Source: an optimization exercise on an open RTL-to-GDS flow (aim: small area). Production flows keep margins and buffers that such runs may drop. At most, simulation tests tie the RTL to the original design; equivalence was not proved. Not every run is shown, and edits may drop behaviour that the tests do not exercise. No functional check of the RTL was part of runs 2 to 6. The clock cells of runs 9 and 11 to 14 come from the design's own scripts or RTL, not from TritonCTS. The clock input has no modelled driver; a real chip could not lean on it and would need a root buffer or a full tree.

### config.mk
export PLATFORM = sky130hd
export DESIGN_NAME = top_counter_up_down
export DESIGN_NICKNAME = top_counter_up_down
export VERILOG_FILES = /design/flow/design.v
export SDC_FILE = /design/flow/constraint.sdc
export NUM_CORES = 4
export LEC_CHECK = 0
export CAP_MARGIN = 20
export CORE_MARGIN = 2
export CORE_UTILIZATION = 40
export SLEW_MARGIN = 20
### constraint.sdc
create_clock -name core_clock -period 90.0 [get_ports {clk}]
set_input_delay 18.0000 -clock core_clock [delete_from_list [all_inputs] [get_ports {clk}]]
set_output_delay 18.0000 -clock core_clock [all_outputs]
set_load 0.01 [all_outputs]
### design.v
`timescale 1ns / 1ps
module uart (
    input        clk,
    input        reset,
    input        br_tick,
    output       tx,
    output [7:0] rx_data,
    output       rx_done,
    input        rx
);
    reg [7:0] p;
    reg [7:0] rd;
    wire r_idle = (p == 8'd0);
    assign rx_done = (p == 8'd160);
    assign rx_data = rd;
    wire r_sample = br_tick & (p[3:0] == 4'hf) & (p[7:4] != 4'd0) & (p[7:4] != 4'd9);
    always @(posedge clk, posedge reset) begin
        if (reset) begin
            p <= 8'd0;
        end else if (r_idle | rx_done) begin
            p <= rx ? 8'd0 : 8'd8;
        end else if (br_tick) begin
            p <= p + 8'd1;
        end
    end
    always @(posedge clk) begin
        if ((r_idle | rx_done) & ~rx) rd <= 8'd0;
        else if (r_sample) rd <= {rx, rd[7:1]};
    end
    localparam T_DONE = 8'd160, T_IDLE = 8'd161, T_LOAD = 8'd255;
    reg [7:0] q;
    reg [7:0] td;
    wire t_frame = (q < 8'd160);
    wire t_shift = br_tick & (q[3:0] == 4'hf) & (q[7:4] != 4'd0) & (q[7:4] != 4'd9);
    always @(posedge clk, posedge reset) begin
        if (reset) begin
            q <= T_IDLE;
        end else if (q == T_IDLE) begin
            if (rx_done) q <= T_LOAD;
        end else if (q == T_LOAD) begin
            q <= 8'd0;
        end else if (q == T_DONE) begin
            q <= T_IDLE;
        end else if (br_tick) begin
            q <= q + 8'd1;
        end
    end
    always @(posedge clk) begin
        if (q == T_LOAD) td <= rd;
        else if (t_shift) td <= {1'b0, td[7:1]};
    end
    assign tx = (q[7:4] == 4'd0) ? 1'b0 : t_frame ? (q[7:4] == 4'd9 ? 1'b1 : td[0]) : 1'b1;
endmodule
`timescale 1ns / 1ps
module top_counter_up_down (
    input        clk,
    input        reset,
    output [3:0] fndCom,
    output [7:0] fndFont,
    output       tx,
    input        rx
);
    wire        br_tick, scan_tick;
    wire [7:0]  rx_data;
    wire        rx_done;
    wire        en, clear, mode;
    wire [15:0] bcd;
    tick_gen U_TickGen (
        .clk      (clk),
        .reset    (reset),
        .br_tick  (br_tick),
        .scan_tick(scan_tick)
    );
    uart U_uart (
        .clk    (clk),
        .reset  (reset),
        .br_tick(br_tick),
        .tx     (tx),
        .rx_data(rx_data),
        .rx_done(rx_done),
        .rx     (rx)
    );
    control_unit U_ControlUnit (
        .clk    (clk),
        .reset  (reset),
        .rx_data(rx_data),
        .rx_done(rx_done),
        .en     (en),
        .clear  (clear),
        .mode   (mode)
    );
    counter_bcd U_Counter (
        .clk  (clk),
        .reset(reset),
        .en   (en),
        .clear(clear),
        .mode (mode),
        .bcd  (bcd)
    );
    fndController U_FndController (
        .clk      (clk),
        .reset    (reset),
        .scan_tick(scan_tick),
        .bcd      (bcd),
        .fndCom   (fndCom),
        .fndFont  (fndFont)
    );
endmodule
module control_unit (
    input            clk,
    input            reset,
    input      [7:0] rx_data,
    input            rx_done,
    output           en,
    output           clear,
    output reg       mode
);
    localparam STOP = 2'd0, RUN = 2'd1, CLEAR = 2'd2;
    reg [1:0] state;
    wire hi  = (rx_data[7:6] == 2'b01);
    wire is_r = hi && (rx_data[4:0] == 5'b10010);
    wire is_c = hi && (rx_data[4:0] == 5'b00011);
    wire is_m = hi && (rx_data[4:0] == 5'b01101);
    assign en    = (state == RUN);
    assign clear = (state == CLEAR);
    always @(posedge clk, posedge reset) begin
        if (reset) begin
            state <= STOP;
            mode  <= 1'b0;
        end else begin
            if (rx_done && is_m) mode <= ~mode;
            case (state)
                STOP: begin
                    if (rx_done && is_r) state <= RUN;
                    else if (rx_done && is_c) state <= CLEAR;
                end
                RUN: if (rx_done && is_r) state <= STOP;
                default: state <= STOP;
            endcase
        end
    end
endmodule
module counter_bcd (
    input             clk,
    input             reset,
    input             en,
    input             clear,
    input             mode,
    output reg [15:0] bcd
);
    reg [4:0] div;
    wire tick = (div == 5'd25);
    always @(posedge clk, posedge reset) begin
        if (reset) begin
            div <= 5'd0;
        end else if (clear) begin
            div <= 5'd0;
        end else if (en) begin
            div <= tick ? 5'd1 : div + 5'd1;
        end
    end
    wire step = en & tick;
    wire [3:0] d0 = bcd[3:0], d1 = bcd[7:4], d2 = bcd[11:8], d3 = bcd[15:12];
    wire l0 = mode ? (d0 == 4'd0) : (d0 == 4'd9);
    wire l1 = mode ? (d1 == 4'd0) : (d1 == 4'd9);
    wire l2 = mode ? (d2 == 4'd0) : (d2 == 4'd9);
    function [3:0] nxt(input [3:0] d, input dn);
        if (dn) nxt = (d == 4'd0) ? 4'd9 : d - 4'd1;
        else    nxt = (d == 4'd9) ? 4'd0 : d + 4'd1;
    endfunction
    always @(posedge clk, posedge reset) begin
        if (reset) begin
            bcd <= 16'd0;
        end else if (clear) begin
            bcd <= 16'd0;
        end else if (step) begin
            bcd[3:0] <= nxt(d0, mode);
            if (l0) bcd[7:4] <= nxt(d1, mode);
            if (l0 & l1) bcd[11:8] <= nxt(d2, mode);
            if (l0 & l1 & l2) bcd[15:12] <= nxt(d3, mode);
        end
    end
endmodule
`timescale 1ns / 1ps
module tick_gen (
    input  clk,
    input  reset,
    output br_tick,
    output scan_tick
);
    reg [3:0] c;
    always @(posedge clk, posedge reset) begin
        if (reset) c <= 4'd15;
        else if (c == 4'd9) c <= 4'd0;
        else if (c == 4'd15) c <= 4'd1;
        else c <= c + 4'd1;
    end
    assign scan_tick = (c == 4'd0);
    assign br_tick   = (c == 4'd0) | (c == 4'd5);
endmodule
module fndController (
    input         clk,
    input         reset,
    input         scan_tick,
    input  [15:0] bcd,
    output [ 3:0] fndCom,
    output [ 7:0] fndFont
);
    reg [1:0] sel;
    always @(posedge clk, posedge reset) begin
        if (reset) sel <= 2'd0;
        else if (scan_tick) sel <= sel + 2'd1;
    end
    assign fndCom = ~(4'b0001 << sel);
    reg [3:0] dig;
    always @(*) begin
        case (sel)
            2'd0: dig = bcd[3:0];
            2'd1: dig = bcd[7:4];
            2'd2: dig = bcd[11:8];
            default: dig = bcd[15:12];
        endcase
    end
    wire w = dig[3], x = dig[2], y = dig[1], z = dig[0];
    wire a_off = (~w & ~x & ~y & z) | (x & ~y & ~z);
    wire b_off = x & (y ^ z);
    wire c_off = ~x & y & ~z;
    wire d_off = a_off | (x & y & z);
    wire e_off = z | (x & ~y);
    wire f_off = (y & z) | (~w & ~x & (y | z));
    wire g_off = (~w & ~x & ~y) | (x & y & z);
    wire ones_lt5 = ~bcd[3] & ~(bcd[2] & (bcd[1] | bcd[0]));
    wire dp = ~((sel == 2'd1) & ones_lt5);
    assign fndFont = {dp, g_off, f_off, e_off, d_off, c_off, b_off, a_off};
endmodule
### run.sh
#!/bin/bash
# synth_recipe.tcl (not shown) runs the flow's synth.tcl, then flattens the netlist and writes it again
# the make line also repeats each setting of config.mk as NAME=value (left out here)
make -C /OpenROAD-flow-scripts/flow DESIGN_CONFIG=/design/flow/config.mk WORK_HOME=/design/flow/orfs CLKGATE_MAP_FILE= SYNTH_SCRIPT=/design/flow/synth_recipe.tcl finish
==> run_1/gate_families.png <==
Scale: 4 px per um.
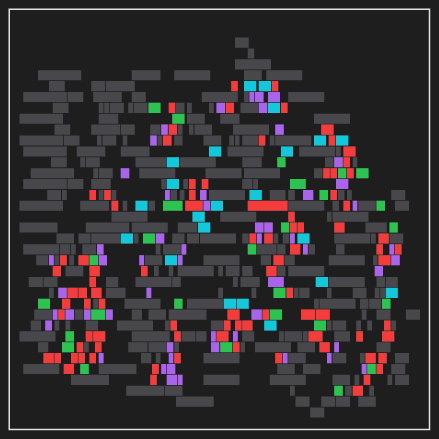
green -> AND and OR gates  # cells 27
red -> inverting AOI/OAI gates  # cells 87, most used a21oi_1
cyan -> XOR/XNOR gates  # cells 22
purple -> NAND gates  # cells 54, most used nand2_1

==> run_1/zoom.png <==
Window x 11 to 41, y 11 to 41 um. Cells in grey, sequential cells in the stronger grey; small squares are vias.
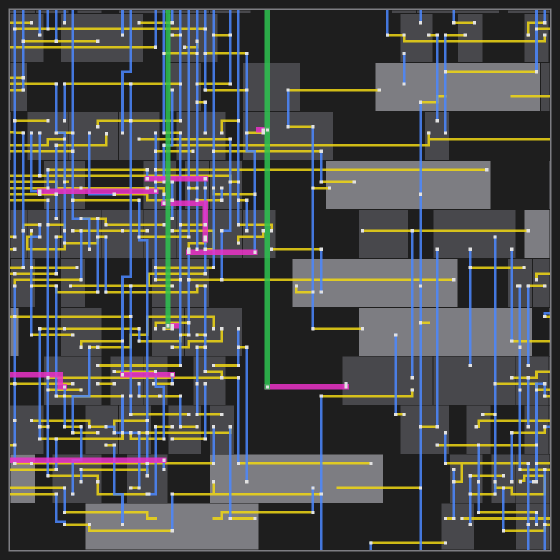
green -> met4
magenta -> met3
yellow -> met1
blue -> met2
cells with their middle in the window = 63
sequential cells in the window = 6
most frequent = o21ai_0 (9), a21oi_1 (6)
netlist names of flops here include = U_uart.q (4)

==> run_1/final_clocks.png <==
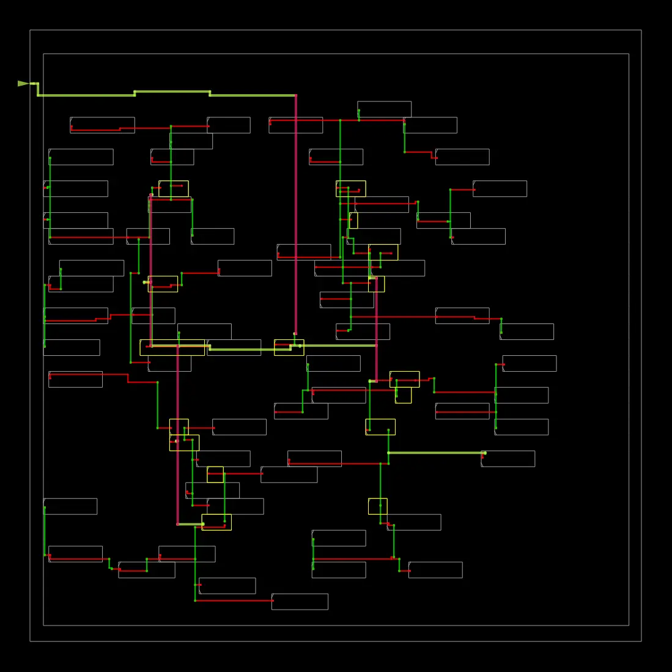
Fin Clk Skew: 0.0109 ns
clock buffer instance count of the final layout: 9
CTS buffer count: 9

==> results.txt, run 1 <==
Outcome
The run finished with no timing, DRC or antenna violations.

Clocking
The clock passes through at most 2 buffers. The clock tree from TritonCTS is done. In this run the clock root is driven by a sky130_fd_sc_hd__clkbuf_8.

After clock tree synthesis, the clock-pin slew on the worst setup and hold paths is roughly 0.070 ns.

Logic synthesis
In the post-synthesis netlist, the biggest area contributors are sky130_fd_sc_hd__dfrtp_1 24%, sky130_fd_sc_hd__ha_1 6.5%, sky130_fd_sc_hd__edfxtp_1 5.9%, sky130_fd_sc_hd__dfstp_2 4.5%, sky130_fd_sc_hd__dfxtp_1 3.9%. The most used flip-flop cell after synthesis is sky130_fd_sc_hd__dfrtp_1. After synthesis, the share of cell area in mux cells is 0.0583. The fraction of synthesized cell area taken by the top area cell type is 0.241. The netlist area before placement is 4060 um2. Counting every net in the synthesized netlist gives 464. For this run, the number of Yosys warnings is 5. Dividing the synthesized area by the synthesized cell count gives 9.22 um2. The library cell with the largest summed area after synthesis is sky130_fd_sc_hd__dfrtp_1. Of the total synthesized cell area, the portion taken by full adders, half adders and majority gates is 0.0672. Counting flops with a built-in enable in the synthesized netlist gives 8.

Setup path
The standard cell with the maximum stage delay on the critical path is sky130_fd_sc_hd__clkdlybuf4s50_1. The most critical setup path has its startpoint at U_FndController.sel[1]$_DFFE_PP0N_. Counting buffers and inverters, the worst setup path is 8 cells deep.

For the worst flop-to-flop path, the logic depth is 5. STA classifies the critical path startpoint as a register. The data required time at the worst endpoint is a little over 70 ns. The worst setup path is of the reg -> out kind. For this run, the slowest stage of the critical path takes approximately 0.55 ns.

Floorplan
For this configuration, the core starts out at a cell density of 0.413. The standard cell core area is 9820 um2. 16 I/O pins were placed. The die covers 11000 um2.

Hold path
The path class of the tightest hold or removal check is reg -> reg. The worst hold path cell count is 2.

Route
In the final routed layout, each cell accounts on average for about 14 um. For this block, the initial DRC count from the detailed router was between 150 and 200. The total DRC errors in the routed layout is 0. The post-detailed-route via-to-cell ratio is between 5 and 6.

After detailed routing, the wire length on met1 is between 3 and 4 mm. The remaining antenna violation count is 0.

Layout
The relative area change from synthesis to final layout is 8.29%.

Placed design
The instance area after placement is around 4200 um2. The routability congestion estimate from global placement is roughly 0.80.

Timing
The number of failing hold endpoints at the final stage is 0. Static timing analysis puts the maximum clock frequency at roughly 48 MHz. The total count of max-transition violations in the final report came to 0.

Global routing
The residual overflow from global routing is 0. The number of global-route vias before repair came to just under 3000.

Run
The number of violations of the max-capacitance limit is 0.
==> run 1: state kept, by name, indices dropped and copies added, names as in the netlist <==
name	cells
U_ControlUnit.mode	1
U_ControlUnit.state	2
U_Counter.bcd	16
U_Counter.div	5
U_FndController.sel	2
U_TickGen.c	4
U_uart.p	8
U_uart.q	8
U_uart.rd	8
U_uart.td	8
==> run 1: cell type report <==
class	instances	area, um2	share of cell area
tap	133	166	0.0379
sequential	62	1560	0.355
inverter	29	110	0.0251
multi-input combinational	315	2210	0.503
timing repair buffer	15	150	0.0342
clock inverter	7	73.8	0.0168
clock buffer	9	124	0.0282
==> run 1: layer usage <==
| layer | vias to the layer above | GRT usage |
|---|---|---|
| met5 | - | 0 |
| met4 | 0 | 0.0695 |
| met3 | 13 | 0.0312 |
| met2 | 48 | 0.246 |
| met1 | 1510 | 0.202 |
| li1 | 1542 | - |
==> run 1: worst register-to-register path, cell delays in order (launching register included) <==
cell and delay, ns:
sky130_fd_sc_hd__dfrtp_1 0.96, sky130_fd_sc_hd__or3b_4 0.49, sky130_fd_sc_hd__a2111oi_4 0.54, sky130_fd_sc_hd__nand4bb_1 0.39, sky130_fd_sc_hd__mux2_4 0.41, sky130_fd_sc_hd__nor2_2 0.07
==> run 1: cells in the final DEF (no fill, tap or decap), drive strengths merged, types with 3 or more instances in the layout <==
cell type and n:
a211oi 4, a21oi 27, a222oi 3, a311oi 4
a31oi 5, and3 5, and3b 4, and4 3
clkbuf 9, clkdlybuf4s50 15, clkinv 3, clkinvlp 3
dfrtp 39, dfstp 7, dfxtp 8, edfxtp 8
ha 21, inv 29, mux2 10, mux2i 12
nand2 23, nand2b 10, nand3 9, nand3b 3
nand4 6, nor2 41, nor2b 6, nor3 9
nor3b 4, nor4 4, nor4b 3, o21a 5
o21ai 25, o21bai 3, o22ai 3, o31ai 6
or2 5, or3b 4, xnor2 11, xor2 11
==> run 1: stage by stage <==
step	std cells	hold WS, ns	worst slack (ns)
after floorplan	440	0.453	70.18
after global placement	554	0.475	69.67
after detailed placement	554	0.485	69.61
after CTS	570	0.496	69.22
after global routing	570	0.534	68.99
final	570	0.497	69.24
==> run 2: a larger rewrite; changed files in full <==
==> design.v <==
`timescale 1ns / 1ps
module uart (
    input        clk,
    input        reset,
    input        br_tick,
    output       tx,
    output [7:0] rx_data,
    output       rx_done,
    input        rx
);
    localparam R_IDLE = 8'h14, R_START = 8'h78;
    reg [7:0] p;
    reg [7:0] rd;
    wire [3:0] pb = p[7:4];
    wire r_wait = (pb == 4'd1);            
    assign rx_done = r_wait & ~p[2];
    assign rx_data = rd;
    always @(posedge clk, posedge reset) begin
        if (reset) p <= R_IDLE;
        else if (r_wait) p <= rx ? R_IDLE : R_START;
        else if (br_tick) p <= p + 8'd1;
    end
    always @(posedge clk) begin
        if (br_tick & pb[3] & (p[3:0] == 4'hf)) rd <= {rx, rd[7:1]};
    end
    localparam T_DONE = 8'h10, T_IDLE = 8'h11, T_LOAD = 8'h6f;
    reg [7:0] q;
    reg [7:0] td;
    reg       z;
    wire [3:0] qb = q[7:4];
    wire t_idle = (q == T_IDLE);
    wire t_load = t_idle & rx_done;
    always @(posedge clk, posedge reset) begin
        if (reset) q <= T_IDLE;
        else if (t_idle) begin
            if (rx_done) q <= T_LOAD;
        end else if (q == T_LOAD || q == T_DONE || br_tick) q <= q + 8'd1;
    end
    always @(posedge clk) begin
        if (t_load) begin
            td <= rd;
            z  <= ~rx;
        end
    end
    assign tx = (qb == 4'd7) ? 1'b0 : qb[3] ? (td[qb[2:0]] & ~z) : 1'b1;
endmodule
`timescale 1ns / 1ps
module top_counter_up_down (
    input        clk,
    input        reset,
    output [3:0] fndCom,
    output [7:0] fndFont,
    output       tx,
    input        rx
);
    wire        br_tick, scan_tick;
    wire [7:0]  rx_data;
    wire        rx_done;
    wire        en, clear, mode;
    wire [15:0] bcd;
    tick_gen U_TickGen (
        .clk      (clk),
        .reset    (reset),
        .br_tick  (br_tick),
        .scan_tick(scan_tick)
    );
    uart U_uart (
        .clk    (clk),
        .reset  (reset),
        .br_tick(br_tick),
        .tx     (tx),
        .rx_data(rx_data),
        .rx_done(rx_done),
        .rx     (rx)
    );
    control_unit U_ControlUnit (
        .clk    (clk),
        .reset  (reset),
        .rx_data(rx_data),
        .rx_done(rx_done),
        .en     (en),
        .clear  (clear),
        .mode   (mode)
    );
    counter_bcd U_Counter (
        .clk  (clk),
        .reset(reset),
        .en   (en),
        .clear(clear),
        .mode (mode),
        .bcd  (bcd)
    );
    fndController U_FndController (
        .clk      (clk),
        .reset    (reset),
        .scan_tick(scan_tick),
        .bcd      (bcd),
        .fndCom   (fndCom),
        .fndFont  (fndFont)
    );
endmodule
module control_unit (
    input            clk,
    input            reset,
    input      [7:0] rx_data,
    input            rx_done,
    output           en,
    output           clear,
    output reg       mode
);
    localparam STOP = 2'd0, RUN = 2'd1, CLEAR = 2'd2;
    reg [1:0] state;
    wire hi  = (rx_data[7:6] == 2'b01);
    wire is_r = hi && (rx_data[4:0] == 5'b10010);
    wire is_c = hi && (rx_data[4:0] == 5'b00011);
    wire is_m = hi && (rx_data[4:0] == 5'b01101);
    assign en    = (state == RUN);
    assign clear = (state == CLEAR);
    always @(posedge clk, posedge reset) begin
        if (reset) begin
            state <= STOP;
            mode  <= 1'b0;
        end else begin
            if (rx_done && is_m) mode <= ~mode;
            case (state)
                STOP: begin
                    if (rx_done && is_r) state <= RUN;
                    else if (rx_done && is_c) state <= CLEAR;
                end
                RUN: if (rx_done && is_r) state <= STOP;
                default: state <= STOP;
            endcase
        end
    end
endmodule
module counter_bcd (
    input             clk,
    input             reset,
    input             en,
    input             clear,
    input             mode,
    output reg [15:0] bcd
);
    reg [4:0] div;
    wire tick = &div;
    always @(posedge clk, posedge reset) begin
        if (reset) begin
            div <= 5'd6;
        end else if (clear) begin
            div <= 5'd6;
        end else if (en) begin
            div <= (div + 5'd1) | {2'b00, {3{tick}}};
        end
    end
    wire step = en & tick;
    wire [3:0] t0, t1, t2, t3;
    wire c1, c2, c3, c4;
    bcd_digit_t U_D0 (.d(bcd[3:0]),   .dn(mode), .ci(step), .t(t0), .co(c1));
    bcd_digit_t U_D1 (.d(bcd[7:4]),   .dn(mode), .ci(c1),   .t(t1), .co(c2));
    bcd_digit_t U_D2 (.d(bcd[11:8]),  .dn(mode), .ci(c2),   .t(t2), .co(c3));
    bcd_digit_t U_D3 (.d(bcd[15:12]), .dn(mode), .ci(c3),   .t(t3), .co(c4));
    always @(posedge clk, posedge reset) begin
        if (reset) begin
            bcd <= 16'd0;
        end else if (clear) begin
            bcd <= 16'd0;
        end else begin
            bcd <= bcd ^ {t3, t2, t1, t0};
        end
    end
endmodule
module bcd_digit_t (
    input  [3:0] d,
    input        dn,
    input        ci,
    output [3:0] t,
    output       co
);
    wire [2:0] e = d[2:0] ^ {3{dn}};
    wire term = dn ? ~(d[3] | d[2] | d[1] | d[0]) : (d[3] & d[0]);
    assign co   = ci & term;
    assign t[0] = ci;
    assign t[1] = ci & e[0] & ~term;
    assign t[2] = ci & e[0] & e[1] & ~term;
    assign t[3] = ci & ((e[0] & e[1] & e[2]) | term);
endmodule
`timescale 1ns / 1ps
module tick_gen (
    input  clk,
    input  reset,
    output br_tick,
    output scan_tick
);
    reg [3:0] c;
    always @(posedge clk, posedge reset) begin
        if (reset) c <= 4'd15;
        else if (c == 4'd9) c <= 4'd0;
        else if (c == 4'd15) c <= 4'd1;
        else c <= c + 4'd1;
    end
    assign scan_tick = (c == 4'd0);
    assign br_tick   = (c == 4'd0) | (c == 4'd5);
endmodule
module fndController (
    input         clk,
    input         reset,
    input         scan_tick,
    input  [15:0] bcd,
    output [ 3:0] fndCom,
    output [ 7:0] fndFont
);
    reg [1:0] sel;
    always @(posedge clk, posedge reset) begin
        if (reset) sel <= 2'd0;
        else if (scan_tick) sel <= sel + 2'd1;
    end
    assign fndCom = ~(4'b0001 << sel);
    reg [3:0] dig;
    always @(*) begin
        case (sel)
            2'd0: dig = bcd[3:0];
            2'd1: dig = bcd[7:4];
            2'd2: dig = bcd[11:8];
            default: dig = bcd[15:12];
        endcase
    end
    wire w = dig[3], x = dig[2], y = dig[1], z = dig[0];
    wire a_off = (~w & ~x & ~y & z) | (x & ~y & ~z);
    wire b_off = x & (y ^ z);
    wire c_off = ~x & y & ~z;
    wire d_off = a_off | (x & y & z);
    wire e_off = z | (x & ~y);
    wire f_off = (y & z) | (~w & ~x & (y | z));
    wire g_off = (~w & ~x & ~y) | (x & y & z);
    wire ones_lt5 = ~bcd[3] & ~(bcd[2] & (bcd[1] | bcd[0]));
    wire dp = ~((sel == 2'd1) & ones_lt5);
    assign fndFont = {dp, g_off, f_off, e_off, d_off, c_off, b_off, a_off};
endmodule
==> config.mk <==
export PLATFORM = sky130hd
export DESIGN_NAME = top_counter_up_down
export DESIGN_NICKNAME = top_counter_up_down
export VERILOG_FILES = /design/flow/design.v
export SDC_FILE = /design/flow/constraint.sdc
export NUM_CORES = 4
export LEC_CHECK = 0
export ABC_AREA = 1
export CAP_MARGIN = 20
export CORE_MARGIN = 2
export CORE_UTILIZATION = 60
export SLEW_MARGIN = 20
==> run_2/met3.png <==
Scale: 6 px per um.
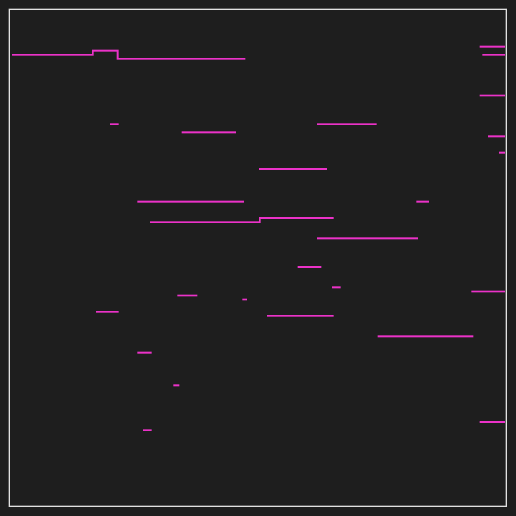
longest straight run = 21.2 um
main direction = horizontal
share of all routed wire = 2.9%
nets with wire on the layer = 19

==> run_2/zoom.png <==
Window x 6 to 36, y 6 to 36 um. Cells in grey, sequential cells in the stronger grey; small squares are vias.
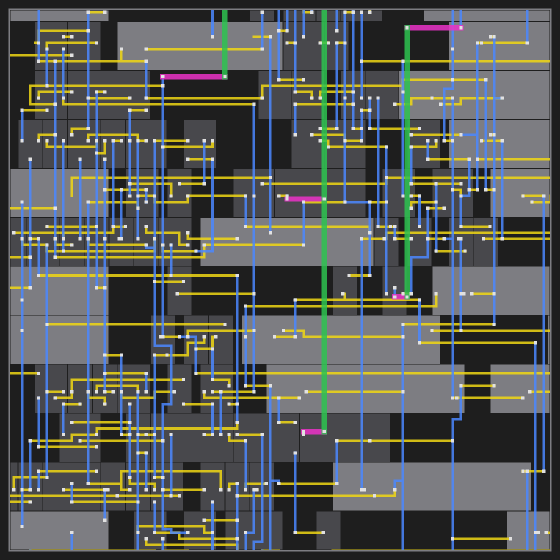
magenta -> met3
green -> met4
yellow -> met1
blue -> met2
sequential cells in the window = 13
cells with their middle in the window = 77
netlist names of flops here include = U_uart.rd (7), U_uart.p (5)
most frequent = inv_1 (12), nand2_1 (11)

==> results.txt, run 2 <==
Outcome
The run finished with no timing, DRC or antenna violations.

Hold path
The worst hold path cell count is 0 (-2). The worst hold-check path type is reg -> reg.

Setup path
The data required time at the worst endpoint was 72.00 ns (about the same). STA classifies the critical path startpoint as a register. The critical path in this run is classified as reg -> out.

The depth of the worst register-to-register path was 12 (+7).

Logic synthesis
The count of synthesis-stage warnings from yosys is 5 (unchanged). The number of flops mapped to enable cells by yosys is 17 (+9). By area the synthesized netlist is led by sky130_fd_sc_hd__dfrtp_1 24%, sky130_fd_sc_hd__edfxtp_1 14%, sky130_fd_sc_hd__nand2_1 9.5%, sky130_fd_sc_hd__dfstp_2 7.1%, sky130_fd_sc_hd__inv_1 6.6%. The synthesized area per cell is 8.15 um2 (-12%). The net count after synthesis is 477 (+2.8%).

The most instantiated flip-flop cell in the synthesis netlist is sky130_fd_sc_hd__dfrtp_1. The synthesized design spends more area on one cell type than any other, namely sky130_fd_sc_hd__dfrtp_1. The netlist area before placement is 3710 um2 (-8.6%).

Route
The post-detailed-route via-to-cell ratio was 5.43 (-0.53%). The average routed wire per standard cell is 12.8 um (-8.4%). The remaining antenna violation count is 0 (unchanged). The met1 wire length was 3.37 mm (-14%). The count of routing violations after the opening detailed-route iteration is 142 (-7.8%).

Global routing
The layer with the highest usage after global routing is met2. The number of global-route vias before repair is 2731 (-8.4%).

Run
The number of violations of the max-capacitance limit is 0 (unchanged).

Timing
The number of failing hold endpoints at the final stage came to 0 (unchanged). The maximum clock rate is 48.2 MHz (+0.13%). The final worst slack came to 69.27 ns (+0.0273 ns). The post-route clock skew is 0.0106 ns (-0.000296 ns). The worst hold slack across all endpoints was 0.471 ns (-0.0258 ns). The total count of max-transition violations in the final report was 0 (unchanged).

Clocking
The number of buffers created by CTS is 9 (unchanged). The maximum buffer depth of the clock tree is 2 (unchanged). The clock tree from TritonCTS is done.

The clock transition at the register clock pins on the worst setup and hold paths after CTS came to 0.08 ns (about the same). The clock root buffer master is sky130_fd_sc_hd__clkbuf_8.

Floorplan
The standard cell core area is 5960 um2 (-39%). The boundary pin count is 16 (unchanged). The floorplan die area is 6820 um2 (-38%).

Layout
Leaving out fill and tap cells, the most frequent cell in the layout is sky130_fd_sc_hd__nand2_1. The register ranked first by flip-flop count is U_Counter.bcd. The flip-flop count of the largest register, all copies and words added is 16 (unchanged). The number of standard cells in the final layout excluding fillers came to 548 (-3.9%).

Placed design
The routability congestion estimate from global placement is 0.842 (+5.7%). The number of placed instances with taps included is 532 (-4.0%). The worst slack after detailed placement is 69.65 ns (+0.0375 ns).
==> run 2: cell types whose count changed after synthesis, sizes merged, moves of 6 or more <==
cell / change
inv: +39
xnor2: -10
nor2b: -6
nand2: +74
dfxtp: -8
mux2i: -12
edfxtp: +9
nand3: +31
mux2: -10
clkbuf: -18
o21ai: +7
nand2b: -9
==> run 2: worst max-delay path by stage <==
stage | start | end | slack (ns) | cells after the start
2_1_floorplan | U_FndController.sel[0]$_DFFE_PP0N_ | fndFont[1] | 70.21 | 10
3_3_place_gp | U_FndController.sel[0]$_DFFE_PP0N_ | fndFont[1] | 69.75 | 10
3_5_place_dp | U_FndController.sel[0]$_DFFE_PP0N_ | fndFont[1] | 69.65 | 10
4_1_cts | U_FndController.sel[0]$_DFFE_PP0N_ | fndFont[1] | 69.28 | 10
5_1_grt | U_FndController.sel[0]$_DFFE_PP0N_ | fndFont[1] | 69.00 | 10
6_report | U_FndController.sel[0]$_DFFE_PP0N_ | fndFont[1] | 69.27 | 10
==> run 2: cell families after synthesis <==
family | count (synthesis) | share of synthesized area
buffers and inverters | 81 | 0.0938
adder cells (fa/ha/maj) | 19 | 0.0641
AND/OR/NAND/NOR | 206 | 0.254
AO/OA/AOI/OAI | 75 | 0.111
XOR/XNOR | 11 | 0.0260
flip-flops | 63 | 0.452
==> run 2: worst max-delay path, stage by stage (launching register included) <==
cell and delay, ns:
sky130_fd_sc_hd__dfrtp_1 0.41, sky130_fd_sc_hd__inv_1 0.11, sky130_fd_sc_hd__ha_1 0.20, sky130_fd_sc_hd__inv_1 0.12, sky130_fd_sc_hd__o22ai_1 0.11, sky130_fd_sc_hd__o22ai_1 0.34
sky130_fd_sc_hd__inv_1 0.15, sky130_fd_sc_hd__ha_1 0.30, sky130_fd_sc_hd__inv_1 0.03, sky130_fd_sc_hd__nor2_1 0.08, sky130_fd_sc_hd__clkdlybuf4s50_1 0.53
==> run 2: layout make-up <==
| cell class | instances | area, um2 |
|---|---|---|
| multi-input combinational | 311 | 1690 |
| clock inverter | 7 | 95.1 |
| fill | 522 | 1880 |
| tap | 75 | 93.8 |
| clock buffer | 9 | 124 |
| timing repair buffer | 15 | 150 |
| sequential | 63 | 1670 |
| inverter | 68 | 256 |
==> run_2/cell_classes.png <==
Scale: 6 px per um.
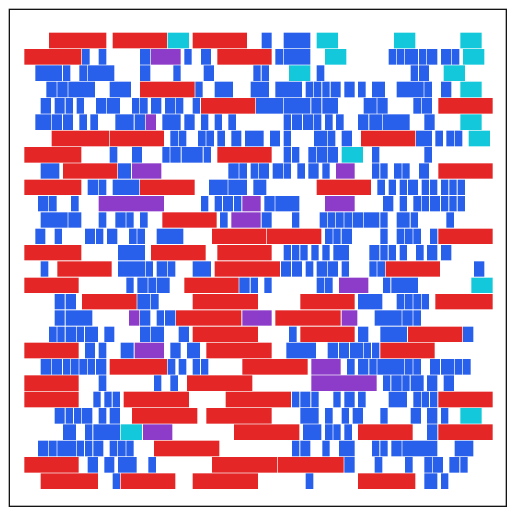

==> run 3: changes to the inputs <==
--- a/config.mk
+++ b/config.mk
@@ -9,4 +9,4 @@
 export CAP_MARGIN = 20
 export CORE_MARGIN = 2
-export CORE_UTILIZATION = 60
+export CORE_UTILIZATION = 80
 export SLEW_MARGIN = 20
==> run_3/cell_classes.png <==
Scale: 8 px per um.
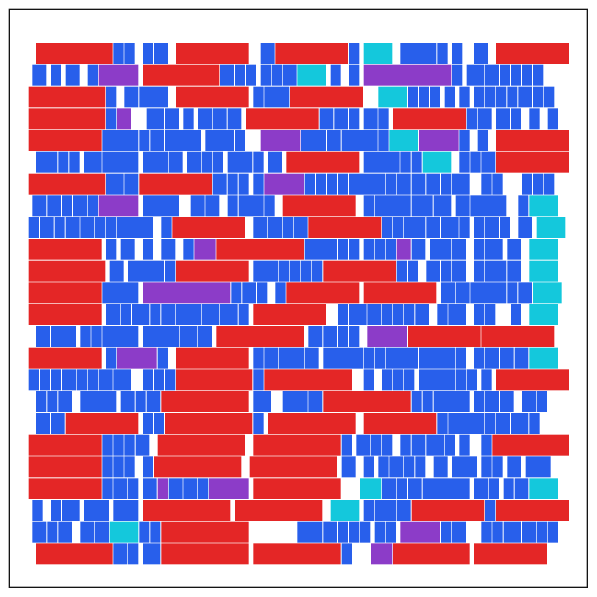
purple -> clock drivers and dummy loads  # cells 16, share of their area 5.3%
red -> flip-flops  # cells 63, share of their area 42%
blue -> all other logic  # cells 379, share of their area 49%
cyan -> other buffers and delay cells  # cells 16, share of their area 4.0%

==> results.txt, run 3 <==
Outcome
The flow ran to the end and the layout has no timing, DRC or antenna violations.

Timing
The number of failing hold endpoints at the final stage is 0 (unchanged). The total count of max-transition violations in the final report is 0 (unchanged).

Setup path
The worst setup path endpoint is fndFont[1]. The sort of element at the start of the critical path is a register. The cell family contributing the most delay on the critical path is buffers and inverters.

The critical path goes through inv_1 > ha_1 > inv_1 > o21ai_0 > o22ai_1 > inv_1 > ha_1 > inv_1 > nor2_1 > clkdlybuf4s50_1. The count of buffer and inverter cells on the critical path is 5 (unchanged). The depth of the worst register-to-register path is 11 (-1). The data required time at the worst endpoint is 72.00 ns (about the same). The kind of critical path is reg -> out. For this design, the slowest cell found on the critical path is sky130_fd_sc_hd__clkdlybuf4s50_1.

Route
The post-detailed-route via-to-cell ratio is 6.69 (+23%). The remaining antenna violation count came to 0 (unchanged).

Layout
The flip-flop count of the largest register, all copies and words added is 16 (unchanged). The register ranked first by flip-flop count is U_Counter.bcd. The number of filler instances in the final layout came to 173 (-67%). The area of the multi-input gates came to 1690 um2 (unchanged).

Logic synthesis
The net count after synthesis came to 477 (unchanged). The netlist area before placement is 3710 um2 (unchanged). The synthesized area per cell is 8.15 um2 (unchanged). The count of synthesis-stage warnings from yosys is 5 (unchanged). The largest total area in the synthesized netlist belongs to sky130_fd_sc_hd__dfrtp_1.

Hold path
The worst hold path cell count is 0 (unchanged). The path class of the tightest hold or removal check is reg -> reg.

Run
The number of violations of the max-capacitance limit is 0 (unchanged).

Placed design
The routability congestion estimate from global placement is 0.908 (+7.8%).

Clocking
The clock transition at the register clock pins on the worst setup and hold paths after CTS was 0.07 ns (about the same). The number of buffers created by CTS is 9 (unchanged). The clock tree from TritonCTS is done.

Global routing
The number of global-route vias before repair is 3512 (+29%).

Floorplan
The standard cell core area is 4410 um2 (-26%). The floorplan die area was 5190 um2 (-24%).
==> run_3/final_clocks.png <==
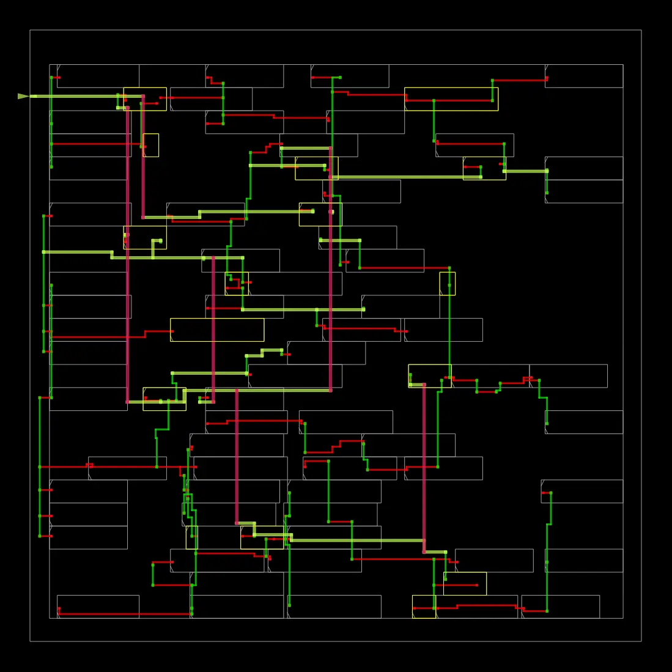
number of clock sinks: 63
total number of sequential cells: 63
Fin Clk Skew: 0.00994 ns
clock buffer instance count of the final layout: 10

[run 3: cells by family (layout without fill, tap and decap cells)]
family,after synthesis,count (layout),share of synthesized area
simple gates,206,206,0.254
buf+inv,81,100,0.0938
compound gates,75,75,0.111
flops,63,63,0.452
fa+ha+maj,19,19,0.0641
xor+xnor,11,11,0.0260
[run 3: cell type report]
cell class                      instances  area share
Multi-Input combinational cell        311       0.416
Sequential cell                        63       0.413
Inverter                               68      0.0630
Timing Repair Buffer                   16      0.0389
Clock buffer                           10      0.0315
Clock inverter                          6      0.0210
Tap cell                               52      0.0161
[run 3: metal layers]
metal	up-vias	track usage
met1	1625	0.524
met5	-	0
met4	0	0.201
li1	1528	-
met2	295	0.703
met3	69	0.110
[run 3: through the flow]
stage	hold WS (ns)	instances	worst slack (ns)
finish	0.480	526	69.18
global route	0.492	526	68.96
CTS	0.489	526	69.23
detailed placement	0.442	510	69.66
global placement	0.437	510	69.76
floorplan	0.421	455	70.21
[run 3: worst reg2reg max path, cell delays in order, from the launching register on]
cell and delay [ns]:
sky130_fd_sc_hd__dfstp_2 0.56, sky130_fd_sc_hd__ha_1 0.22, sky130_fd_sc_hd__nand2_1 0.07, sky130_fd_sc_hd__nor2_1 0.11, sky130_fd_sc_hd__ha_1 0.22, sky130_fd_sc_hd__nand2_1 0.12, sky130_fd_sc_hd__inv_1 0.09, sky130_fd_sc_hd__nand3_2 0.19
sky130_fd_sc_hd__nor2_4 0.25, sky130_fd_sc_hd__nand3_1 0.16, sky130_fd_sc_hd__o21ai_0 0.30, sky130_fd_sc_hd__nor2_1 0.07
==> run 4: changes to the inputs <==
--- a/design.v
+++ b/design.v
@@ -4,4 +4,5 @@
     input        reset,
     input        br_tick,
+    input        ph2,
     output       tx,
     output [7:0] rx_data,
@@ -24,16 +25,16 @@
         if (br_tick & pb[3] & (p[3:0] == 4'hf)) rd <= {rx, rd[7:1]};
     end
-    localparam T_DONE = 8'h10, T_IDLE = 8'h11, T_LOAD = 8'h6f;
+    localparam T_IDLE = 8'h11, T_START = 8'h70;
     reg [7:0] q;
     reg [7:0] td;
     reg       z;
     wire [3:0] qb = q[7:4];
-    wire t_idle = (q == T_IDLE);
+    wire t_idle = (qb == 4'd1) & q[0];
     wire t_load = t_idle & rx_done;
     always @(posedge clk, posedge reset) begin
         if (reset) q <= T_IDLE;
         else if (t_idle) begin
-            if (rx_done) q <= T_LOAD;
-        end else if (q == T_LOAD || q == T_DONE || br_tick) q <= q + 8'd1;
+            if (rx_done) q <= T_START;
+        end else if (br_tick) q <= q + 8'd1;
     end
     always @(posedge clk) begin
@@ -43,5 +44,5 @@
         end
     end
-    assign tx = (qb == 4'd7) ? 1'b0 : qb[3] ? (td[qb[2:0]] & ~z) : 1'b1;
+    assign tx = (qb == 4'd7) ? (ph2 & (q[3:0] == 4'd0)) : qb[3] ? (td[qb[2:0]] & ~z) : 1'b1;
 endmodule
 `timescale 1ns / 1ps
@@ -54,8 +55,8 @@
     input        rx
 );
-    wire        br_tick, scan_tick;
+    wire        br_tick, scan_tick, ph2;
     wire [7:0]  rx_data;
     wire        rx_done;
-    wire        en, clear, mode;
+    wire        en, clear_cmd, mode;
     wire [15:0] bcd;
     tick_gen U_TickGen (
@@ -63,5 +64,6 @@
         .reset    (reset),
         .br_tick  (br_tick),
-        .scan_tick(scan_tick)
+        .scan_tick(scan_tick),
+        .ph2      (ph2)
     );
     uart U_uart (
@@ -69,4 +71,5 @@
         .reset  (reset),
         .br_tick(br_tick),
+        .ph2    (ph2),
         .tx     (tx),
         .rx_data(rx_data),
@@ -79,14 +82,14 @@
         .rx_data(rx_data),
         .rx_done(rx_done),
-        .en     (en),
-        .clear  (clear),
-        .mode   (mode)
+        .en       (en),
+        .clear_cmd(clear_cmd),
+        .mode     (mode)
     );
     counter_bcd U_Counter (
         .clk  (clk),
         .reset(reset),
-        .en   (en),
-        .clear(clear),
-        .mode (mode),
+        .en       (en),
+        .clear_cmd(clear_cmd),
+        .mode     (mode),
         .bcd  (bcd)
     );
@@ -105,30 +108,20 @@
     input      [7:0] rx_data,
     input            rx_done,
-    output           en,
-    output           clear,
+    output reg       en,
+    output           clear_cmd,
     output reg       mode
 );
-    localparam STOP = 2'd0, RUN = 2'd1, CLEAR = 2'd2;
-    reg [1:0] state;
-    wire hi  = (rx_data[7:6] == 2'b01);
+    wire hi   = (rx_data[7:6] == 2'b01);
     wire is_r = hi && (rx_data[4:0] == 5'b10010);
     wire is_c = hi && (rx_data[4:0] == 5'b00011);
     wire is_m = hi && (rx_data[4:0] == 5'b01101);
-    assign en    = (state == RUN);
-    assign clear = (state == CLEAR);
+    assign clear_cmd = rx_done & is_c & ~en;
     always @(posedge clk, posedge reset) begin
         if (reset) begin
-            state <= STOP;
-            mode  <= 1'b0;
+            en   <= 1'b0;
+            mode <= 1'b0;
         end else begin
             if (rx_done && is_m) mode <= ~mode;
-            case (state)
-                STOP: begin
-                    if (rx_done && is_r) state <= RUN;
-                    else if (rx_done && is_c) state <= CLEAR;
-                end
-                RUN: if (rx_done && is_r) state <= STOP;
-                default: state <= STOP;
-            endcase
+            if (rx_done && is_r) en <= ~en;
         end
     end
@@ -138,10 +131,11 @@
     input             reset,
     input             en,
-    input             clear,
+    input             clear_cmd,
     input             mode,
     output reg [15:0] bcd
 );
     reg [4:0] div;
-    wire tick = &div;
+    wire tick  = &div;
+    wire clear = (div == 5'd0);
     always @(posedge clk, posedge reset) begin
         if (reset) begin
@@ -149,4 +143,6 @@
         end else if (clear) begin
             div <= 5'd6;
+        end else if (clear_cmd) begin
+            div <= 5'd0;
         end else if (en) begin
             div <= (div + 5'd1) | {2'b00, {3{tick}}};
@@ -190,5 +186,6 @@
     input  reset,
     output br_tick,
-    output scan_tick
+    output scan_tick,
+    output ph2
 );
     reg [3:0] c;
@@ -201,4 +198,5 @@
     assign scan_tick = (c == 4'd0);
     assign br_tick   = (c == 4'd0) | (c == 4'd5);
+    assign ph2       = (c == 4'd2) | (c == 4'd7);
 endmodule
 module fndController (
--- a/config.mk
+++ b/config.mk
@@ -9,4 +9,6 @@
 export CAP_MARGIN = 20
 export CORE_MARGIN = 2
-export CORE_UTILIZATION = 80
+export CORE_UTILIZATION = 70
+export CTS_CLUSTER_DIAMETER = 500
+export CTS_CLUSTER_SIZE = 100
 export SLEW_MARGIN = 20
==> run_4/zoom.png <==
Window x 4 to 34, y 4 to 34 um. Cells in grey, sequential cells in the stronger grey; small squares are vias.
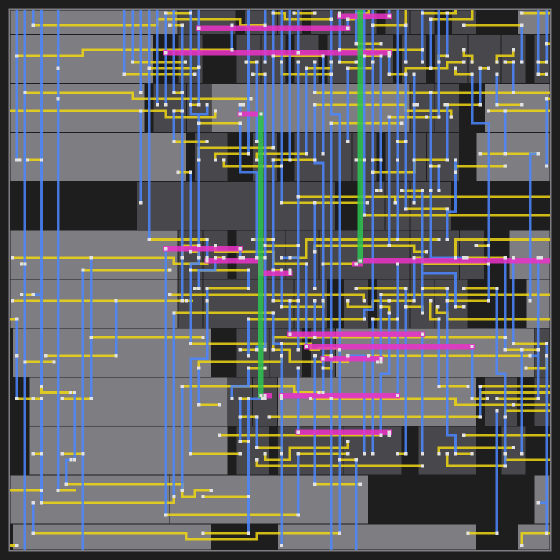
magenta -> met3
yellow -> met1
blue -> met2
green -> met4
cells with their middle in the window = 66
most frequent = edfxtp_1 (12), inv_1 (10)
netlist names of flops here include = U_uart.td (6), U_uart.rd (5), U_uart.q (3)
sequential cells in the window = 15

==> run_4/met3.png <==
Scale: 8 px per um.
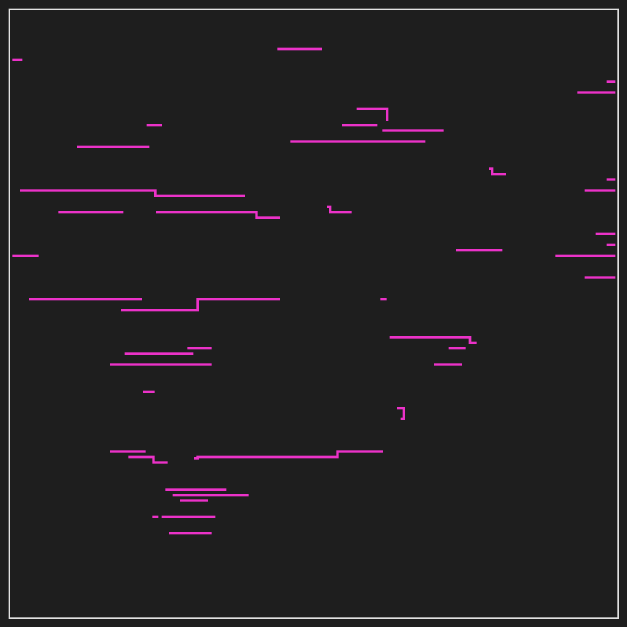
longest straight run = 17.5 um
main direction = horizontal
nets with wire on the layer = 36
share of all routed wire = 3.9%

==> results.txt, run 4 <==
Route
The post-detailed-route via-to-cell ratio is 5.55 (-17%). The remaining antenna violation count is 0 (unchanged).

Clocking
The number of sinks driven by the clock tree is 62 (-1.6%). The clock tree from TritonCTS is done. The clock transition at the register clock pins on the worst setup and hold paths after CTS is 0.07 ns (about the same). The number of buffers created by CTS is 9 (unchanged).

Setup path
The slowest stage of the critical path is the sky130_fd_sc_hd__clkdlybuf4s50_1 cell. The data required time at the worst endpoint came to 72.00 ns (about the same). The critical path is of the reg -> out type. The worst setup path is launched from a register.

Logic synthesis
By count the netlist is led by 84 x sky130_fd_sc_hd__nand2_1, 71 x sky130_fd_sc_hd__inv_1, 60 x sky130_fd_sc_hd__nor2_1, 42 x sky130_fd_sc_hd__o21ai_0, 35 x sky130_fd_sc_hd__dfrtp_1. The net count after synthesis is 470 (-1.5%). The count of synthesis-stage warnings from yosys is 5 (unchanged). In the synthesized netlist the dominant register cell turns out to be sky130_fd_sc_hd__dfrtp_1. Of all cell types, the one taking the most synthesized area is sky130_fd_sc_hd__dfrtp_1.

The synthesized area per cell is 8.05 um2 (-1.2%). The netlist area before placement is 3620 um2 (-2.3%).

Timing
The post-route clock skew is 0.0109 ns (+0.000921 ns). The total count of max-transition violations in the final report is 0 (unchanged). The number of failing hold endpoints at the final stage is 0 (unchanged).

Floorplan
The standard cell core area is 5040 um2 (+14%). The floorplan die area was 5770 um2 (+11%).

Outcome
The flow ran to the end and the layout has no timing, DRC or antenna violations.

Hold path
The worst hold-check path type is reg -> reg.

Layout
The number of antenna diodes in the final layout is 0. The flip-flop count of the largest register, all copies and words added came to 16 (unchanged). Ranked by flip-flop count, first place goes to U_Counter.bcd.

Placed design
The routability congestion estimate from global placement is 0.887 (-2.3%). The worst slack after detailed placement is 69.66 ns (-0.00510 ns).

Global routing
The number of global-route vias before repair is 2953 (-16%).
[run 4: final cells by class]
| type | instances | area [um2] |
|---|---|---|
| sequential | 62 | 1650 |
| clock buffer | 10 | 138 |
| multi-input combinational | 305 | 1630 |
| fill | 357 | 1040 |
| tap | 70 | 87.6 |
| clock inverter | 6 | 70.1 |
| inverter | 72 | 270 |
| timing repair buffer | 16 | 158 |
[run 4: logic make-up (layout without fill, tap and decap cells)]
family,Yosys count,in the layout,share of synthesized area
simple gates,198,198,0.241
buf+inv,83,104,0.0957
compound gates,74,74,0.110
flops,62,62,0.455
fa+ha+maj,17,17,0.0587
xor+xnor,16,16,0.0387
[run 4: critical path: cells and delay by family, from the launching register on]
kind	cells	cell delay (ns)
buf+inv	4	0.87
fa+ha+maj	2	0.54
compound gates	2	0.47
flops	1	0.42
simple gates	1	0.08
[run 4: stage by stage]
step           cells  hold slack [ns]  cell area, um2
3_5_place_dp     525            0.456            3790
2_1_floorplan    450            0.421            3620
4_1_cts          541            0.474            4000
5_1_grt          541            0.485            4000
6_report         541            0.465            4000
3_3_place_gp     525            0.436            3790
[run 4: worst paths after layout]
| check | slack, ns | cells past startpoint | end | from |
|---|---|---|---|---|
| setup / recovery | 69.28 | 9 | fndFont[1] | U_FndController.sel[0]$_DFFE_PP0N_ |
| hold / removal | 0.47 | 0 | U_uart.td[5]$_DFFE_PP_ | U_uart.rd[5]$_DFFE_PP_ |
| setup reg to reg | 87.80 | 7 | U_uart.rd[5]$_DFFE_PP_ | U_TickGen.c[0]$_DFF_PP1_ |
| hold reg to reg | 0.47 | 0 | U_uart.td[5]$_DFFE_PP_ | U_uart.rd[5]$_DFFE_PP_ |
| max in group asynchronous | 71.50 | 3 | U_Counter.bcd[1]$_DFF_PP0_ | reset |
| min in group asynchronous | 18.09 | 3 | U_FndController.sel[0]$_DFFE_PP0N_ | reset |
[run 4: per-layer routing]
metal	GRT usage	vias to the layer above	wire length (um)
met2	0.490	71	3810
met3	0.0583	13	282
li1	-	1490	-
met5	0	-	0
met4	0.0873	0	111
met1	0.337	1430	3120
==> run 5: changes to the inputs <==
--- a/config.mk
+++ b/config.mk
@@ -10,5 +10,3 @@
 export CORE_MARGIN = 2
 export CORE_UTILIZATION = 70
-export CTS_CLUSTER_DIAMETER = 500
-export CTS_CLUSTER_SIZE = 100
 export SLEW_MARGIN = 20
==> run_5/gate_families.png <==
Scale: 4 px per um.
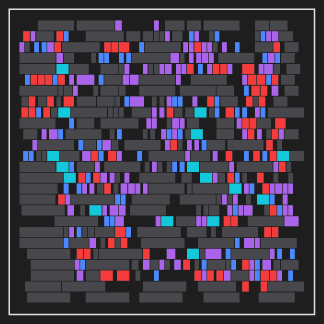
red -> inverting AOI/OAI gates  # cells 74, most used o21ai_0, where widely spread
purple -> NAND gates  # cells 121, most used nand2_1, where widely spread
blue -> inverters  # cells 72, most used inv_1, where widely spread
cyan -> XOR/XNOR gates  # cells 16, most used xor2_1

==> results.txt, run 5 <==
Outcome
The run finished with no timing, DRC or antenna violations.

Clocking
The number of buffers created by CTS is 9 (unchanged). The clock tree from TritonCTS is done. The clock transition at the register clock pins on the worst setup and hold paths after CTS was 0.07 ns (about the same).

Logic synthesis
The synthesized area per cell is 8.05 um2 (unchanged). The netlist area before placement is 3620 um2 (unchanged). The library cell with the largest summed area after synthesis is sky130_fd_sc_hd__dfrtp_1.

The net count after synthesis is 470 (unchanged). Synthesis inferred 62 register bits. The count of synthesis-stage warnings from yosys came to 5 (unchanged). The most instantiated flip-flop cell in the synthesis netlist is sky130_fd_sc_hd__dfrtp_1.

Ranked by instance count, the synthesized netlist is headed by 84 x sky130_fd_sc_hd__nand2_1, 71 x sky130_fd_sc_hd__inv_1, 60 x sky130_fd_sc_hd__nor2_1, 42 x sky130_fd_sc_hd__o21ai_0, 35 x sky130_fd_sc_hd__dfrtp_1. The gate count after technology mapping is 450.

Floorplan
The standard cell core area is 5040 um2 (unchanged). 16 I/O pins were placed. The floorplan die area is 5770 um2 (unchanged).

Setup path
The slowest stage of the critical path belongs to the cell sky130_fd_sc_hd__clkdlybuf4s50_1. The count of buffer and inverter cells on the critical path is 4 (unchanged). The data required time at the worst endpoint is 72.00 ns (about the same). STA classifies the critical path startpoint as a register. Grouping stages by cell kind, the critical path spends the most delay in buffers and inverters. The setup path with the least slack is of type reg -> out.

Route
Wires add up to 7.33 mm. The post-detailed-route via-to-cell ratio is 5.55 (unchanged).

Placed design
The instance area after placement is 3790 um2 (unchanged). The routability congestion estimate from global placement is 0.887 (unchanged).

Timing
The total count of max-transition violations in the final report was 0 (unchanged). The number of failing hold endpoints at the final stage came to 0 (unchanged). The setup-violating endpoint count in the final report is 0.

Layout
The flip-flop count of the largest register, all copies and words added came to 16 (unchanged). More flip-flops sit in one register than any other, and that register is U_Counter.bcd. The post-route cell area is 4000 um2 (unchanged). The number of antenna repair diodes is 0 (unchanged).

Global routing
The number of global-route vias before repair came to 2953 (unchanged).

Hold path
The min-delay analysis places its worst path in the category reg -> reg.
==> run_5/final_clocks.png <==
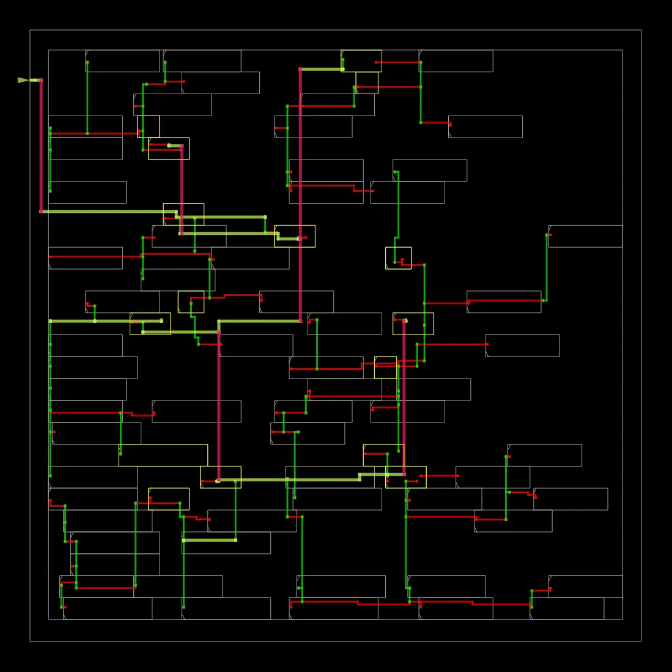
number of clock sinks: 62

run 5: logic make-up after synthesis:
kind of cell | Yosys count | synth area share
adder cells (fa/ha/maj) | 17 | 0.0587
XOR/XNOR | 16 | 0.0387
buffers and inverters | 83 | 0.0957
AO/OA/AOI/OAI | 74 | 0.110
AND/OR/NAND/NOR | 198 | 0.241
flip-flops | 62 | 0.455
run 5: layout make-up:
| cell class | instances | area [um2] |
|---|---|---|
| clock inverter | 6 | 70.1 |
| tap | 70 | 87.6 |
| multi-input combinational | 305 | 1630 |
| clock buffer | 10 | 138 |
| inverter | 72 | 270 |
| sequential | 62 | 1650 |
| fill | 357 | 1040 |
| timing repair buffer | 16 | 158 |
run 5: worst paths after layout:
kind,startpoint,endpoint,slack (ns),cells past startpoint
setup / recovery,U_FndController.sel[0]$_DFFE_PP0N_,fndFont[1],69.28,9
hold / removal,U_uart.rd[5]$_DFFE_PP_,U_uart.td[5]$_DFFE_PP_,0.47,0
setup reg to reg,U_TickGen.c[0]$_DFF_PP1_,U_uart.rd[5]$_DFFE_PP_,87.80,7
hold reg to reg,U_uart.rd[5]$_DFFE_PP_,U_uart.td[5]$_DFFE_PP_,0.47,0
max in group asynchronous,reset,U_Counter.bcd[1]$_DFF_PP0_,71.50,3
min in group asynchronous,reset,U_FndController.sel[0]$_DFFE_PP0N_,18.09,3
run 5: stage by stage:
step           cells  hold WS, ns  utilization  setup slack [ns]
2_1_floorplan    450        0.421            -             70.21
3_3_place_gp     525        0.436        0.752             69.74
3_5_place_dp     525        0.456        0.752             69.66
4_1_cts          541        0.474        0.793             69.28
5_1_grt          541        0.485        0.793             69.06
6_report         541        0.465        0.793             69.28
run 5: layer usage:
metal	vias up	GRT usage	part of all wire
met5	-	0	0
met1	1430	0.337	0.43
met3	13	0.0583	0.038
met4	0	0.0873	0.015
met2	71	0.490	0.52
li1	1490	-	-
==> run 6: changes to the inputs <==
--- a/config.mk
+++ b/config.mk
@@ -10,3 +10,4 @@
 export CORE_MARGIN = 2
 export CORE_UTILIZATION = 70
+export CTS_BUF_LIST = sky130_fd_sc_hd__clkbuf_4
 export SLEW_MARGIN = 20
==> run_6/gate_families.png <==
Scale: 4 px per um.
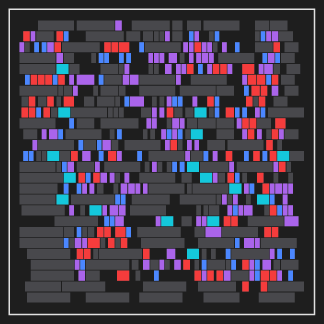
cyan -> XOR/XNOR gates  # cells 16, most used xor2_1
purple -> NAND gates  # cells 121, most used nand2_1, where widely spread
red -> inverting AOI/OAI gates  # cells 74, most used o21ai_0, where widely spread
blue -> inverters  # cells 72, most used inv_1, where widely spread

==> run_6/cell_classes.png <==
Scale: 8 px per um.
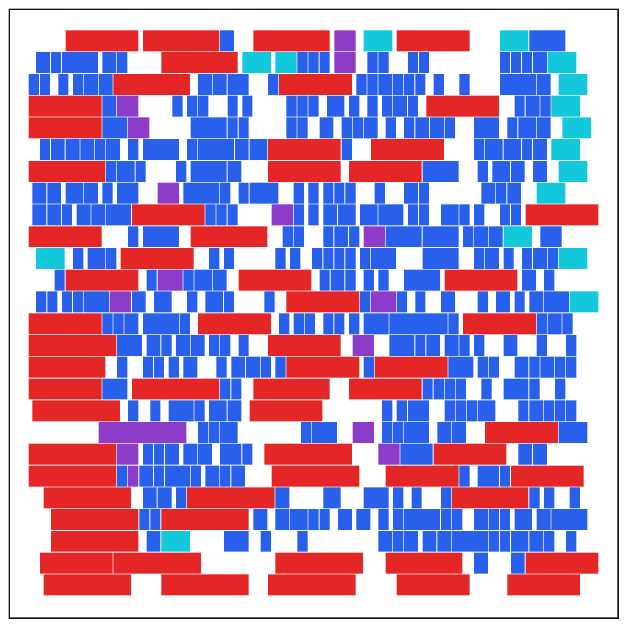
red -> flip-flops  # cells 62, share of their area 43%
cyan -> other buffers and delay cells  # cells 16, share of their area 4.1%
blue -> all other logic  # cells 377, share of their area 49%
purple -> clock drivers and dummy loads  # cells 16, share of their area 3.7%

==> results.txt, run 6 <==
Setup path
The data required time at the worst endpoint is 72.00 ns (about the same). The worst setup path is of the reg -> out kind. The count of buffer and inverter cells on the critical path is 4 (unchanged). The standard cell with the maximum stage delay on the critical path is sky130_fd_sc_hd__clkdlybuf4s50_1. The worst register-to-register path ends at U_Counter.bcd[9]$_DFF_PP0_. The worst setup path is launched from a register. Of all nets on the critical path, the largest fanout is 7. The worst register-to-register path begins at U_Counter.div[1]$_DFFE_PP1P_. STA classifies the critical path endpoint as an output port.

The setup slack on the worst flop-to-flop path is 87.78 ns (-0.02 ns). The depth of the worst register-to-register path is 13 (+6). The cell family contributing the most delay on the critical path is buffers and inverters.

Logic synthesis
The post-synthesis sequential element count is 62 (unchanged). The largest total area in the synthesized netlist belongs to sky130_fd_sc_hd__dfrtp_1. The most instantiated flip-flop cell in the synthesis netlist is sky130_fd_sc_hd__dfrtp_1. The gate count after technology mapping was 450 (unchanged). The netlist area before placement is 3620 um2 (unchanged). By count the netlist is led by 84 x sky130_fd_sc_hd__nand2_1, 71 x sky130_fd_sc_hd__inv_1, 60 x sky130_fd_sc_hd__nor2_1, 42 x sky130_fd_sc_hd__o21ai_0, 35 x sky130_fd_sc_hd__dfrtp_1. The synthesized area per cell is 8.05 um2 (unchanged).

The net count after synthesis is 470 (unchanged). The count of synthesis-stage warnings from yosys came to 5 (unchanged).

Layout
The number of filler instances in the final layout is 372 (+4.2%). The flip-flop count of the largest register, all copies and words added is 16 (unchanged). The number of antenna repair diodes came to 0 (unchanged). The register ranked first by flip-flop count is U_Counter.bcd. The number of nets in the finished design is roughly 490. The sequential standard cell area is 1650 um2 (unchanged). The number of standard cells in the final layout excluding fillers is 541 (unchanged). The area of the multi-input gates is 1630 um2 (unchanged).

Clocking
The number of buffers created by CTS came to 9 (unchanged). The number of sinks driven by the clock tree is 62 (unchanged). The clock transition at the register clock pins on the worst setup and hold paths after CTS is 0.11 ns (+0.04 ns). The clock tree from TritonCTS is done.

Timing
For the finished layout, the period the worst path requires is slightly above 20 ns. The number of failing hold endpoints at the final stage is 0 (unchanged). The worst slew slack as a fraction of its limit is 0.510.

The setup-violating endpoint count in the final report was 0 (unchanged). The total count of max-transition violations in the final report was 0 (unchanged).

Global routing
The number of global-route vias before repair is 2933 (-0.68%). The first global-routing pass estimated 12.8 mm of wire.

Outcome
The flow ran to the end and the layout has no timing, DRC or antenna violations.

Floorplan
The boundary pin count is 16 (unchanged). The standard cell core area is 5040 um2 (unchanged). The floorplan die area is 5770 um2 (unchanged).

Route
After detailed routing, the number of remaining DRC violations is 0. The post-detailed-route via-to-cell ratio is 5.55 (-0.13%). Across all layers, the routed design uses 3000 vias. The total wire length after detailed routing is 7.35 mm (+0.31%).

Placed design
The number of placed instances with taps included is 525 (unchanged). The half-perimeter wire length of the detailed placement result is between 5 and 6 mm. The routability congestion estimate from global placement is 0.887 (unchanged).

Hold path
The worst hold-check path type is reg -> reg. The worst hold path cell count is 0 (unchanged). The worst hold path startpoint is U_uart.rd[5]$_DFFE_PP_.
==> run 6: cell families after synthesis <==
family,synth area share
adders and majority gates,0.0587
DFF,0.455
and+or+nand+nor,0.241
xor gates and xnor gates,0.0387
buffers and inverters,0.0957
AOI/OAI and AO/OA,0.110
==> run 6: worst max-delay path by stage <==
stage	from	end	slack (ns)	cells past startpoint
2_1_floorplan	U_FndController.sel[0]$_DFFE_PP0N_	fndFont[1]	70.21	10
3_3_place_gp	U_FndController.sel[0]$_DFFE_PP0N_	fndFont[1]	69.74	9
3_5_place_dp	U_FndController.sel[0]$_DFFE_PP0N_	fndFont[1]	69.66	9
4_1_cts	U_FndController.sel[0]$_DFFE_PP0N_	fndFont[1]	69.19	9
5_1_grt	U_FndController.sel[0]$_DFFE_PP0N_	fndFont[1]	68.97	9
6_report	U_FndController.sel[0]$_DFFE_PP0N_	fndFont[1]	69.20	9
==> run 6: metrics by stage <==
step                      setup slack (ns)   util  area (um2)  hold slack (ns)
final                                69.20  0.780        3930            0.473
after global routing                 68.97  0.780        3930            0.503
after detailed placement             69.66  0.752        3790            0.456
after floorplan                      70.21      -        3620            0.421
after global placement               69.74  0.752        3790            0.436
after CTS                            69.19  0.780        3930            0.483
==> run 6: metal layers <==
metal  global-route usage  part of all wire  vias up
li1                     -                 -     1484
met4               0.0855             0.018        0
met3               0.0607             0.044       15
met5                    0                 0        -
met1                0.332              0.43     1411
met2                0.493              0.51       90
==> run 6: area by class of cell <==
class                           count  area share
Clock inverter                      7      0.0188
Clock buffer                        9      0.0172
Sequential cell                    62       0.419
Multi-Input combinational cell    305       0.414
Timing Repair Buffer               16      0.0401
Inverter                           72      0.0687
Tap cell                           70      0.0223
==> run 7: changes to the inputs <==
--- a/design.v
+++ b/design.v
@@ -213,14 +213,8 @@
         else if (scan_tick) sel <= sel + 2'd1;
     end
-    assign fndCom = ~(4'b0001 << sel);
-    reg [3:0] dig;
-    always @(*) begin
-        case (sel)
-            2'd0: dig = bcd[3:0];
-            2'd1: dig = bcd[7:4];
-            2'd2: dig = bcd[11:8];
-            default: dig = bcd[15:12];
-        endcase
-    end
+    wire [3:0] on = 4'b0001 << sel;
+    assign fndCom = ~on;
+    wire [3:0] dig = ({4{on[0]}} & bcd[3:0]) | ({4{on[1]}} & bcd[7:4]) |
+                     ({4{on[2]}} & bcd[11:8]) | ({4{on[3]}} & bcd[15:12]);
     wire w = dig[3], x = dig[2], y = dig[1], z = dig[0];
     wire a_off = (~w & ~x & ~y & z) | (x & ~y & ~z);
--- a/config.mk
+++ b/config.mk
@@ -10,4 +10,3 @@
 export CORE_MARGIN = 2
 export CORE_UTILIZATION = 70
-export CTS_BUF_LIST = sky130_fd_sc_hd__clkbuf_4
 export SLEW_MARGIN = 20
==> run_7/gate_families.png <==
Scale: 4 px per um.
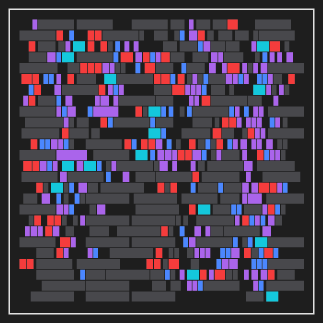
purple -> NAND gates  # cells 127, most used nand2_1, where widely spread
blue -> inverters  # cells 74, most used inv_1, where widely spread
cyan -> XOR/XNOR gates  # cells 15, most used xor2_1, where widely spread
red -> inverting AOI/OAI gates  # cells 74, most used o21ai_0, where widely spread

==> run_7/zoom.png <==
Window x 4 to 34, y 4 to 34 um. Cells in grey, sequential cells in the stronger grey; small squares are vias.
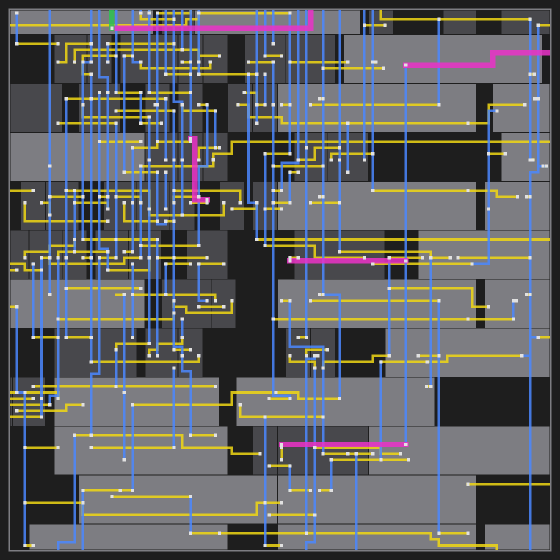
yellow -> met1
green -> met4
magenta -> met3
blue -> met2
netlist names of flops here include = U_uart.rd (8), U_uart.p (4), U_uart.td (3)
sequential cells in the window = 16
cells with their middle in the window = 58
most frequent = edfxtp_1 (12), nand2_1 (7), nor2_1 (7)

==> results.txt, run 7 <==
Floorplan
The standard cell core area is 5040 um2 (unchanged). The floorplan die area is 5730 um2 (-0.55%).

Logic synthesis
The most instantiated flip-flop cell in the synthesis netlist is sky130_fd_sc_hd__dfrtp_1. The count of synthesis-stage warnings from yosys was 5 (unchanged). The post-synthesis sequential element count is 62 (unchanged). The gate count after technology mapping is 441 (-2.0%). The library cell with the largest summed area after synthesis is sky130_fd_sc_hd__dfrtp_1. The netlist area before placement came to 3600 um2 (-0.59%). The net count after synthesis is 460 (-2.1%).

Global routing
The met1 layer usage reported by global route came to 0.343 (+0.0116). The global routing stage identified its most utilized layer as met2. The met2 usage is 0.450 (-0.0426). The number of global-route vias before repair came to 2643 (-9.9%).

Outcome
The flow ran to the end and the layout has no timing, DRC or antenna violations.

Placed design
The routability congestion estimate from global placement came to 0.821 (-7.5%). The worst slack after detailed placement is 69.81 ns (+0.152 ns).

Layout
The register ranked first by flip-flop count is U_Counter.bcd.

Timing
The total count of max-transition violations in the final report is 0 (unchanged).

Route
The total wire length after detailed routing was 7.20 mm (-2.1%). The count of vias placed by the detailed router was 2903 (-3.2%).

Setup path
The sort of element at the start of the critical path is a register. The depth of the worst register-to-register path is 7 (-6).

Clocking
The number of sinks driven by the clock tree came to 62 (unchanged).

Hold path
The worst hold-check path type is reg -> reg.
-- run 7: cell type report --
type | instances | area [um2] | area share
multi-input cells | 293 | 1590 | 0.403
flip-flops and latches | 62 | 1650 | 0.417
clock inverters | 7 | 65.1 | 0.0165
repair buffers | 16 | 158 | 0.0399
clock buffers | 9 | 124 | 0.0313
inverters | 74 | 278 | 0.0703
well taps | 70 | 87.6 | 0.0222
-- run 7: worst min path at each step --
stage	start	end	cells past startpoint
floorplan	U_uart.rd[5]$_DFFE_PP_	U_uart.rd[4]$_DFFE_PP_	0
global route	U_uart.rd[5]$_DFFE_PP_	U_uart.rd[4]$_DFFE_PP_	0
global placement	U_uart.rd[5]$_DFFE_PP_	U_uart.td[5]$_DFFE_PP_	0
CTS	U_uart.rd[5]$_DFFE_PP_	U_uart.rd[4]$_DFFE_PP_	0
detailed placement	U_uart.rd[5]$_DFFE_PP_	U_uart.td[5]$_DFFE_PP_	0
finish	U_uart.rd[5]$_DFFE_PP_	U_uart.td[5]$_DFFE_PP_	0
-- run 7: cell families after synthesis --
group / share of synthesized area
and+or+nand+nor: 0.237
buffers and inverters: 0.0997
AOI/OAI and AO/OA: 0.114
DFF: 0.458
adders and majority gates: 0.0556
xor gates and xnor gates: 0.0365
-- run 7: metrics by stage --
| stage | instances | hold slack, ns | utilization |
|---|---|---|---|
| after global routing | 531 | 0.492 | 0.784 |
| after floorplan | 441 | 0.421 | - |
| after detailed placement | 515 | 0.449 | 0.747 |
| final | 531 | 0.471 | 0.784 |
| after CTS | 531 | 0.479 | 0.784 |
| after global placement | 515 | 0.440 | 0.747 |
-- run 7: worst max-delay path: cells and delay by family (launching register included) --
| kind | cells | cell delay (ns) |
|---|---|---|
| AOI/OAI and AO/OA | 1 | 0.09 |
| adders and majority gates | 2 | 0.53 |
| buffers and inverters | 5 | 0.90 |
| DFF | 1 | 0.38 |
| and+or+nand+nor | 2 | 0.36 |
-- run 7: metal layers --
layer  routed length [um]  vias to the layer above
met1                 3300                     1378
met5                    0                        -
met3                  251                       10
met2                 3530                       46
met4                  112                        0
li1                     -                     1469
==> run 8: changes to the inputs <==
==> flow/run.sh (new file) <==
#!/bin/bash
# Own layout flow: the standard synthesis, then the combinational logic is
# re-mapped for area with a stronger ABC script (flip-flops kept as they are,
# checked by name, type and a combinational equivalence proof), then the standard flow's
# standard layout steps with smaller port buffers and no CTS dummy loads.
set -uo pipefail
W=$(pwd)
F=$W/flow
R=$W/orfs/results/$FLOW_PLATFORM/top_counter_up_down/base
LIB=$FLOW_HOME/platforms/$FLOW_PLATFORM/lib/sky130_fd_sc_hd__tt_025C_1v80.lib
DU=$(sed -n '/DONT_USE_CELLS +=/,/^#/p' $FLOW_HOME/platforms/$FLOW_PLATFORM/config.mk | tr -d '\\' | tr ' ' '\n' | grep '^sky130' | sed 's/^/-dont_use /' | tr '\n' ' ')

bash standard.sh synth > log_std_synth.txt 2>&1 || exit 1
cp $R/1_2_yosys.v $W/std_1_2_yosys.v

remap() { # in out abc_script
  cat > $2.ys <<EOC
read_liberty -ignore_miss_func $LIB
blackbox sky130_fd_sc_hd__df* sky130_fd_sc_hd__edf* sky130_fd_sc_hd__sdf* sky130_fd_sc_hd__dl*
read_verilog $1
hierarchy -top $FLOW_TOP
flatten
rename -hide w:_*
opt -purge
abc -script $3 -liberty $LIB $DU -D 90000
opt_clean -purge
hilomap -singleton -hicell sky130_fd_sc_hd__conb_1 HI -locell sky130_fd_sc_hd__conb_1 LO
tee -q -o $2.stat stat -liberty $LIB
select $FLOW_TOP
write_verilog -selected -noattr -noexpr -nohex -nodec $2
EOC
  yosys -q $2.ys > $2.log 2>&1
}

ffs() { grep -oE 'sky130_fd_sc_hd__(df|edf|sdf|dl)[a-z0-9_]*\s+\S+' $1 | awk '{print $1, $2}' | sort; }

check() { # candidate netlist: same flip-flops, combinationally equivalent
  ffs $W/std_1_2_yosys.v > $1.ffs_std
  ffs $1 > $1.ffs
  cmp -s $1.ffs_std $1.ffs || return 1
  python3 $F/cutff.py $W/std_1_2_yosys.v $1.gold_cut.v || return 1
  python3 $F/cutff.py $1 $1.gate_cut.v || return 1
  cat > $1.eq.ys <<EOC
read_liberty -ignore_miss_func $LIB
read_verilog $1.gold_cut.v
rename $FLOW_TOP gold
read_verilog $1.gate_cut.v
rename $FLOW_TOP gate
miter -equiv -flatten -make_assert gold gate m
hierarchy -top m
sat -verify -prove-asserts m
EOC
  yosys -q $1.eq.ys > $1.eq.log 2>&1
}

BEST=$W/std_1_2_yosys.v
if remap $W/std_1_2_yosys.v $W/remap1.v $F/remap1.abc && check $W/remap1.v; then
  BEST=$W/remap1.v
  if remap $W/remap1.v $W/remap2.v $F/remap2.abc && check $W/remap2.v; then
    a1=$(grep -oE "Chip area for module[^:]*: [0-9.]+" $W/remap1.v.stat | awk '{print $NF}')
    a2=$(grep -oE "Chip area for module[^:]*: [0-9.]+" $W/remap2.v.stat | awk '{print $NF}')
    if python3 -c "import sys; sys.exit(0 if float('$a2') < float('$a1') else 1)"; then BEST=$W/remap2.v; fi
  fi
fi
echo "netlist used: $BEST" > log_remap_choice.txt
if [[ $BEST != $W/std_1_2_yosys.v ]]; then
  cp $BEST $R/1_2_yosys.v
  rm -f $R/1_synth.odb $R/1_synth.sdc
fi

export BUFFER_PORTS_ARGS="-buffer_cell sky130_fd_sc_hd__buf_1"
export CTS_ARGS="-sink_clustering_enable -repair_clock_nets -dont_use_dummy_load"
bash standard.sh finish > log_std_finish.txt 2>&1
==> flow/cutff.py (new file) <==
import re,sys
# cutff.py IN OUT: replace flip-flop instances by ports (Q -> input, other pins -> outputs)
v=open(sys.argv[1]).read()
ports=[];decl=[];assigns=[]
def repl(m):
    typ,name,body=m.group(1),m.group(2),m.group(3)
    key=re.sub(r'[^A-Za-z0-9_]','_',name.strip().lstrip('\\'))
    for p,n in re.findall(r'\.(\w+)\(([^()]*)\)',body):
        n=n.strip()
        if p=='CLK': continue
        pn=f'ff_{key}_{p}'
        ports.append(pn)
        if p in('Q','Q_N'):
            decl.append(f'  input {pn};'); assigns.append(f'  assign {n} = {pn} ;')
        else:
            decl.append(f'  output {pn};'); assigns.append(f'  assign {pn} = {n} ;')
    return ''
v=re.sub(r'(sky130_fd_sc_hd__(?:df|edf|sdf)\w*)\s+(\\\S+\s|\S+)\s*\((.*?)\);',repl,v,flags=re.S)
m=re.search(r'module\s+(\w+)\s*\(',v)
v=v[:m.end()]+', '.join(ports)+', '+v[m.end():]
i=v.index(';',m.end())+1
v=v[:i]+'\n'+'\n'.join(decl)+'\n'+v[i:]
j=v.rindex('endmodule')
v=v[:j]+'\n'.join(assigns)+'\n'+v[j:]
open(sys.argv[2],'w').write(v)
==> flow/remap1.abc (new file) <==
strash
&get -n
&deepsyn -T 30
&put
dch -f
map -a
topo
==> flow/remap2.abc (new file) <==
strash
dch -f
amap
topo
==> standard.sh (new file) <==
#!/bin/bash
# synth_recipe.tcl (not shown) runs the flow's synth.tcl, then flattens the netlist and writes it again
# the make line also repeats each setting of config.mk as NAME=value (left out here)
make -C /OpenROAD-flow-scripts/flow DESIGN_CONFIG=/design/flow/config.mk WORK_HOME=/design/flow/orfs CLKGATE_MAP_FILE= SYNTH_SCRIPT=/design/flow/synth_recipe.tcl "${@:-finish}"
removed: run.sh
==> run_8/final_clocks.png <==
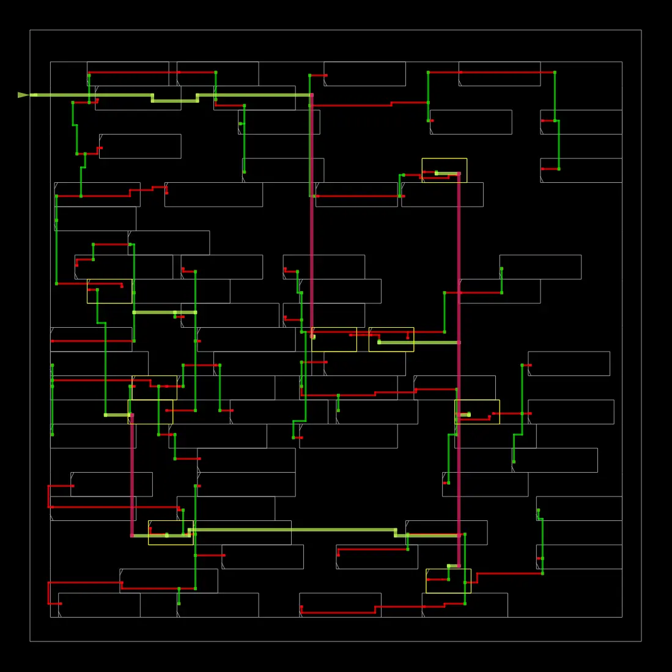
clock buffer instance count of the final layout: 9
later-pin clock latency in the skew report: 0.33 ns
total number of sequential cells: 62

==> run_8/gate_families.png <==
Scale: 6 px per um.
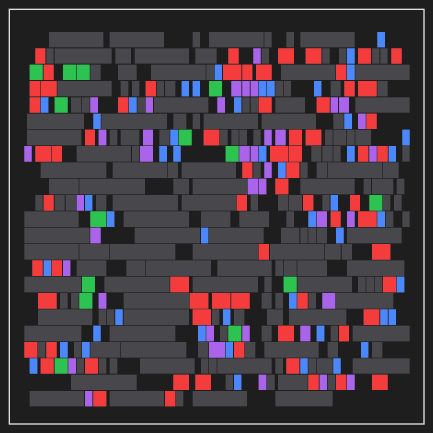
blue -> inverters  # cells 47, most used clkinv_1, where widely spread
red -> inverting AOI/OAI gates  # cells 68, most used o21ai_0, where widely spread
green -> AND and OR gates  # cells 14, most used or3_1
purple -> NAND gates  # cells 38, most used nand2_1, where widely spread

==> results.txt, run 8 <==
Outcome
The flow ran to the end and the layout has no timing, DRC or antenna violations.

Setup path
STA classifies the critical path startpoint as a register. The depth of the worst register-to-register path is 20 (+13). The setup slack on the worst flop-to-flop path is about 85 ns.

The count of buffer and inverter cells on the critical path came to 2 (-3). The cell family contributing the most delay on the critical path is simple AND/OR/NAND/NOR gates. On the worst path, the slowest cell contributes a delay of about 0.43 ns.

Hold path
The worst hold-check path type is reg -> reg. The worst hold path startpoint is U_uart.q[1]$_DFFE_PP0P_. The worst hold path cell count is 1 (+1). The worst hold path terminates at U_uart.q[1]$_DFFE_PP0P_.

Global routing
The number of global-route vias before repair is 2270 (-14%).

Route
The total wire length after detailed routing is 6.22 mm (-14%). The remaining antenna violation count is 0. The count of vias placed by the detailed router was 2457 (-15%).

Logic synthesis
The count of synthesis-stage warnings from yosys is 5 (unchanged). The net count after synthesis is 326 (-29%). The netlist area before placement is 2950 um2 (-18%). The gate count after technology mapping is 323 (-27%).

Floorplan
The standard cell core area came to 4030 um2 (-20%). The floorplan die area is 4740 um2 (-17%). The die is 68.9 um tall.

Layout
Of the cells placed in the final design, the portion with a size suffix greater than 1 is 0.0629. U_Counter.bcd holds more flip-flops than any other register.

Clocking
The number of sinks driven by the clock tree is 62 (unchanged). The clock tree synthesis step divided the H-tree into 3 levels.

Timing
The worst hold slack across all endpoints is 0.471 ns (+0.000692 ns). The total count of max-transition violations in the final report is 0 (unchanged).

Placed design
The routability congestion estimate from global placement is 0.963 (+17%).
==> run 8: changes by cell type in the layout (fill, tap and decap cells not counted), sizes merged, moves of 7 or more <==
cell and delta:
xor2 -12, ha -16, nand4 -8, buf +17, nor2 +7, nand3 -24
inv -77, o21ai -14, nor3 +15, nand2 -58, clkdlybuf4s50 -15, a21oi -12
clkinv +44
==> run 8: through the flow <==
stage | cells | utilization | setup WS (ns)
finish | 400 | 0.797 | 69.57
global route | 400 | 0.797 | 69.41
CTS | 400 | 0.797 | 69.63
detailed placement | 391 | 0.766 | 69.98
global placement | 391 | 0.766 | 70.16
floorplan | 323 | - | 70.17
==> run 8: layout make-up <==
class / count / area (um2) / share of cell area
Timing Repair Buffer: 18 / 78.8 / 0.0246
Multi-Input combinational cell: 214 / 1120 / 0.349
Tap cell: 50 / 62.6 / 0.0195
Sequential cell: 62 / 1650 / 0.514
Inverter: 47 / 176 / 0.0549
Clock buffer: 9 / 124 / 0.0386
==> run 8: how the worst max path moves through the flow <==
| stage | slack, ns | startpoint | depth (start not counted) | end |
|---|---|---|---|---|
| 3_3_place_gp | 70.16 | U_FndController.sel[0]$_DFFE_PP0N_ | 10 | fndFont[0] |
| 4_1_cts | 69.63 | U_FndController.sel[0]$_DFFE_PP0N_ | 9 | fndFont[0] |
| 3_5_place_dp | 69.98 | U_FndController.sel[0]$_DFFE_PP0N_ | 9 | fndFont[0] |
| 6_report | 69.57 | U_FndController.sel[0]$_DFFE_PP0N_ | 9 | fndFont[0] |
| 2_1_floorplan | 70.17 | U_FndController.sel[0]$_DFFE_PP0N_ | 9 | fndFont[0] |
| 5_1_grt | 69.41 | U_FndController.sel[0]$_DFFE_PP0N_ | 10 | fndFont[0] |
==> run 8: routing by layer <==
| layer | part of all wire | wire length, um | GRT usage |
|---|---|---|---|
| met1 | 0.43 | 2680 | 0.392 |
| met2 | 0.47 | 2900 | 0.465 |
| met3 | 0.066 | 412 | 0.0568 |
| met4 | 0.037 | 233 | 0.154 |
| met5 | 0 | 0 | 0 |
==> run 9: changes to the inputs <==
--- a/flow/run.sh
+++ b/flow/run.sh
@@ -71,3 +71,19 @@
 export BUFFER_PORTS_ARGS="-buffer_cell sky130_fd_sc_hd__buf_1"
 export CTS_ARGS="-sink_clustering_enable -repair_clock_nets -dont_use_dummy_load"
+bash standard.sh cts > log_std_cts.txt 2>&1 || exit 1
+
+# Clock distribution: NCLUST buffers fed by the clock port, each driving one
+# cluster of flip-flops; kept only if the estimated clock-pin slew is low.
+cp $R/4_cts.odb $W/4_cts_orfs.odb
+PLATFORM_DIR=$FLOW_HOME/platforms/$FLOW_PLATFORM IN_ODB=$R/4_cts.odb IN_SDC=$R/4_cts.sdc \
+  OUT_ODB=$W/4_cts_recluster.odb NCLUST=${NCLUST:-3} LEAF_CELL=${LEAF_CELL:-sky130_fd_sc_hd__clkbuf_16} \
+  openroad -no_init -exit $F/recluster.tcl > log_recluster.txt 2>&1
+slew=$(grep -oE "RECLUSTER: worst clock pin slew [0-9.e-]+" log_recluster.txt | awk '{print $NF}')
+if [[ -f $W/4_cts_recluster.odb && -n "$slew" ]] && python3 -c "import sys; sys.exit(0 if float('$slew') < 0.105 else 1)"; then
+  cp $W/4_cts_recluster.odb $R/4_cts.odb
+  echo "recluster used, slew $slew" >> log_remap_choice.txt
+else
+  echo "recluster not used ($slew)" >> log_remap_choice.txt
+fi
+
 bash standard.sh finish > log_std_finish.txt 2>&1
==> flow/recluster.tcl (new file) <==
# Rebuild the clock distribution as K buffers fed by the clock port, each
# driving one cluster of clock sinks (k-means on sink locations).
set P $::env(PLATFORM_DIR)
read_lef $P/lef/sky130_fd_sc_hd.tlef
read_lef $P/lef/sky130_fd_sc_hd_merged.lef
read_liberty $P/lib/sky130_fd_sc_hd__tt_025C_1v80.lib
read_db $::env(IN_ODB)
read_sdc $::env(IN_SDC)
source $P/setRC.tcl
set K $::env(NCLUST)
set BUF $::env(LEAF_CELL)
set block [ord::get_db_block]
set clknet [$block findNet clk]
# collect the clock buffers (driven from clk, transitively) and the sinks
set bufs {}
set sinks {}
set front [list $clknet]
while {[llength $front]} {
  set n [lindex $front 0]; set front [lrange $front 1 end]
  foreach it [$n getITerms] {
    if {[$it isOutputSignal]} continue
    set inst [$it getInst]
    set m [[$inst getMaster] getName]
    if {[string match sky130_fd_sc_hd__clkbuf_* $m] || [string match sky130_fd_sc_hd__buf_* $m]} {
      lappend bufs $inst
      lappend front [[$inst findITerm X] getNet]
    } else {
      lappend sinks $it
    }
  }
}
puts "RECLUSTER: [llength $bufs] buffers, [llength $sinks] sinks"
# remove the old buffers and their nets
foreach it $sinks { $it disconnect }
foreach b $bufs {
  set on [[$b findITerm X] getNet]
  foreach it [$b getITerms] { if {[$it getNet] != "NULL"} { $it disconnect } }
  odb::dbInst_destroy $b
  if {$on != $clknet} { catch { odb::dbNet_destroy $on } }
}
# k-means on sink locations
set xs {}; set ys {}
foreach it $sinks { set bb [[$it getInst] getBBox]; lappend xs [expr {([$bb xMin]+[$bb xMax])/2.0}]; lappend ys [expr {([$bb yMin]+[$bb yMax])/2.0}] }
set n [llength $sinks]
set cx {}; set cy {}
set idx [lsort -real -indices $xs]
for {set k 0} {$k < $K} {incr k} { set j [lindex $idx [expr {int(($k+0.5)*$n/$K)}]]; lappend cx [lindex $xs $j]; lappend cy [lindex $ys $j] }
for {set iter 0} {$iter < 50} {incr iter} {
  set asg {}
  for {set i 0} {$i < $n} {incr i} {
    set best 0; set bd 1e30
    for {set k 0} {$k < $K} {incr k} { set d [expr {abs([lindex $xs $i]-[lindex $cx $k])+abs([lindex $ys $i]-[lindex $cy $k])}]; if {$d < $bd} {set bd $d; set best $k} }
    lappend asg $best
  }
  for {set k 0} {$k < $K} {incr k} { set sx 0; set sy 0; set c 0
    for {set i 0} {$i < $n} {incr i} { if {[lindex $asg $i]==$k} { set sx [expr {$sx+[lindex $xs $i]}]; set sy [expr {$sy+[lindex $ys $i]}]; incr c } }
    if {$c} { lset cx $k [expr {$sx/$c}]; lset cy $k [expr {$sy/$c}] } }
}
set master [[ord::get_db] findMaster $BUF]
for {set k 0} {$k < $K} {incr k} {
  set b [odb::dbInst_create $block $master "clkbuf_leaf_$k"]
  set net [odb::dbNet_create $block "clknet_leaf_$k"]
  $net setSigType CLOCK
  [$b findITerm A] connect $clknet
  [$b findITerm X] connect $net
  $b setLocation [expr {int([lindex $cx $k])}] [expr {int([lindex $cy $k])}]
  $b setPlacementStatus PLACED
  set c 0
  for {set i 0} {$i < $n} {incr i} { if {[lindex $asg $i]==$k} { [lindex $sinks $i] connect $net; incr c } }
  puts "RECLUSTER: buffer $k drives $c sinks"
}
detailed_placement
check_placement
set_propagated_clock [all_clocks]
estimate_parasitics -placement
set worst 0
foreach pin [get_pins */CLK] { set s [get_property $pin slew_max]; if {$s > $worst} {set worst $s} }
puts "RECLUSTER: worst clock pin slew $worst"
report_worst_slack -max
report_worst_slack -min
write_db $::env(OUT_ODB)
==> run_9/zoom.png <==
Window x 2 to 32, y 2 to 32 um. Cells in grey, sequential cells in the stronger grey; small squares are vias.
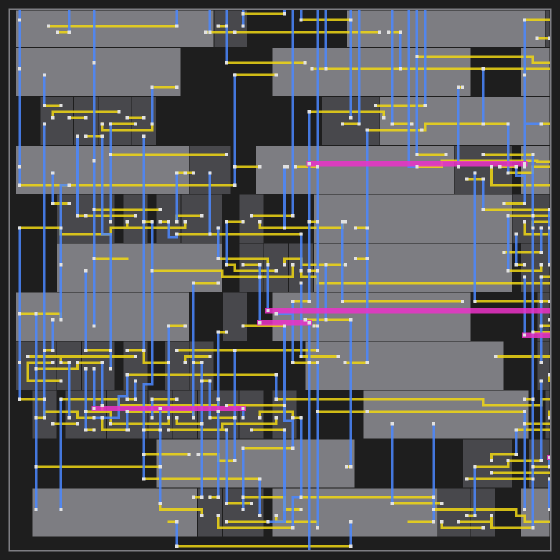
yellow -> met1
magenta -> met3
blue -> met2
netlist names of flops here include = U_uart.p (6), U_uart.td (5), U_uart.rd (4)
most frequent = edfxtp_1 (10), nor2_1 (9), clkinv_1 (7)
cells with their middle in the window = 56
sequential cells in the window = 17

==> results.txt, run 9 <==

Setup path
The sort of element at the start of the critical path is a register. The maximum cell stage delay along the critical path is 0.43 ns (about the same). On the critical path the largest part of the delay comes from simple AND/OR/NAND/NOR gates. The setup slack on the worst flop-to-flop path is 85.38 ns (about the same). The depth of the worst register-to-register path was 20 (unchanged).

Placed design
The routability congestion estimate from global placement is 0.963 (unchanged).

Route
The total wire length after detailed routing came to 6.07 mm (-2.4%). The count of vias placed by the detailed router is 2432 (-1.0%). The remaining antenna violation count came to 0 (unchanged).

Hold path
The worst hold path startpoint is U_uart.q[1]$_DFFE_PP0P_. The worst hold path cell count is 1 (unchanged). For hold timing, the worst endpoint is U_uart.q[1]$_DFFE_PP0P_. The tightest min-delay check is of the reg -> reg type.

Floorplan
The height of the chip is 68.9 um (unchanged). The standard cell core area is 4030 um2 (unchanged).

Timing
The total count of max-transition violations in the final report is 0 (unchanged).

Outcome
The flow ran to the end and the layout has no timing, DRC or antenna violations.

Layout
The final core area utilization is 0.785 (-0.0121). The proportion of layout cells with a drive suffix above 1 came to 0.0465 (-0.0163). The final layout contains ~350 nets.

Global routing
The number of global-route vias before repair came to 2230 (-1.8%).

Logic synthesis
The count of synthesis-stage warnings from yosys is 5 (unchanged). The netlist area before placement is 2950 um2 (unchanged). The net count after synthesis is 326 (unchanged).

Clocking
The number of sinks driven by the clock tree is 62 (unchanged).
==> run_9/final_clocks.png <==
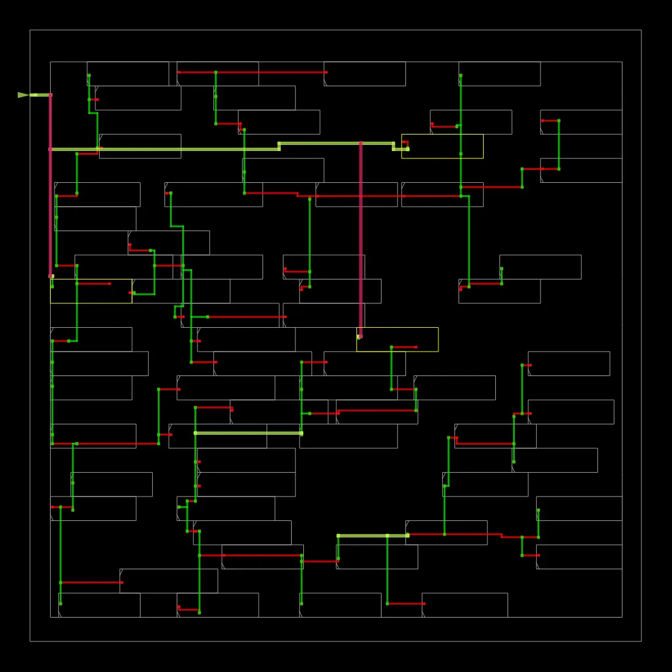
later-pin clock latency in the skew report: 0.15 ns
Fin Clk Skew: 0.0207 ns

## run 9: layout make-up
cell class                 instances  area [um2]
buffer                             3        75.1
fill                             275         867
inverter                          47         176
multi-input combinational        214        1120
sequential                        62        1650
tap                               50        62.6
timing repair buffer              18        78.8
## run 9: stage by stage
step / instance area (um2) / hold WS (ns) / cells / worst slack, ns
2_1_floorplan: 2950 / 0.421 / 323 / 70.17
3_3_place_gp: 3090 / 0.455 / 391 / 70.16
3_5_place_dp: 3090 / 0.467 / 391 / 69.98
4_1_cts: 3210 / 0.474 / 400 / 69.63
5_1_grt: 3160 / 0.504 / 394 / 69.59
6_report: 3160 / 0.476 / 394 / 69.77
## run 9: worst max-delay path by stage
stage                                             from    endpoint  slack [ns]  cells after the start
floorplan           U_FndController.sel[0]$_DFFE_PP0N_  fndFont[0]       70.17                      9
global placement    U_FndController.sel[0]$_DFFE_PP0N_  fndFont[0]       70.16                     10
detailed placement  U_FndController.sel[0]$_DFFE_PP0N_  fndFont[0]       69.98                      9
CTS                 U_FndController.sel[0]$_DFFE_PP0N_  fndFont[0]       69.63                      9
global route        U_FndController.sel[0]$_DFFE_PP0N_  fndFont[0]       69.59                     10
finish              U_FndController.sel[0]$_DFFE_PP0N_  fndFont[0]       69.77                      9
## run 9: worst reg2reg max path, delay by kind of cell (launching register included)
family / cells / cell delay (ns)
AND/OR/NAND/NOR: 15 / 3.20
flip-flops: 1 / 0.41
AO/OA/AOI/OAI: 3 / 0.63
buffers and inverters: 2 / 0.31
## run 9: routing by layer
layer | wire length, um | global-route usage
met1 | 2650 | 0.373
met2 | 2920 | 0.462
met3 | 316 | 0.0438
met4 | 176 | 0.120
met5 | 0 | 0
==> run 10: changes to the inputs <==
--- a/config.mk
+++ b/config.mk
@@ -9,4 +9,4 @@
 export CAP_MARGIN = 20
 export CORE_MARGIN = 2
-export CORE_UTILIZATION = 70
+export CORE_UTILIZATION = 85
 export SLEW_MARGIN = 20
==> results.txt, run 10 <==
Outcome
The tool reported: "[ERROR GPL-0301] Utilization 101.062 % exceeds 100%". The flow did not finish. The failing step is 3_3_place_gp.

Floorplan
The boundary pin count is 16. The number of placement rows is 21. The height of the chip is 62.9 um (-8.7%). The initial standard-cell utilization of the core is 0.883.

The floorplan die width is between 60 and 70 um.

Logic synthesis
The gate count after technology mapping is between 300 and 400. The synthesized area per cell is 9.12 um2. The count of synthesis-stage warnings from yosys is 5 (unchanged). The netlist area before placement came to 2950 um2 (unchanged). The net count after synthesis is 326 (unchanged).

Placed design
Input and output buffers added on the ports amount to 15.
==> run 11: changes to the inputs <==
--- a/config.mk
+++ b/config.mk
@@ -7,6 +7,7 @@
 export LEC_CHECK = 0
 export ABC_AREA = 1
-export CAP_MARGIN = 20
+export CAP_MARGIN = 0
 export CORE_MARGIN = 2
-export CORE_UTILIZATION = 85
-export SLEW_MARGIN = 20
+export CORE_UTILIZATION = 75
+export GPL_TIMING_DRIVEN = 0
+export SLEW_MARGIN = 0
==> results.txt, run 11 <==
Clocking
For this design, the sink count on the clock tree is between 60 and 70. After clock tree synthesis, the setup repair step added 0 buffers. The post-CTS resize count is 0. The clock latency of the later-clocked register in the worst-skew pair is 0.15 ns.

After clock tree synthesis, the clock-pin slew on the worst setup and hold paths is approximately 0.090 ns. The number of hold buffers added after CTS was 0.

Floorplan
The number of placement rows came to 22 (+4.8%). The boundary pin count is 16 (unchanged). The floorplan die width is 66.7 um (+6.0%). The floorplan die area is 4440 um2. The initial standard-cell utilization of the core is 0.793 (-0.0900).

The standard cell core area is 3720 um2. The height of the chip is 66.7 um (+6.0%).

Global routing
The number of antenna violations at the first check in global routing is 0. The number of global-route vias before repair was ~2400. The global-route wire length before repair is 11.0 mm. For this run the aggregate overflow at the end of global routing stands at 0. The total routing resource utilization after global routing is 0.330.

Hold path
In this run the worst hold path is classified as reg -> reg. The path with the worst hold slack has its endpoint at U_uart.rd[4]$_DFFE_PP_. In this run the most critical hold path is launched from U_uart.rd[5]$_DFFE_PP_. Counting instances, the worst hold path has a depth of 0.

Logic synthesis
The synthesized area per cell is 9.12 um2 (unchanged). The net count after synthesis was 326 (unchanged). The count of synthesis-stage warnings from yosys is 5 (unchanged).

The gate count after technology mapping is 323 (unchanged). The netlist area before placement is 2950 um2 (unchanged).

Layout
The number of antenna repair diodes is 0. The sequential standard cell area is around 1600 um2. The number of filler instances in the final layout is 184.

The final core area utilization is 0.847. Leaving out fill and tap cells, the most frequent cell in the layout is sky130_fd_sc_hd__nor2_1. In the final layout, the multi-input gates occupy 1130 um2. The proportion of layout cells with a drive suffix above 1 is 0.0469.

The final layout contains between 300 and 400 nets.

Outcome
The run finished with no timing, DRC or antenna violations.

Setup path
On the worst path, the slowest cell contributes a delay of approximately 0.46 ns. The data required time at the worst endpoint is 72.00 ns. The kind of critical path is reg -> out. The reg-to-reg critical path endpoint is U_Counter.bcd[14]$_DFF_PP0_. The arrival time of data at the critical path endpoint is ~2.4 ns. The capturing element type of the critical path is an output port. The sort of element at the start of the critical path is a register.

Route
The routed design uses 406 um of met3 wire. The total wire length after detailed routing is 6.32 mm. The detail route stage leaves a number of antenna-violating nets equal to 0. For this block, the initial DRC count from the detailed router was 311. The count of vias placed by the detailed router is 2455.

Timing
The post-route clock skew is roughly 0.018 ns. Dividing the final minimum period by the clock period gives 0.227. The total negative slack for setup checks is 0 ns. The total count of max-transition violations in the final report is 0. The maximum clock rate is 49.0 MHz. The slew of the pin with the lowest slew margin is 0.834 ns.

Placed design
Once detailed placement completed, the half-perimeter wirelength came to roughly 4.3 mm. The number of buffers added on ports is 15 (unchanged).
-- run 11: area by class of cell --
| cell class | count | area share |
|---|---|---|
| flip-flops and latches | 62 | 0.524 |
| multi-input cells | 214 | 0.359 |
| inverters | 47 | 0.0564 |
| plain buffers | 3 | 0.0238 |
| well taps | 48 | 0.0191 |
| repair buffers | 15 | 0.0179 |
-- run 11: worst max-delay path by stage --
stage	from	to	slack [ns]	cells after the start
floorplan	U_FndController.sel[0]$_DFFE_PP0N_	fndFont[0]	70.17	9
global placement	U_FndController.sel[0]$_DFFE_PP0N_	fndFont[0]	69.95	9
detailed placement	U_FndController.sel[0]$_DFFE_PP0N_	fndFont[0]	69.86	10
CTS	U_FndController.sel[0]$_DFFE_PP0N_	fndFont[0]	69.50	10
global route	U_FndController.sel[0]$_DFFE_PP0N_	fndFont[0]	69.40	10
finish	U_FndController.sel[0]$_DFFE_PP0N_	fndFont[0]	69.61	9
-- run 11: worst reg2reg max path: cells and delay by family, from the launching register on --
family                 cells  cell delay [ns]
flip-flops                 1             0.40
buffers and inverters      2             0.29
AND/OR/NAND/NOR           12             3.06
AO/OA/AOI/OAI              3             0.71
-- run 11: per-layer routing --
layer | up-vias | track usage
met3 | 13 | 0.0405
li1 | 1187 | -
met5 | - | 0
met1 | 1147 | 0.445
met4 | 0 | 0.120
met2 | 108 | 0.554
-- run 11: through the flow --
stage	cell area [um2]	instances	setup slack (ns)
finish	3150	389	69.61
global route	3150	389	69.40
CTS	3190	395	69.50
detailed placement	3060	386	69.86
global placement	3060	386	69.95
floorplan	2950	323	70.17
==> run_11/gate_families.png <==
Scale: 6 px per um.
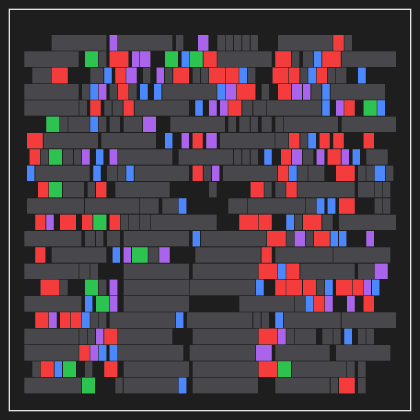
blue -> inverters  # cells 47, most used clkinv_1, where widely spread
purple -> NAND gates  # cells 38, most used nand2_1, where widely spread
red -> inverting AOI/OAI gates  # cells 68, most used o21ai_0, where widely spread
green -> AND and OR gates  # cells 14, most used or3_1

==> run_11/zoom.png <==
Window x 2 to 32, y 2 to 32 um. Cells in grey, sequential cells in the stronger grey; small squares are vias.
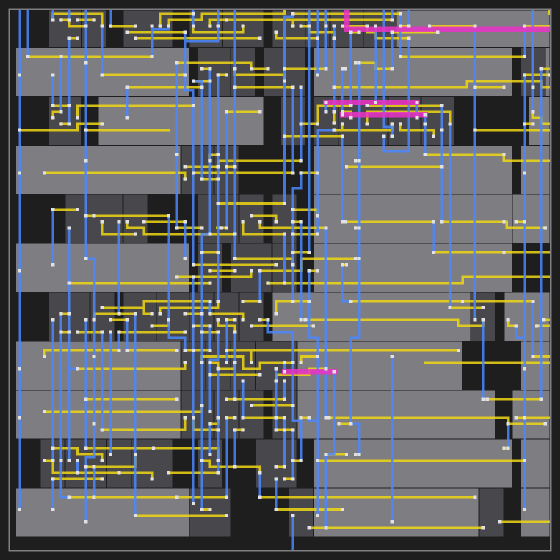
blue -> met2
magenta -> met3
yellow -> met1
netlist names of flops here include = U_uart.p (8), U_uart.rd (8)
sequential cells in the window = 17
cells with their middle in the window = 71
most frequent = nor2_1 (11), clkinv_1 (9), edfxtp_1 (8)

==> run 12: changes to the inputs <==
--- a/design.v
+++ b/design.v
@@ -14,5 +14,5 @@
     reg [7:0] rd;
     wire [3:0] pb = p[7:4];
-    wire r_wait = (pb == 4'd1);            
+    wire r_wait = ~pb[3] & ~pb[1] & pb[0];    
     assign rx_done = r_wait & ~p[2];
     assign rx_data = rd;
@@ -30,5 +30,5 @@
     reg       z;
     wire [3:0] qb = q[7:4];
-    wire t_idle = (qb == 4'd1) & q[0];
+    wire t_idle = ~qb[3] & ~qb[1] & qb[0] & q[0];
     wire t_load = t_idle & rx_done;
     always @(posedge clk, posedge reset) begin
@@ -44,5 +44,5 @@
         end
     end
-    assign tx = (qb == 4'd7) ? (ph2 & (q[3:0] == 4'd0)) : qb[3] ? (td[qb[2:0]] & ~z) : 1'b1;
+    assign tx = (~qb[3] & qb[1]) ? (ph2 & (q[3:0] == 4'd0)) : qb[3] ? (td[qb[2:0]] & ~z) : 1'b1;
 endmodule
 `timescale 1ns / 1ps
@@ -137,5 +137,5 @@
     reg [4:0] div;
     wire tick  = &div;
-    wire clear = (div == 5'd0);
+    wire clear = ~(div[4] | div[3] | div[1]);    
     always @(posedge clk, posedge reset) begin
         if (reset) begin
@@ -190,13 +190,13 @@
 );
     reg [3:0] c;
-    always @(posedge clk, posedge reset) begin
-        if (reset) c <= 4'd15;
-        else if (c == 4'd9) c <= 4'd0;
-        else if (c == 4'd15) c <= 4'd1;
+    wire c10 = c[3] & c[1];
+    always @(posedge clk, posedge reset) begin
+        if (reset) c <= 4'd0;
+        else if (c10) c <= 4'd1;
         else c <= c + 4'd1;
     end
-    assign scan_tick = (c == 4'd0);
-    assign br_tick   = (c == 4'd0) | (c == 4'd5);
-    assign ph2       = (c == 4'd2) | (c == 4'd7);
+    assign scan_tick = c10;
+    assign br_tick   = c10 | (c[2] & ~c[1] & c[0]);           
+    assign ph2       = ~c[3] & c[1] & ~(c[2] ^ c[0]);        
 endmodule
 module fndController (
==> run_12/met3.png <==
Scale: 8 px per um.
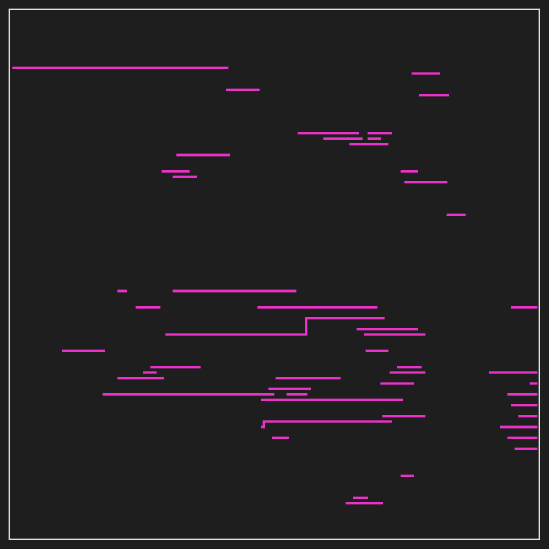
wire length on this layer = 301 um
share of all routed wire = 5.3%
main direction = horizontal
nets with wire on the layer = 41

==> results.txt, run 12 <==
Floorplan
The boundary pin count is 16 (unchanged). The floorplan die area was 4360 um2 (-1.8%). The floorplan die width is 66.1 um (-0.90%). The height of the chip is 66.1 um (-0.90%).

The standard cell core area is 3690 um2 (-0.74%). The initial standard-cell utilization of the core is 0.783 (-0.00935).

Timing
The slew of the pin with the lowest slew margin is 0.904 ns (+0.0695 ns). The post-route clock skew is 0.0173 ns (-0.000855 ns). The maximum clock rate is 48.4 MHz (-1.2%). The total count of max-transition violations in the final report came to 0 (unchanged). The total negative slack for setup checks is 0 ns (unchanged). The final period utilization is 0.229 (+0.00285).

Clocking
The number of sinks driven by the clock tree was 62 (unchanged). The post-CTS resize count is 0 (unchanged). The clock transition at the register clock pins on the worst setup and hold paths after CTS is 0.09 ns (about the same). The number of buffers inserted by hold repair at cts is 0 (unchanged). The clock latency of the later-clocked register in the worst-skew pair is 0.15 ns (about the same). The number of setup buffers added after CTS came to 0 (unchanged).

Placed design
The number of buffers added on ports came to 15 (unchanged). The instance area after placement was 3010 um2 (-1.7%). The half-perimeter wire length of the detailed placement result is 4.13 mm (-4.9%).

Route
The remaining antenna violation count is 0 (unchanged). The post-detailed-route via-to-cell ratio is 6.18. The total wire length after detailed routing is 5.66 mm (-10%).

The count of routing violations after the opening detailed-route iteration came to 200 (-36%).

Setup path
The arrival time of data at the critical path endpoint came to 2.65 ns (+0.26 ns). The kind of critical path is reg -> out. The capturing element type of the critical path is an output port. The sort of element at the start of the critical path is a register. The data required time at the worst endpoint is 72.00 ns (about the same).

Layout
The number of nets in the finished design was 333 (-3.8%). The number of filler instances in the final layout came to 189 (+2.7%). The number of antenna repair diodes is 0 (unchanged). The post-route cell area is 3090 um2 (-1.9%). The register with the most flip-flops in the layout has 16 of them. The library cell used most frequently in the layout, excluding fill and tap cells, is sky130_fd_sc_hd__nor2_1.

Logic synthesis
The synthesized area per cell is 9.32 um2 (+2.2%). The count of synthesis-stage warnings from yosys was 5 (unchanged). The netlist area before placement is 2890 um2 (-1.9%). The gate count after technology mapping came to 310 (-4.0%). The net count after synthesis came to 313 (-4.0%).

Hold path
The worst hold-check path type is reg -> reg.

Outcome
The flow ran to the end and the layout has no timing, DRC or antenna violations.

Global routing
The number of global-route vias before repair is 2200 (-7.6%). The total routing resource utilization after global routing came to 0.288 (-0.0426). The number of antenna violations at the first check in global routing is 0 (unchanged).

The global-route wire length before repair is 9.58 mm (-13%). The largest net degree at the start of global routing is 46. The residual overflow from global routing is 0 (unchanged).
==> run_12/gate_families.png <==
Scale: 6 px per um.
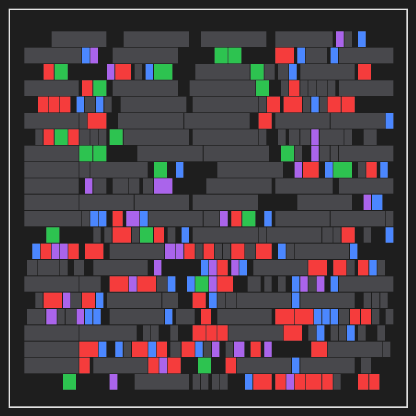
red -> inverting AOI/OAI gates  # cells 67, most used o21ai_0, where widely spread
green -> AND and OR gates  # cells 20, most used or2_0
blue -> inverters  # cells 47, most used clkinv_1, where widely spread
purple -> NAND gates  # cells 31, most used nand2_1

run 12: layer usage:
metal,vias up,global-route usage,part of all wire
met2,85,0.489,0.49
met4,0,0.0638,0.014
met5,-,0,0
met3,9,0.0460,0.053
li1,1136,-,-
met1,1092,0.395,0.44
run 12: stage by stage:
step | worst slack (ns) | util | cells
6_report | 69.35 | 0.837 | 376
2_1_floorplan | 69.88 | - | 310
5_1_grt | 69.10 | 0.837 | 376
3_3_place_gp | 69.78 | 0.815 | 373
3_5_place_dp | 69.60 | 0.816 | 373
4_1_cts | 69.20 | 0.850 | 382
run 12: cell type report:
cell class                      instances  area [um2]  share of cell area
Sequential cell                        62        1640               0.533
Multi-Input combinational cell        201        1070               0.348
Inverter                               47         178              0.0576
Buffer                                  3        75.1              0.0243
Tap cell                               48        60.1              0.0195
Timing Repair Buffer                   15        56.3              0.0182
run 12: final timing paths:
| path | start | end | slack [ns] | depth (start not counted) |
|---|---|---|---|---|
| max | U_FndController.sel[0]$_DFFE_PP0P_ | fndFont[0] | 69.35 | 11 |
| min | U_uart.rd[5]$_DFFE_PP_ | U_uart.rd[4]$_DFFE_PP_ | 0.48 | 0 |
| max reg2reg | U_Counter.div[4]$_DFFE_PP0P_ | U_Counter.bcd[13]$_DFF_PP0_ | 85.75 | 17 |
| min reg2reg | U_uart.rd[5]$_DFFE_PP_ | U_uart.rd[4]$_DFFE_PP_ | 0.48 | 0 |
| max in group asynchronous | reset | U_Counter.bcd[6]$_DFF_PP0_ | 71.61 | 2 |
| min in group asynchronous | reset | U_uart.q[1]$_DFFE_PP0P_ | 17.93 | 2 |
run 12: critical path, cell delays in order, from the launching register on:
cell                       delay (ns)
sky130_fd_sc_hd__dfrtp_1         0.40
sky130_fd_sc_hd__clkinv_1        0.12
sky130_fd_sc_hd__nor2_1          0.27
sky130_fd_sc_hd__clkinv_1        0.22
sky130_fd_sc_hd__o221ai_1        0.46
sky130_fd_sc_hd__clkinv_1        0.17
sky130_fd_sc_hd__nor2_1          0.19
sky130_fd_sc_hd__a21oi_1         0.08
sky130_fd_sc_hd__a21oi_1         0.18
sky130_fd_sc_hd__o21ai_0         0.14
sky130_fd_sc_hd__nor2_1          0.11
sky130_fd_sc_hd__buf_1           0.16
==> run 13: changes to the inputs <==
--- a/flow/run.sh
+++ b/flow/run.sh
@@ -54,13 +54,17 @@
 }
 
+# deepsyn with a few seeds in parallel, each followed by an area re-mapping;
+# the smallest netlist that passes the checks is used
 BEST=$W/std_1_2_yosys.v
-if remap $W/std_1_2_yosys.v $W/remap1.v $F/remap1.abc && check $W/remap1.v; then
-  BEST=$W/remap1.v
-  if remap $W/remap1.v $W/remap2.v $F/remap2.abc && check $W/remap2.v; then
-    a1=$(grep -oE "Chip area for module[^:]*: [0-9.]+" $W/remap1.v.stat | awk '{print $NF}')
-    a2=$(grep -oE "Chip area for module[^:]*: [0-9.]+" $W/remap2.v.stat | awk '{print $NF}')
-    if python3 -c "import sys; sys.exit(0 if float('$a2') < float('$a1') else 1)"; then BEST=$W/remap2.v; fi
-  fi
-fi
+for S in 1 2 3 4; do
+  printf 'strash\n&get -n\n&deepsyn -T 30 -S %s\n&put\ndch -f\nmap -a\ntopo\n' $S > $W/deepsyn$S.abc
+  ( remap $W/std_1_2_yosys.v $W/remap_s$S.v $W/deepsyn$S.abc && remap $W/remap_s$S.v $W/remap_s${S}_a.v $F/amap.abc ) &
+done
+wait
+for cand in $(for f in $W/remap_s?.v $W/remap_s?_a.v; do
+                [[ -f $f.stat ]] && echo "$(grep -oE 'Chip area for module[^:]*: [0-9.]+' $f.stat | awk '{print $NF}') $f"
+              done | sort -n | awk '{print $2}'); do
+  if check $cand; then BEST=$cand; break; fi
+done
 echo "netlist used: $BEST" > log_remap_choice.txt
 if [[ $BEST != $W/std_1_2_yosys.v ]]; then
==> flow/amap.abc (new file) <==
strash
dch -f
amap
topo
removed: flow/remap1.abc
removed: flow/remap2.abc
==> run_13/met3.png <==
Scale: 8 px per um.
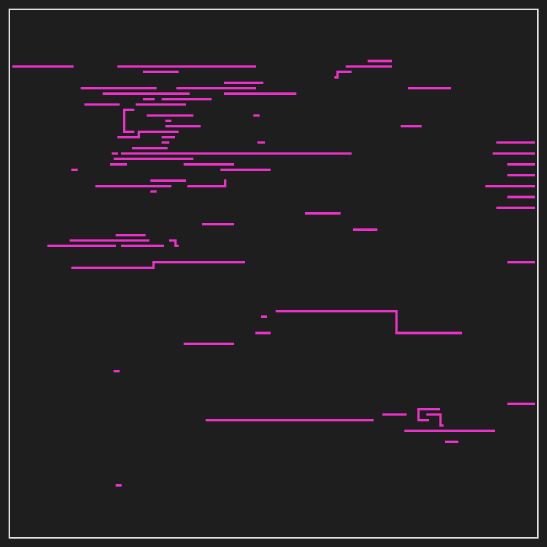
nets with wire on the layer = 55
longest straight run = 28.5 um
main direction = horizontal
share of all routed wire = 6.2%
wire length on this layer = 383 um

==> results.txt, run 13 <==
Outcome
The run finished with no timing, DRC or antenna violations.

Global routing
The largest net degree at the start of global routing is 46 (unchanged). The number of antenna violations at the first check in global routing was 0 (unchanged). The residual overflow from global routing is 0 (unchanged). The total routing resource utilization after global routing was 0.311 (+0.0235). The number of global-route vias before repair is 2213 (+0.59%).

Placed design
The instance area after placement came to 2990 um2 (-0.75%). The half-perimeter wire length of the detailed placement result is 4.21 mm (+2.0%). The number of placed instances with taps included is 377 (+1.1%).

Logic synthesis
The count of synthesis-stage warnings from yosys is 5 (unchanged). The net count after synthesis is 317 (+1.3%). The gate count after technology mapping was 314 (+1.3%). The synthesized area per cell is 9.14 um2 (-1.9%).

Layout
The post-route cell area came to 3070 um2 (-0.57%). The number of nets in the finished design is 337 (+1.2%). The library cell used most frequently in the layout, excluding fill and tap cells, is sky130_fd_sc_hd__clkinv_1. The final core area utilization is 0.838 (+0.00151).

The sequential standard cell area is 1640 um2 (unchanged). The flip-flop count of the largest register, all copies and words added is 16 (unchanged). The number of antenna repair diodes is 0 (unchanged).

Setup path
The setup slack on the worst flop-to-flop path is 85.65 ns (-0.10 ns). In this run the critical register-to-register path is launched from U_ControlUnit.en$_DFFE_PP0P_. The arrival time of data at the critical path endpoint came to 2.42 ns (-0.23 ns).

The data required time at the worst endpoint is 72.00 ns (about the same). STA classifies the critical path startpoint as a register. The capturing element type of the critical path is an output port. In this run the critical register-to-register path is captured at U_Counter.bcd[11]$_DFF_PP0_. The maximum cell stage delay along the critical path was 0.41 ns (-0.05 ns). The count of buffer and inverter cells on the critical path is 4 (unchanged). The cell type with the highest occurrence count on the critical path is sky130_fd_sc_hd__clkinv_1. The signal on the critical path passes through clkinv_1 > nand2_1 > o22ai_1 > a221oi_1 > clkinv_1 > a21oi_1 > a21oi_1 > o21ai_0 > clkinv_1 > buf_1.

Route
The total wire length after detailed routing is 6.19 mm (+9.4%). The remaining antenna violation count was 0 (unchanged). The post-detailed-route via-to-cell ratio is 6.36 (+3.0%). The count of routing violations after the opening detailed-route iteration is 255 (+28%). The total DRC errors in the routed layout is 0.

Hold path
The worst hold path cell count came to 0 (unchanged). The worst hold path startpoint is U_uart.rd[5]$_DFFE_PP_. In this run the worst hold path is classified as reg -> reg.

Timing
The slew of the pin with the lowest slew margin is 0.839 ns (-0.0643 ns). The total negative slack for setup checks was 0 ns (unchanged). The post-route clock skew is 0.0137 ns (-0.00358 ns). The total count of max-transition violations in the final report is 0 (unchanged). The maximum clock rate is 49.0 MHz (+1.1%). The number of failing hold endpoints at the final stage is 0.

Clocking
The number of buffers inserted by hold repair at cts came to 0 (unchanged). The post-CTS resize count was 0 (unchanged). The number of sinks driven by the clock tree is 62 (unchanged). The clock transition at the register clock pins on the worst setup and hold paths after CTS is 0.09 ns (about the same). The number of setup buffers added after CTS is 0 (unchanged). The clock latency of the later-clocked register in the worst-skew pair is 0.15 ns (about the same).

Floorplan
The standard cell core area is 3660 um2 (-0.75%). The boundary pin count came to 16 (unchanged). The initial standard-cell utilization of the core is 0.784 (+0.00110).

The floorplan die area came to 4340 um2 (-0.57%).
==> run_13/gate_families.png <==
Scale: 6 px per um.
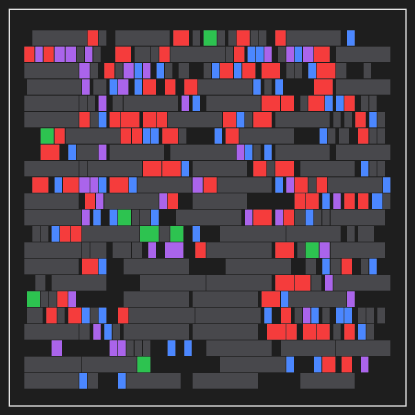
red -> inverting AOI/OAI gates  # cells 77, most used o21ai_0, where widely spread
green -> AND and OR gates  # cells 8, most used and2_0
purple -> NAND gates  # cells 38, most used nand2_1, where widely spread
blue -> inverters  # cells 59, most used clkinv_1, where widely spread

-- run 13: layout make-up --
type,instances,share of cell area
inverters,59,0.0726
flip-flops and latches,62,0.536
well taps,48,0.0196
plain buffers,3,0.0245
multi-input cells,193,0.329
repair buffers,15,0.0183
-- run 13: worst max path at each step --
stage / startpoint / end / slack (ns) / cells past startpoint
6_report: U_FndController.sel[0]$_DFFE_PP0P_ / fndFont[3] / 69.58 / 10
5_1_grt: U_FndController.sel[0]$_DFFE_PP0P_ / fndFont[3] / 69.36 / 12
4_1_cts: U_FndController.sel[0]$_DFFE_PP0P_ / fndFont[3] / 69.48 / 10
3_5_place_dp: U_FndController.sel[0]$_DFFE_PP0P_ / fndFont[3] / 69.82 / 10
3_3_place_gp: U_FndController.sel[1]$_DFFE_PP0P_ / fndFont[3] / 70.03 / 12
2_1_floorplan: U_FndController.sel[0]$_DFFE_PP0P_ / fndFont[0] / 70.09 / 8
-- run 13: routing by layer --
metal | global-route usage | wire length (um) | vias up
met2 | 0.528 | 3130 | 116
li1 | - | - | 1133
met3 | 0.0392 | 382 | 15
met4 | 0.0833 | 112 | 0
met1 | 0.428 | 2560 | 1153
met5 | 0 | 0 | -
-- run 13: metrics by stage --
stage	setup WS, ns	hold slack, ns
global route	69.36	0.476
CTS	69.48	0.441
finish	69.58	0.463
detailed placement	69.82	0.443
floorplan	70.09	0.421
global placement	70.03	0.431
-- run 13: worst reg2reg max path: cells and delay by family (launching register included) --
family	cells	cell delay (ns)
AND/OR/NAND/NOR	16	2.32
flip-flops	1	0.40
buffers and inverters	6	0.73
AO/OA/AOI/OAI	6	0.79
==> run_13/final_clocks.png <==
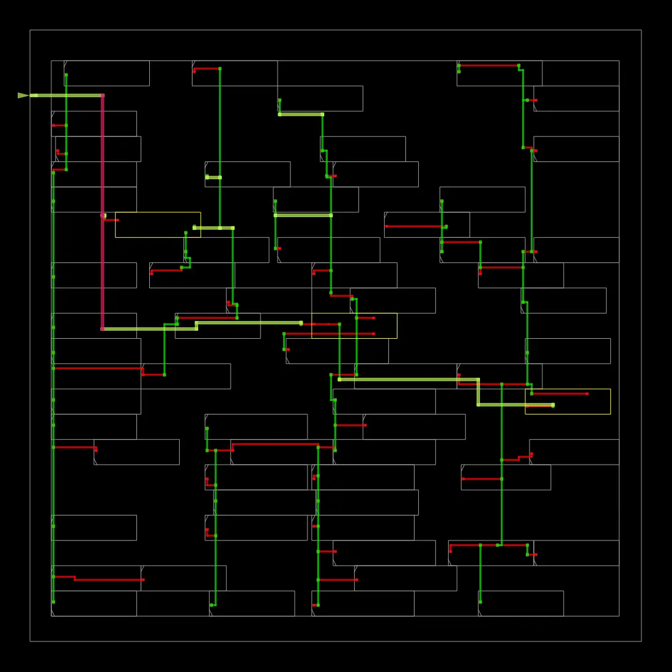

==> run 14: changes to the inputs <==
--- a/flow/run.sh
+++ b/flow/run.sh
@@ -77,17 +77,21 @@
 bash standard.sh cts > log_std_cts.txt 2>&1 || exit 1
 
-# Clock distribution: NCLUST buffers fed by the clock port, each driving one
-# cluster of flip-flops; kept only if the estimated clock-pin slew is low.
 cp $R/4_cts.odb $W/4_cts_orfs.odb
-PLATFORM_DIR=$FLOW_HOME/platforms/$FLOW_PLATFORM IN_ODB=$R/4_cts.odb IN_SDC=$R/4_cts.sdc \
-  OUT_ODB=$W/4_cts_recluster.odb NCLUST=${NCLUST:-3} LEAF_CELL=${LEAF_CELL:-sky130_fd_sc_hd__clkbuf_16} \
-  openroad -no_init -exit $F/recluster.tcl > log_recluster.txt 2>&1
-slew=$(grep -oE "RECLUSTER: worst clock pin slew [0-9.e-]+" log_recluster.txt | awk '{print $NF}')
-if [[ -f $W/4_cts_recluster.odb && -n "$slew" ]] && python3 -c "import sys; sys.exit(0 if float('$slew') < 0.105 else 1)"; then
-  cp $W/4_cts_recluster.odb $R/4_cts.odb
-  echo "recluster used, slew $slew" >> log_remap_choice.txt
-else
-  echo "recluster not used ($slew)" >> log_remap_choice.txt
-fi
+: > log_recluster.txt
+for cfg in "4 sky130_fd_sc_hd__buf_6" "3 sky130_fd_sc_hd__buf_8" "4 sky130_fd_sc_hd__buf_8" "3 sky130_fd_sc_hd__clkbuf_16"; do
+  set -- $cfg
+  rm -f $W/4_cts_recluster.odb
+  echo "== $cfg" >> log_recluster.txt
+  PLATFORM_DIR=$FLOW_HOME/platforms/$FLOW_PLATFORM IN_ODB=$W/4_cts_orfs.odb IN_SDC=$R/4_cts.sdc \
+    OUT_ODB=$W/4_cts_recluster.odb NCLUST=$1 LEAF_CELL=$2 \
+    openroad -no_init -exit $F/recluster.tcl >> log_recluster.txt 2>&1
+  slew=$(grep -oE "RECLUSTER: worst clock pin slew [0-9.e-]+" log_recluster.txt | tail -1 | awk '{print $NF}')
+  if [[ -f $W/4_cts_recluster.odb && -n "$slew" ]] && python3 -c "import sys; sys.exit(0 if float('$slew') < 0.108 else 1)"; then
+    cp $W/4_cts_recluster.odb $R/4_cts.odb
+    echo "recluster used: $cfg, slew $slew" >> log_remap_choice.txt
+    break
+  fi
+  echo "recluster $cfg not used ($slew)" >> log_remap_choice.txt
+done
 
 bash standard.sh finish > log_std_finish.txt 2>&1
--- a/flow/recluster.tcl
+++ b/flow/recluster.tcl
@@ -46,10 +46,19 @@
 set idx [lsort -real -indices $xs]
 for {set k 0} {$k < $K} {incr k} { set j [lindex $idx [expr {int(($k+0.5)*$n/$K)}]]; lappend cx [lindex $xs $j]; lappend cy [lindex $ys $j] }
-for {set iter 0} {$iter < 50} {incr iter} {
-  set asg {}
+set cap [expr {int(ceil(double($n)/$K))}]
+for {set iter 0} {$iter < 30} {incr iter} {
+  # balanced assignment: nearest free centre, closest pairs first
+  set pairs {}
   for {set i 0} {$i < $n} {incr i} {
-    set best 0; set bd 1e30
-    for {set k 0} {$k < $K} {incr k} { set d [expr {abs([lindex $xs $i]-[lindex $cx $k])+abs([lindex $ys $i]-[lindex $cy $k])}]; if {$d < $bd} {set bd $d; set best $k} }
-    lappend asg $best
+    for {set k 0} {$k < $K} {incr k} {
+      set dx [expr {[lindex $xs $i]-[lindex $cx $k]}]; set dy [expr {[lindex $ys $i]-[lindex $cy $k]}]
+      lappend pairs [list [expr {$dx*$dx+$dy*$dy}] $i $k]
+    }
+  }
+  set asg [lrepeat $n -1]; set cnt [lrepeat $K 0]
+  foreach pr [lsort -real -index 0 $pairs] {
+    lassign $pr d i k
+    if {[lindex $asg $i] >= 0 || [lindex $cnt $k] >= $cap} continue
+    lset asg $i $k; lset cnt $k [expr {[lindex $cnt $k]+1}]
   }
   for {set k 0} {$k < $K} {incr k} { set sx 0; set sy 0; set c 0
==> run_14/final_clocks.png <==
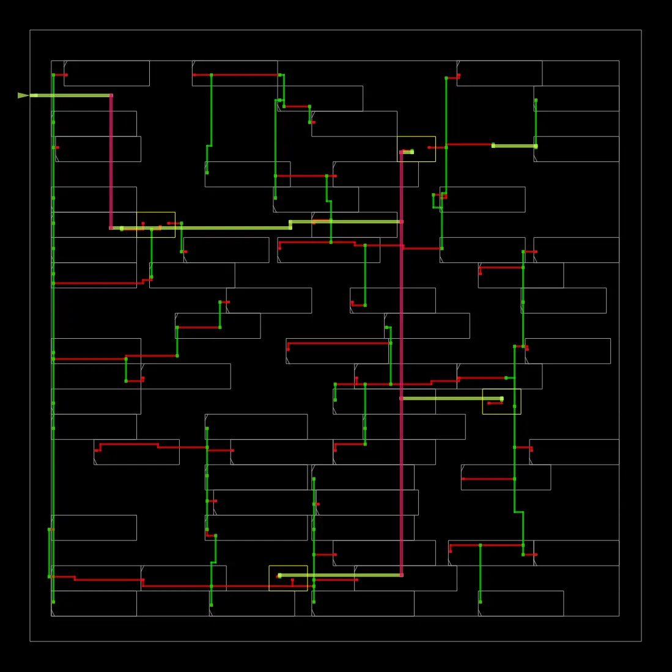
later-pin clock latency in the skew report: 0.13 ns

==> results.txt, run 14 <==
Global routing
The total routing resource utilization after global routing is 0.307 (-0.00411). The number of global-route vias before repair came to 2246 (+1.5%). The number of antenna violations at the first check in global routing came to 0 (unchanged). The residual overflow from global routing was 0 (unchanged).

Route
The remaining antenna violation count is 0 (unchanged). The count of routing violations after the opening detailed-route iteration is 193 (-24%). The total DRC errors in the routed layout was 0 (unchanged). The total wire length after detailed routing was 5.94 mm (-4.0%).

Setup path
Traced cell by cell, the critical path runs through clkinv_1 > nand2_1 > o22ai_1 > a221oi_1 > clkinv_1 > a21oi_1 > a21oi_1 > o21ai_0 > clkinv_1 > buf_1. The count of buffer and inverter cells on the critical path was 4 (unchanged). The arrival time of data at the critical path endpoint is 2.40 ns (-0.02 ns). The maximum cell stage delay along the critical path is 0.41 ns (about the same).

Clocking
The number of setup buffers added after CTS is 0 (unchanged). The clock transition at the register clock pins on the worst setup and hold paths after CTS is 0.10 ns (about the same). The number of buffers inserted by hold repair at cts is 0 (unchanged).

Floorplan
The boundary pin count is 16 (unchanged).

Placed design
The instance area after placement is 2990 um2 (unchanged).

Layout
The post-route cell area is 3040 um2 (-0.98%). The commonest non-fill, non-tap cell in the layout is sky130_fd_sc_hd__clkinv_1.

Timing
The post-route clock skew came to 0.00566 ns (-0.00808 ns). The slew of the pin with the lowest slew margin came to 0.853 ns (+0.0141 ns).

Logic synthesis
The synthesized area per cell is 9.14 um2 (unchanged). The gate count after technology mapping was 314 (unchanged). The net count after synthesis is 317 (unchanged).

Outcome
The run finished with no timing, DRC or antenna violations.

Hold path
The worst hold-check path type is reg -> reg.
==> run_14/cell_classes.png <==
Scale: 8 px per um.
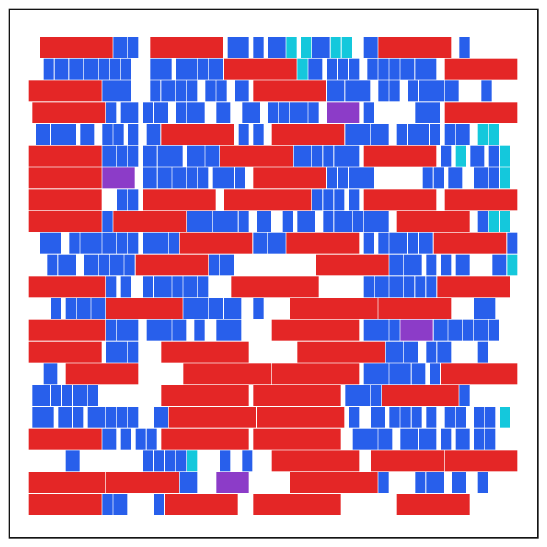
blue -> all other logic  # cells 252, share of their area 41%
cyan -> other buffers and delay cells  # cells 15, share of their area 1.9%
red -> flip-flops  # cells 62, share of their area 55%
purple -> cells driving clock nets  # cells 4, share of their area 1.5%

## run 14: metal layers
metal / up-vias / wire length, um / GRT usage / part of all wire
li1: 1128 / - / - / -
met1: 1136 / 2540 / 0.414 / 0.43
met2: 105 / 2900 / 0.504 / 0.49
met3: 16 / 391 / 0.0579 / 0.066
met4: 0 / 108 / 0.104 / 0.018
met5: - / 0 / 0 / 0
## run 14: layout make-up
type                            instances  area [um2]
Inverter                               59         223
Buffer                                  4        45.0
Tap cell                               48        60.1
Timing Repair Buffer                   15        56.3
Multi-Input combinational cell        193        1010
Sequential cell                        62        1640
Fill cell                             203         622
## run 14: worst paths after layout
path / startpoint / to / slack [ns] / cells past startpoint
setup reg to reg: U_ControlUnit.en$_DFFE_PP0P_ / U_Counter.bcd[11]$_DFF_PP0_ / 85.69 / 28
setup / recovery: U_FndController.sel[0]$_DFFE_PP0P_ / fndFont[3] / 69.60 / 10
hold / removal: U_uart.rd[5]$_DFFE_PP_ / U_uart.rd[4]$_DFFE_PP_ / 0.46 / 0
min in group asynchronous: reset / U_uart.q[1]$_DFFE_PP0P_ / 17.95 / 2
hold reg to reg: U_uart.rd[5]$_DFFE_PP_ / U_uart.rd[4]$_DFFE_PP_ / 0.46 / 0
max in group asynchronous: reset / U_uart.p[6]$_DFFE_PP0P_ / 71.59 / 2
## run 14: stage by stage
stage / hold slack (ns) / utilization / setup WS (ns) / std cells
3_5_place_dp: 0.443 / 0.816 / 69.82 / 377
5_1_grt: 0.480 / 0.830 / 69.38 / 381
4_1_cts: 0.441 / 0.850 / 69.48 / 386
6_report: 0.463 / 0.830 / 69.60 / 381
2_1_floorplan: 0.421 / - / 70.09 / 314
3_3_place_gp: 0.431 / 0.816 / 70.03 / 377

[afterwards: timing with drivers on the ports]
How much do the figures lean on ideal ports? The routed layouts below were timed once more, with nothing changed but the port constraints. Step 1 sets driving cells, clkbuf_16 on the clock port and buf_2 on the other inputs (assumed; they add their load-dependent delay and slew). Step 2 moves the port delays by t, midway between the first and last clock arrival at a register: inputs arrive t later, outputs are due t later. That takes back most of the time a late clock gives input paths. Three values: no drivers, after step 1, after step 2; two values: the first two.
| run | shift t [ns] | slack for setup (ns) | worst slew at a driven data input, ns |
|---|---|---|---|
| run 1 | 0.367 | 69.245 / 69.215 / 69.582 | 0.03 |
| run 2 | 0.364 | 69.272 / 69.240 / 69.604 | 0.03 |
| run 3 | 0.382 | 69.181 / 69.154 / 69.536 | 0.03 |
| run 4 | 0.369 | 69.282 / 69.257 / 69.627 | 0.03 |
| run 5 | 0.369 | 69.282 / 69.257 / 69.627 | 0.03 |
| run 6 | 0.437 | 69.202 / 69.178 / 69.615 | 0.03 |
| run 7 | 0.376 | 69.376 / 69.346 / 69.722 | 0.03 |
| run 8 | 0.352 | 69.570 / 69.542 / 69.894 | 0.04 |
| run 9 | 0.200 | 69.773 / 69.716 / 69.916 | 0.04 |
| run 11 | 0.206 | 69.611 / 69.549 / 69.755 | 0.03 |
| run 12 | 0.205 | 69.354 / 69.294 / 69.499 | 0.03 |
| run 13 | 0.201 | 69.577 / 69.519 / 69.720 | 0.03 |
| run 14 | 0.185 | 69.599 / 69.541 / 69.726 | 0.03 |
After both steps every run listed still meets setup and hold.
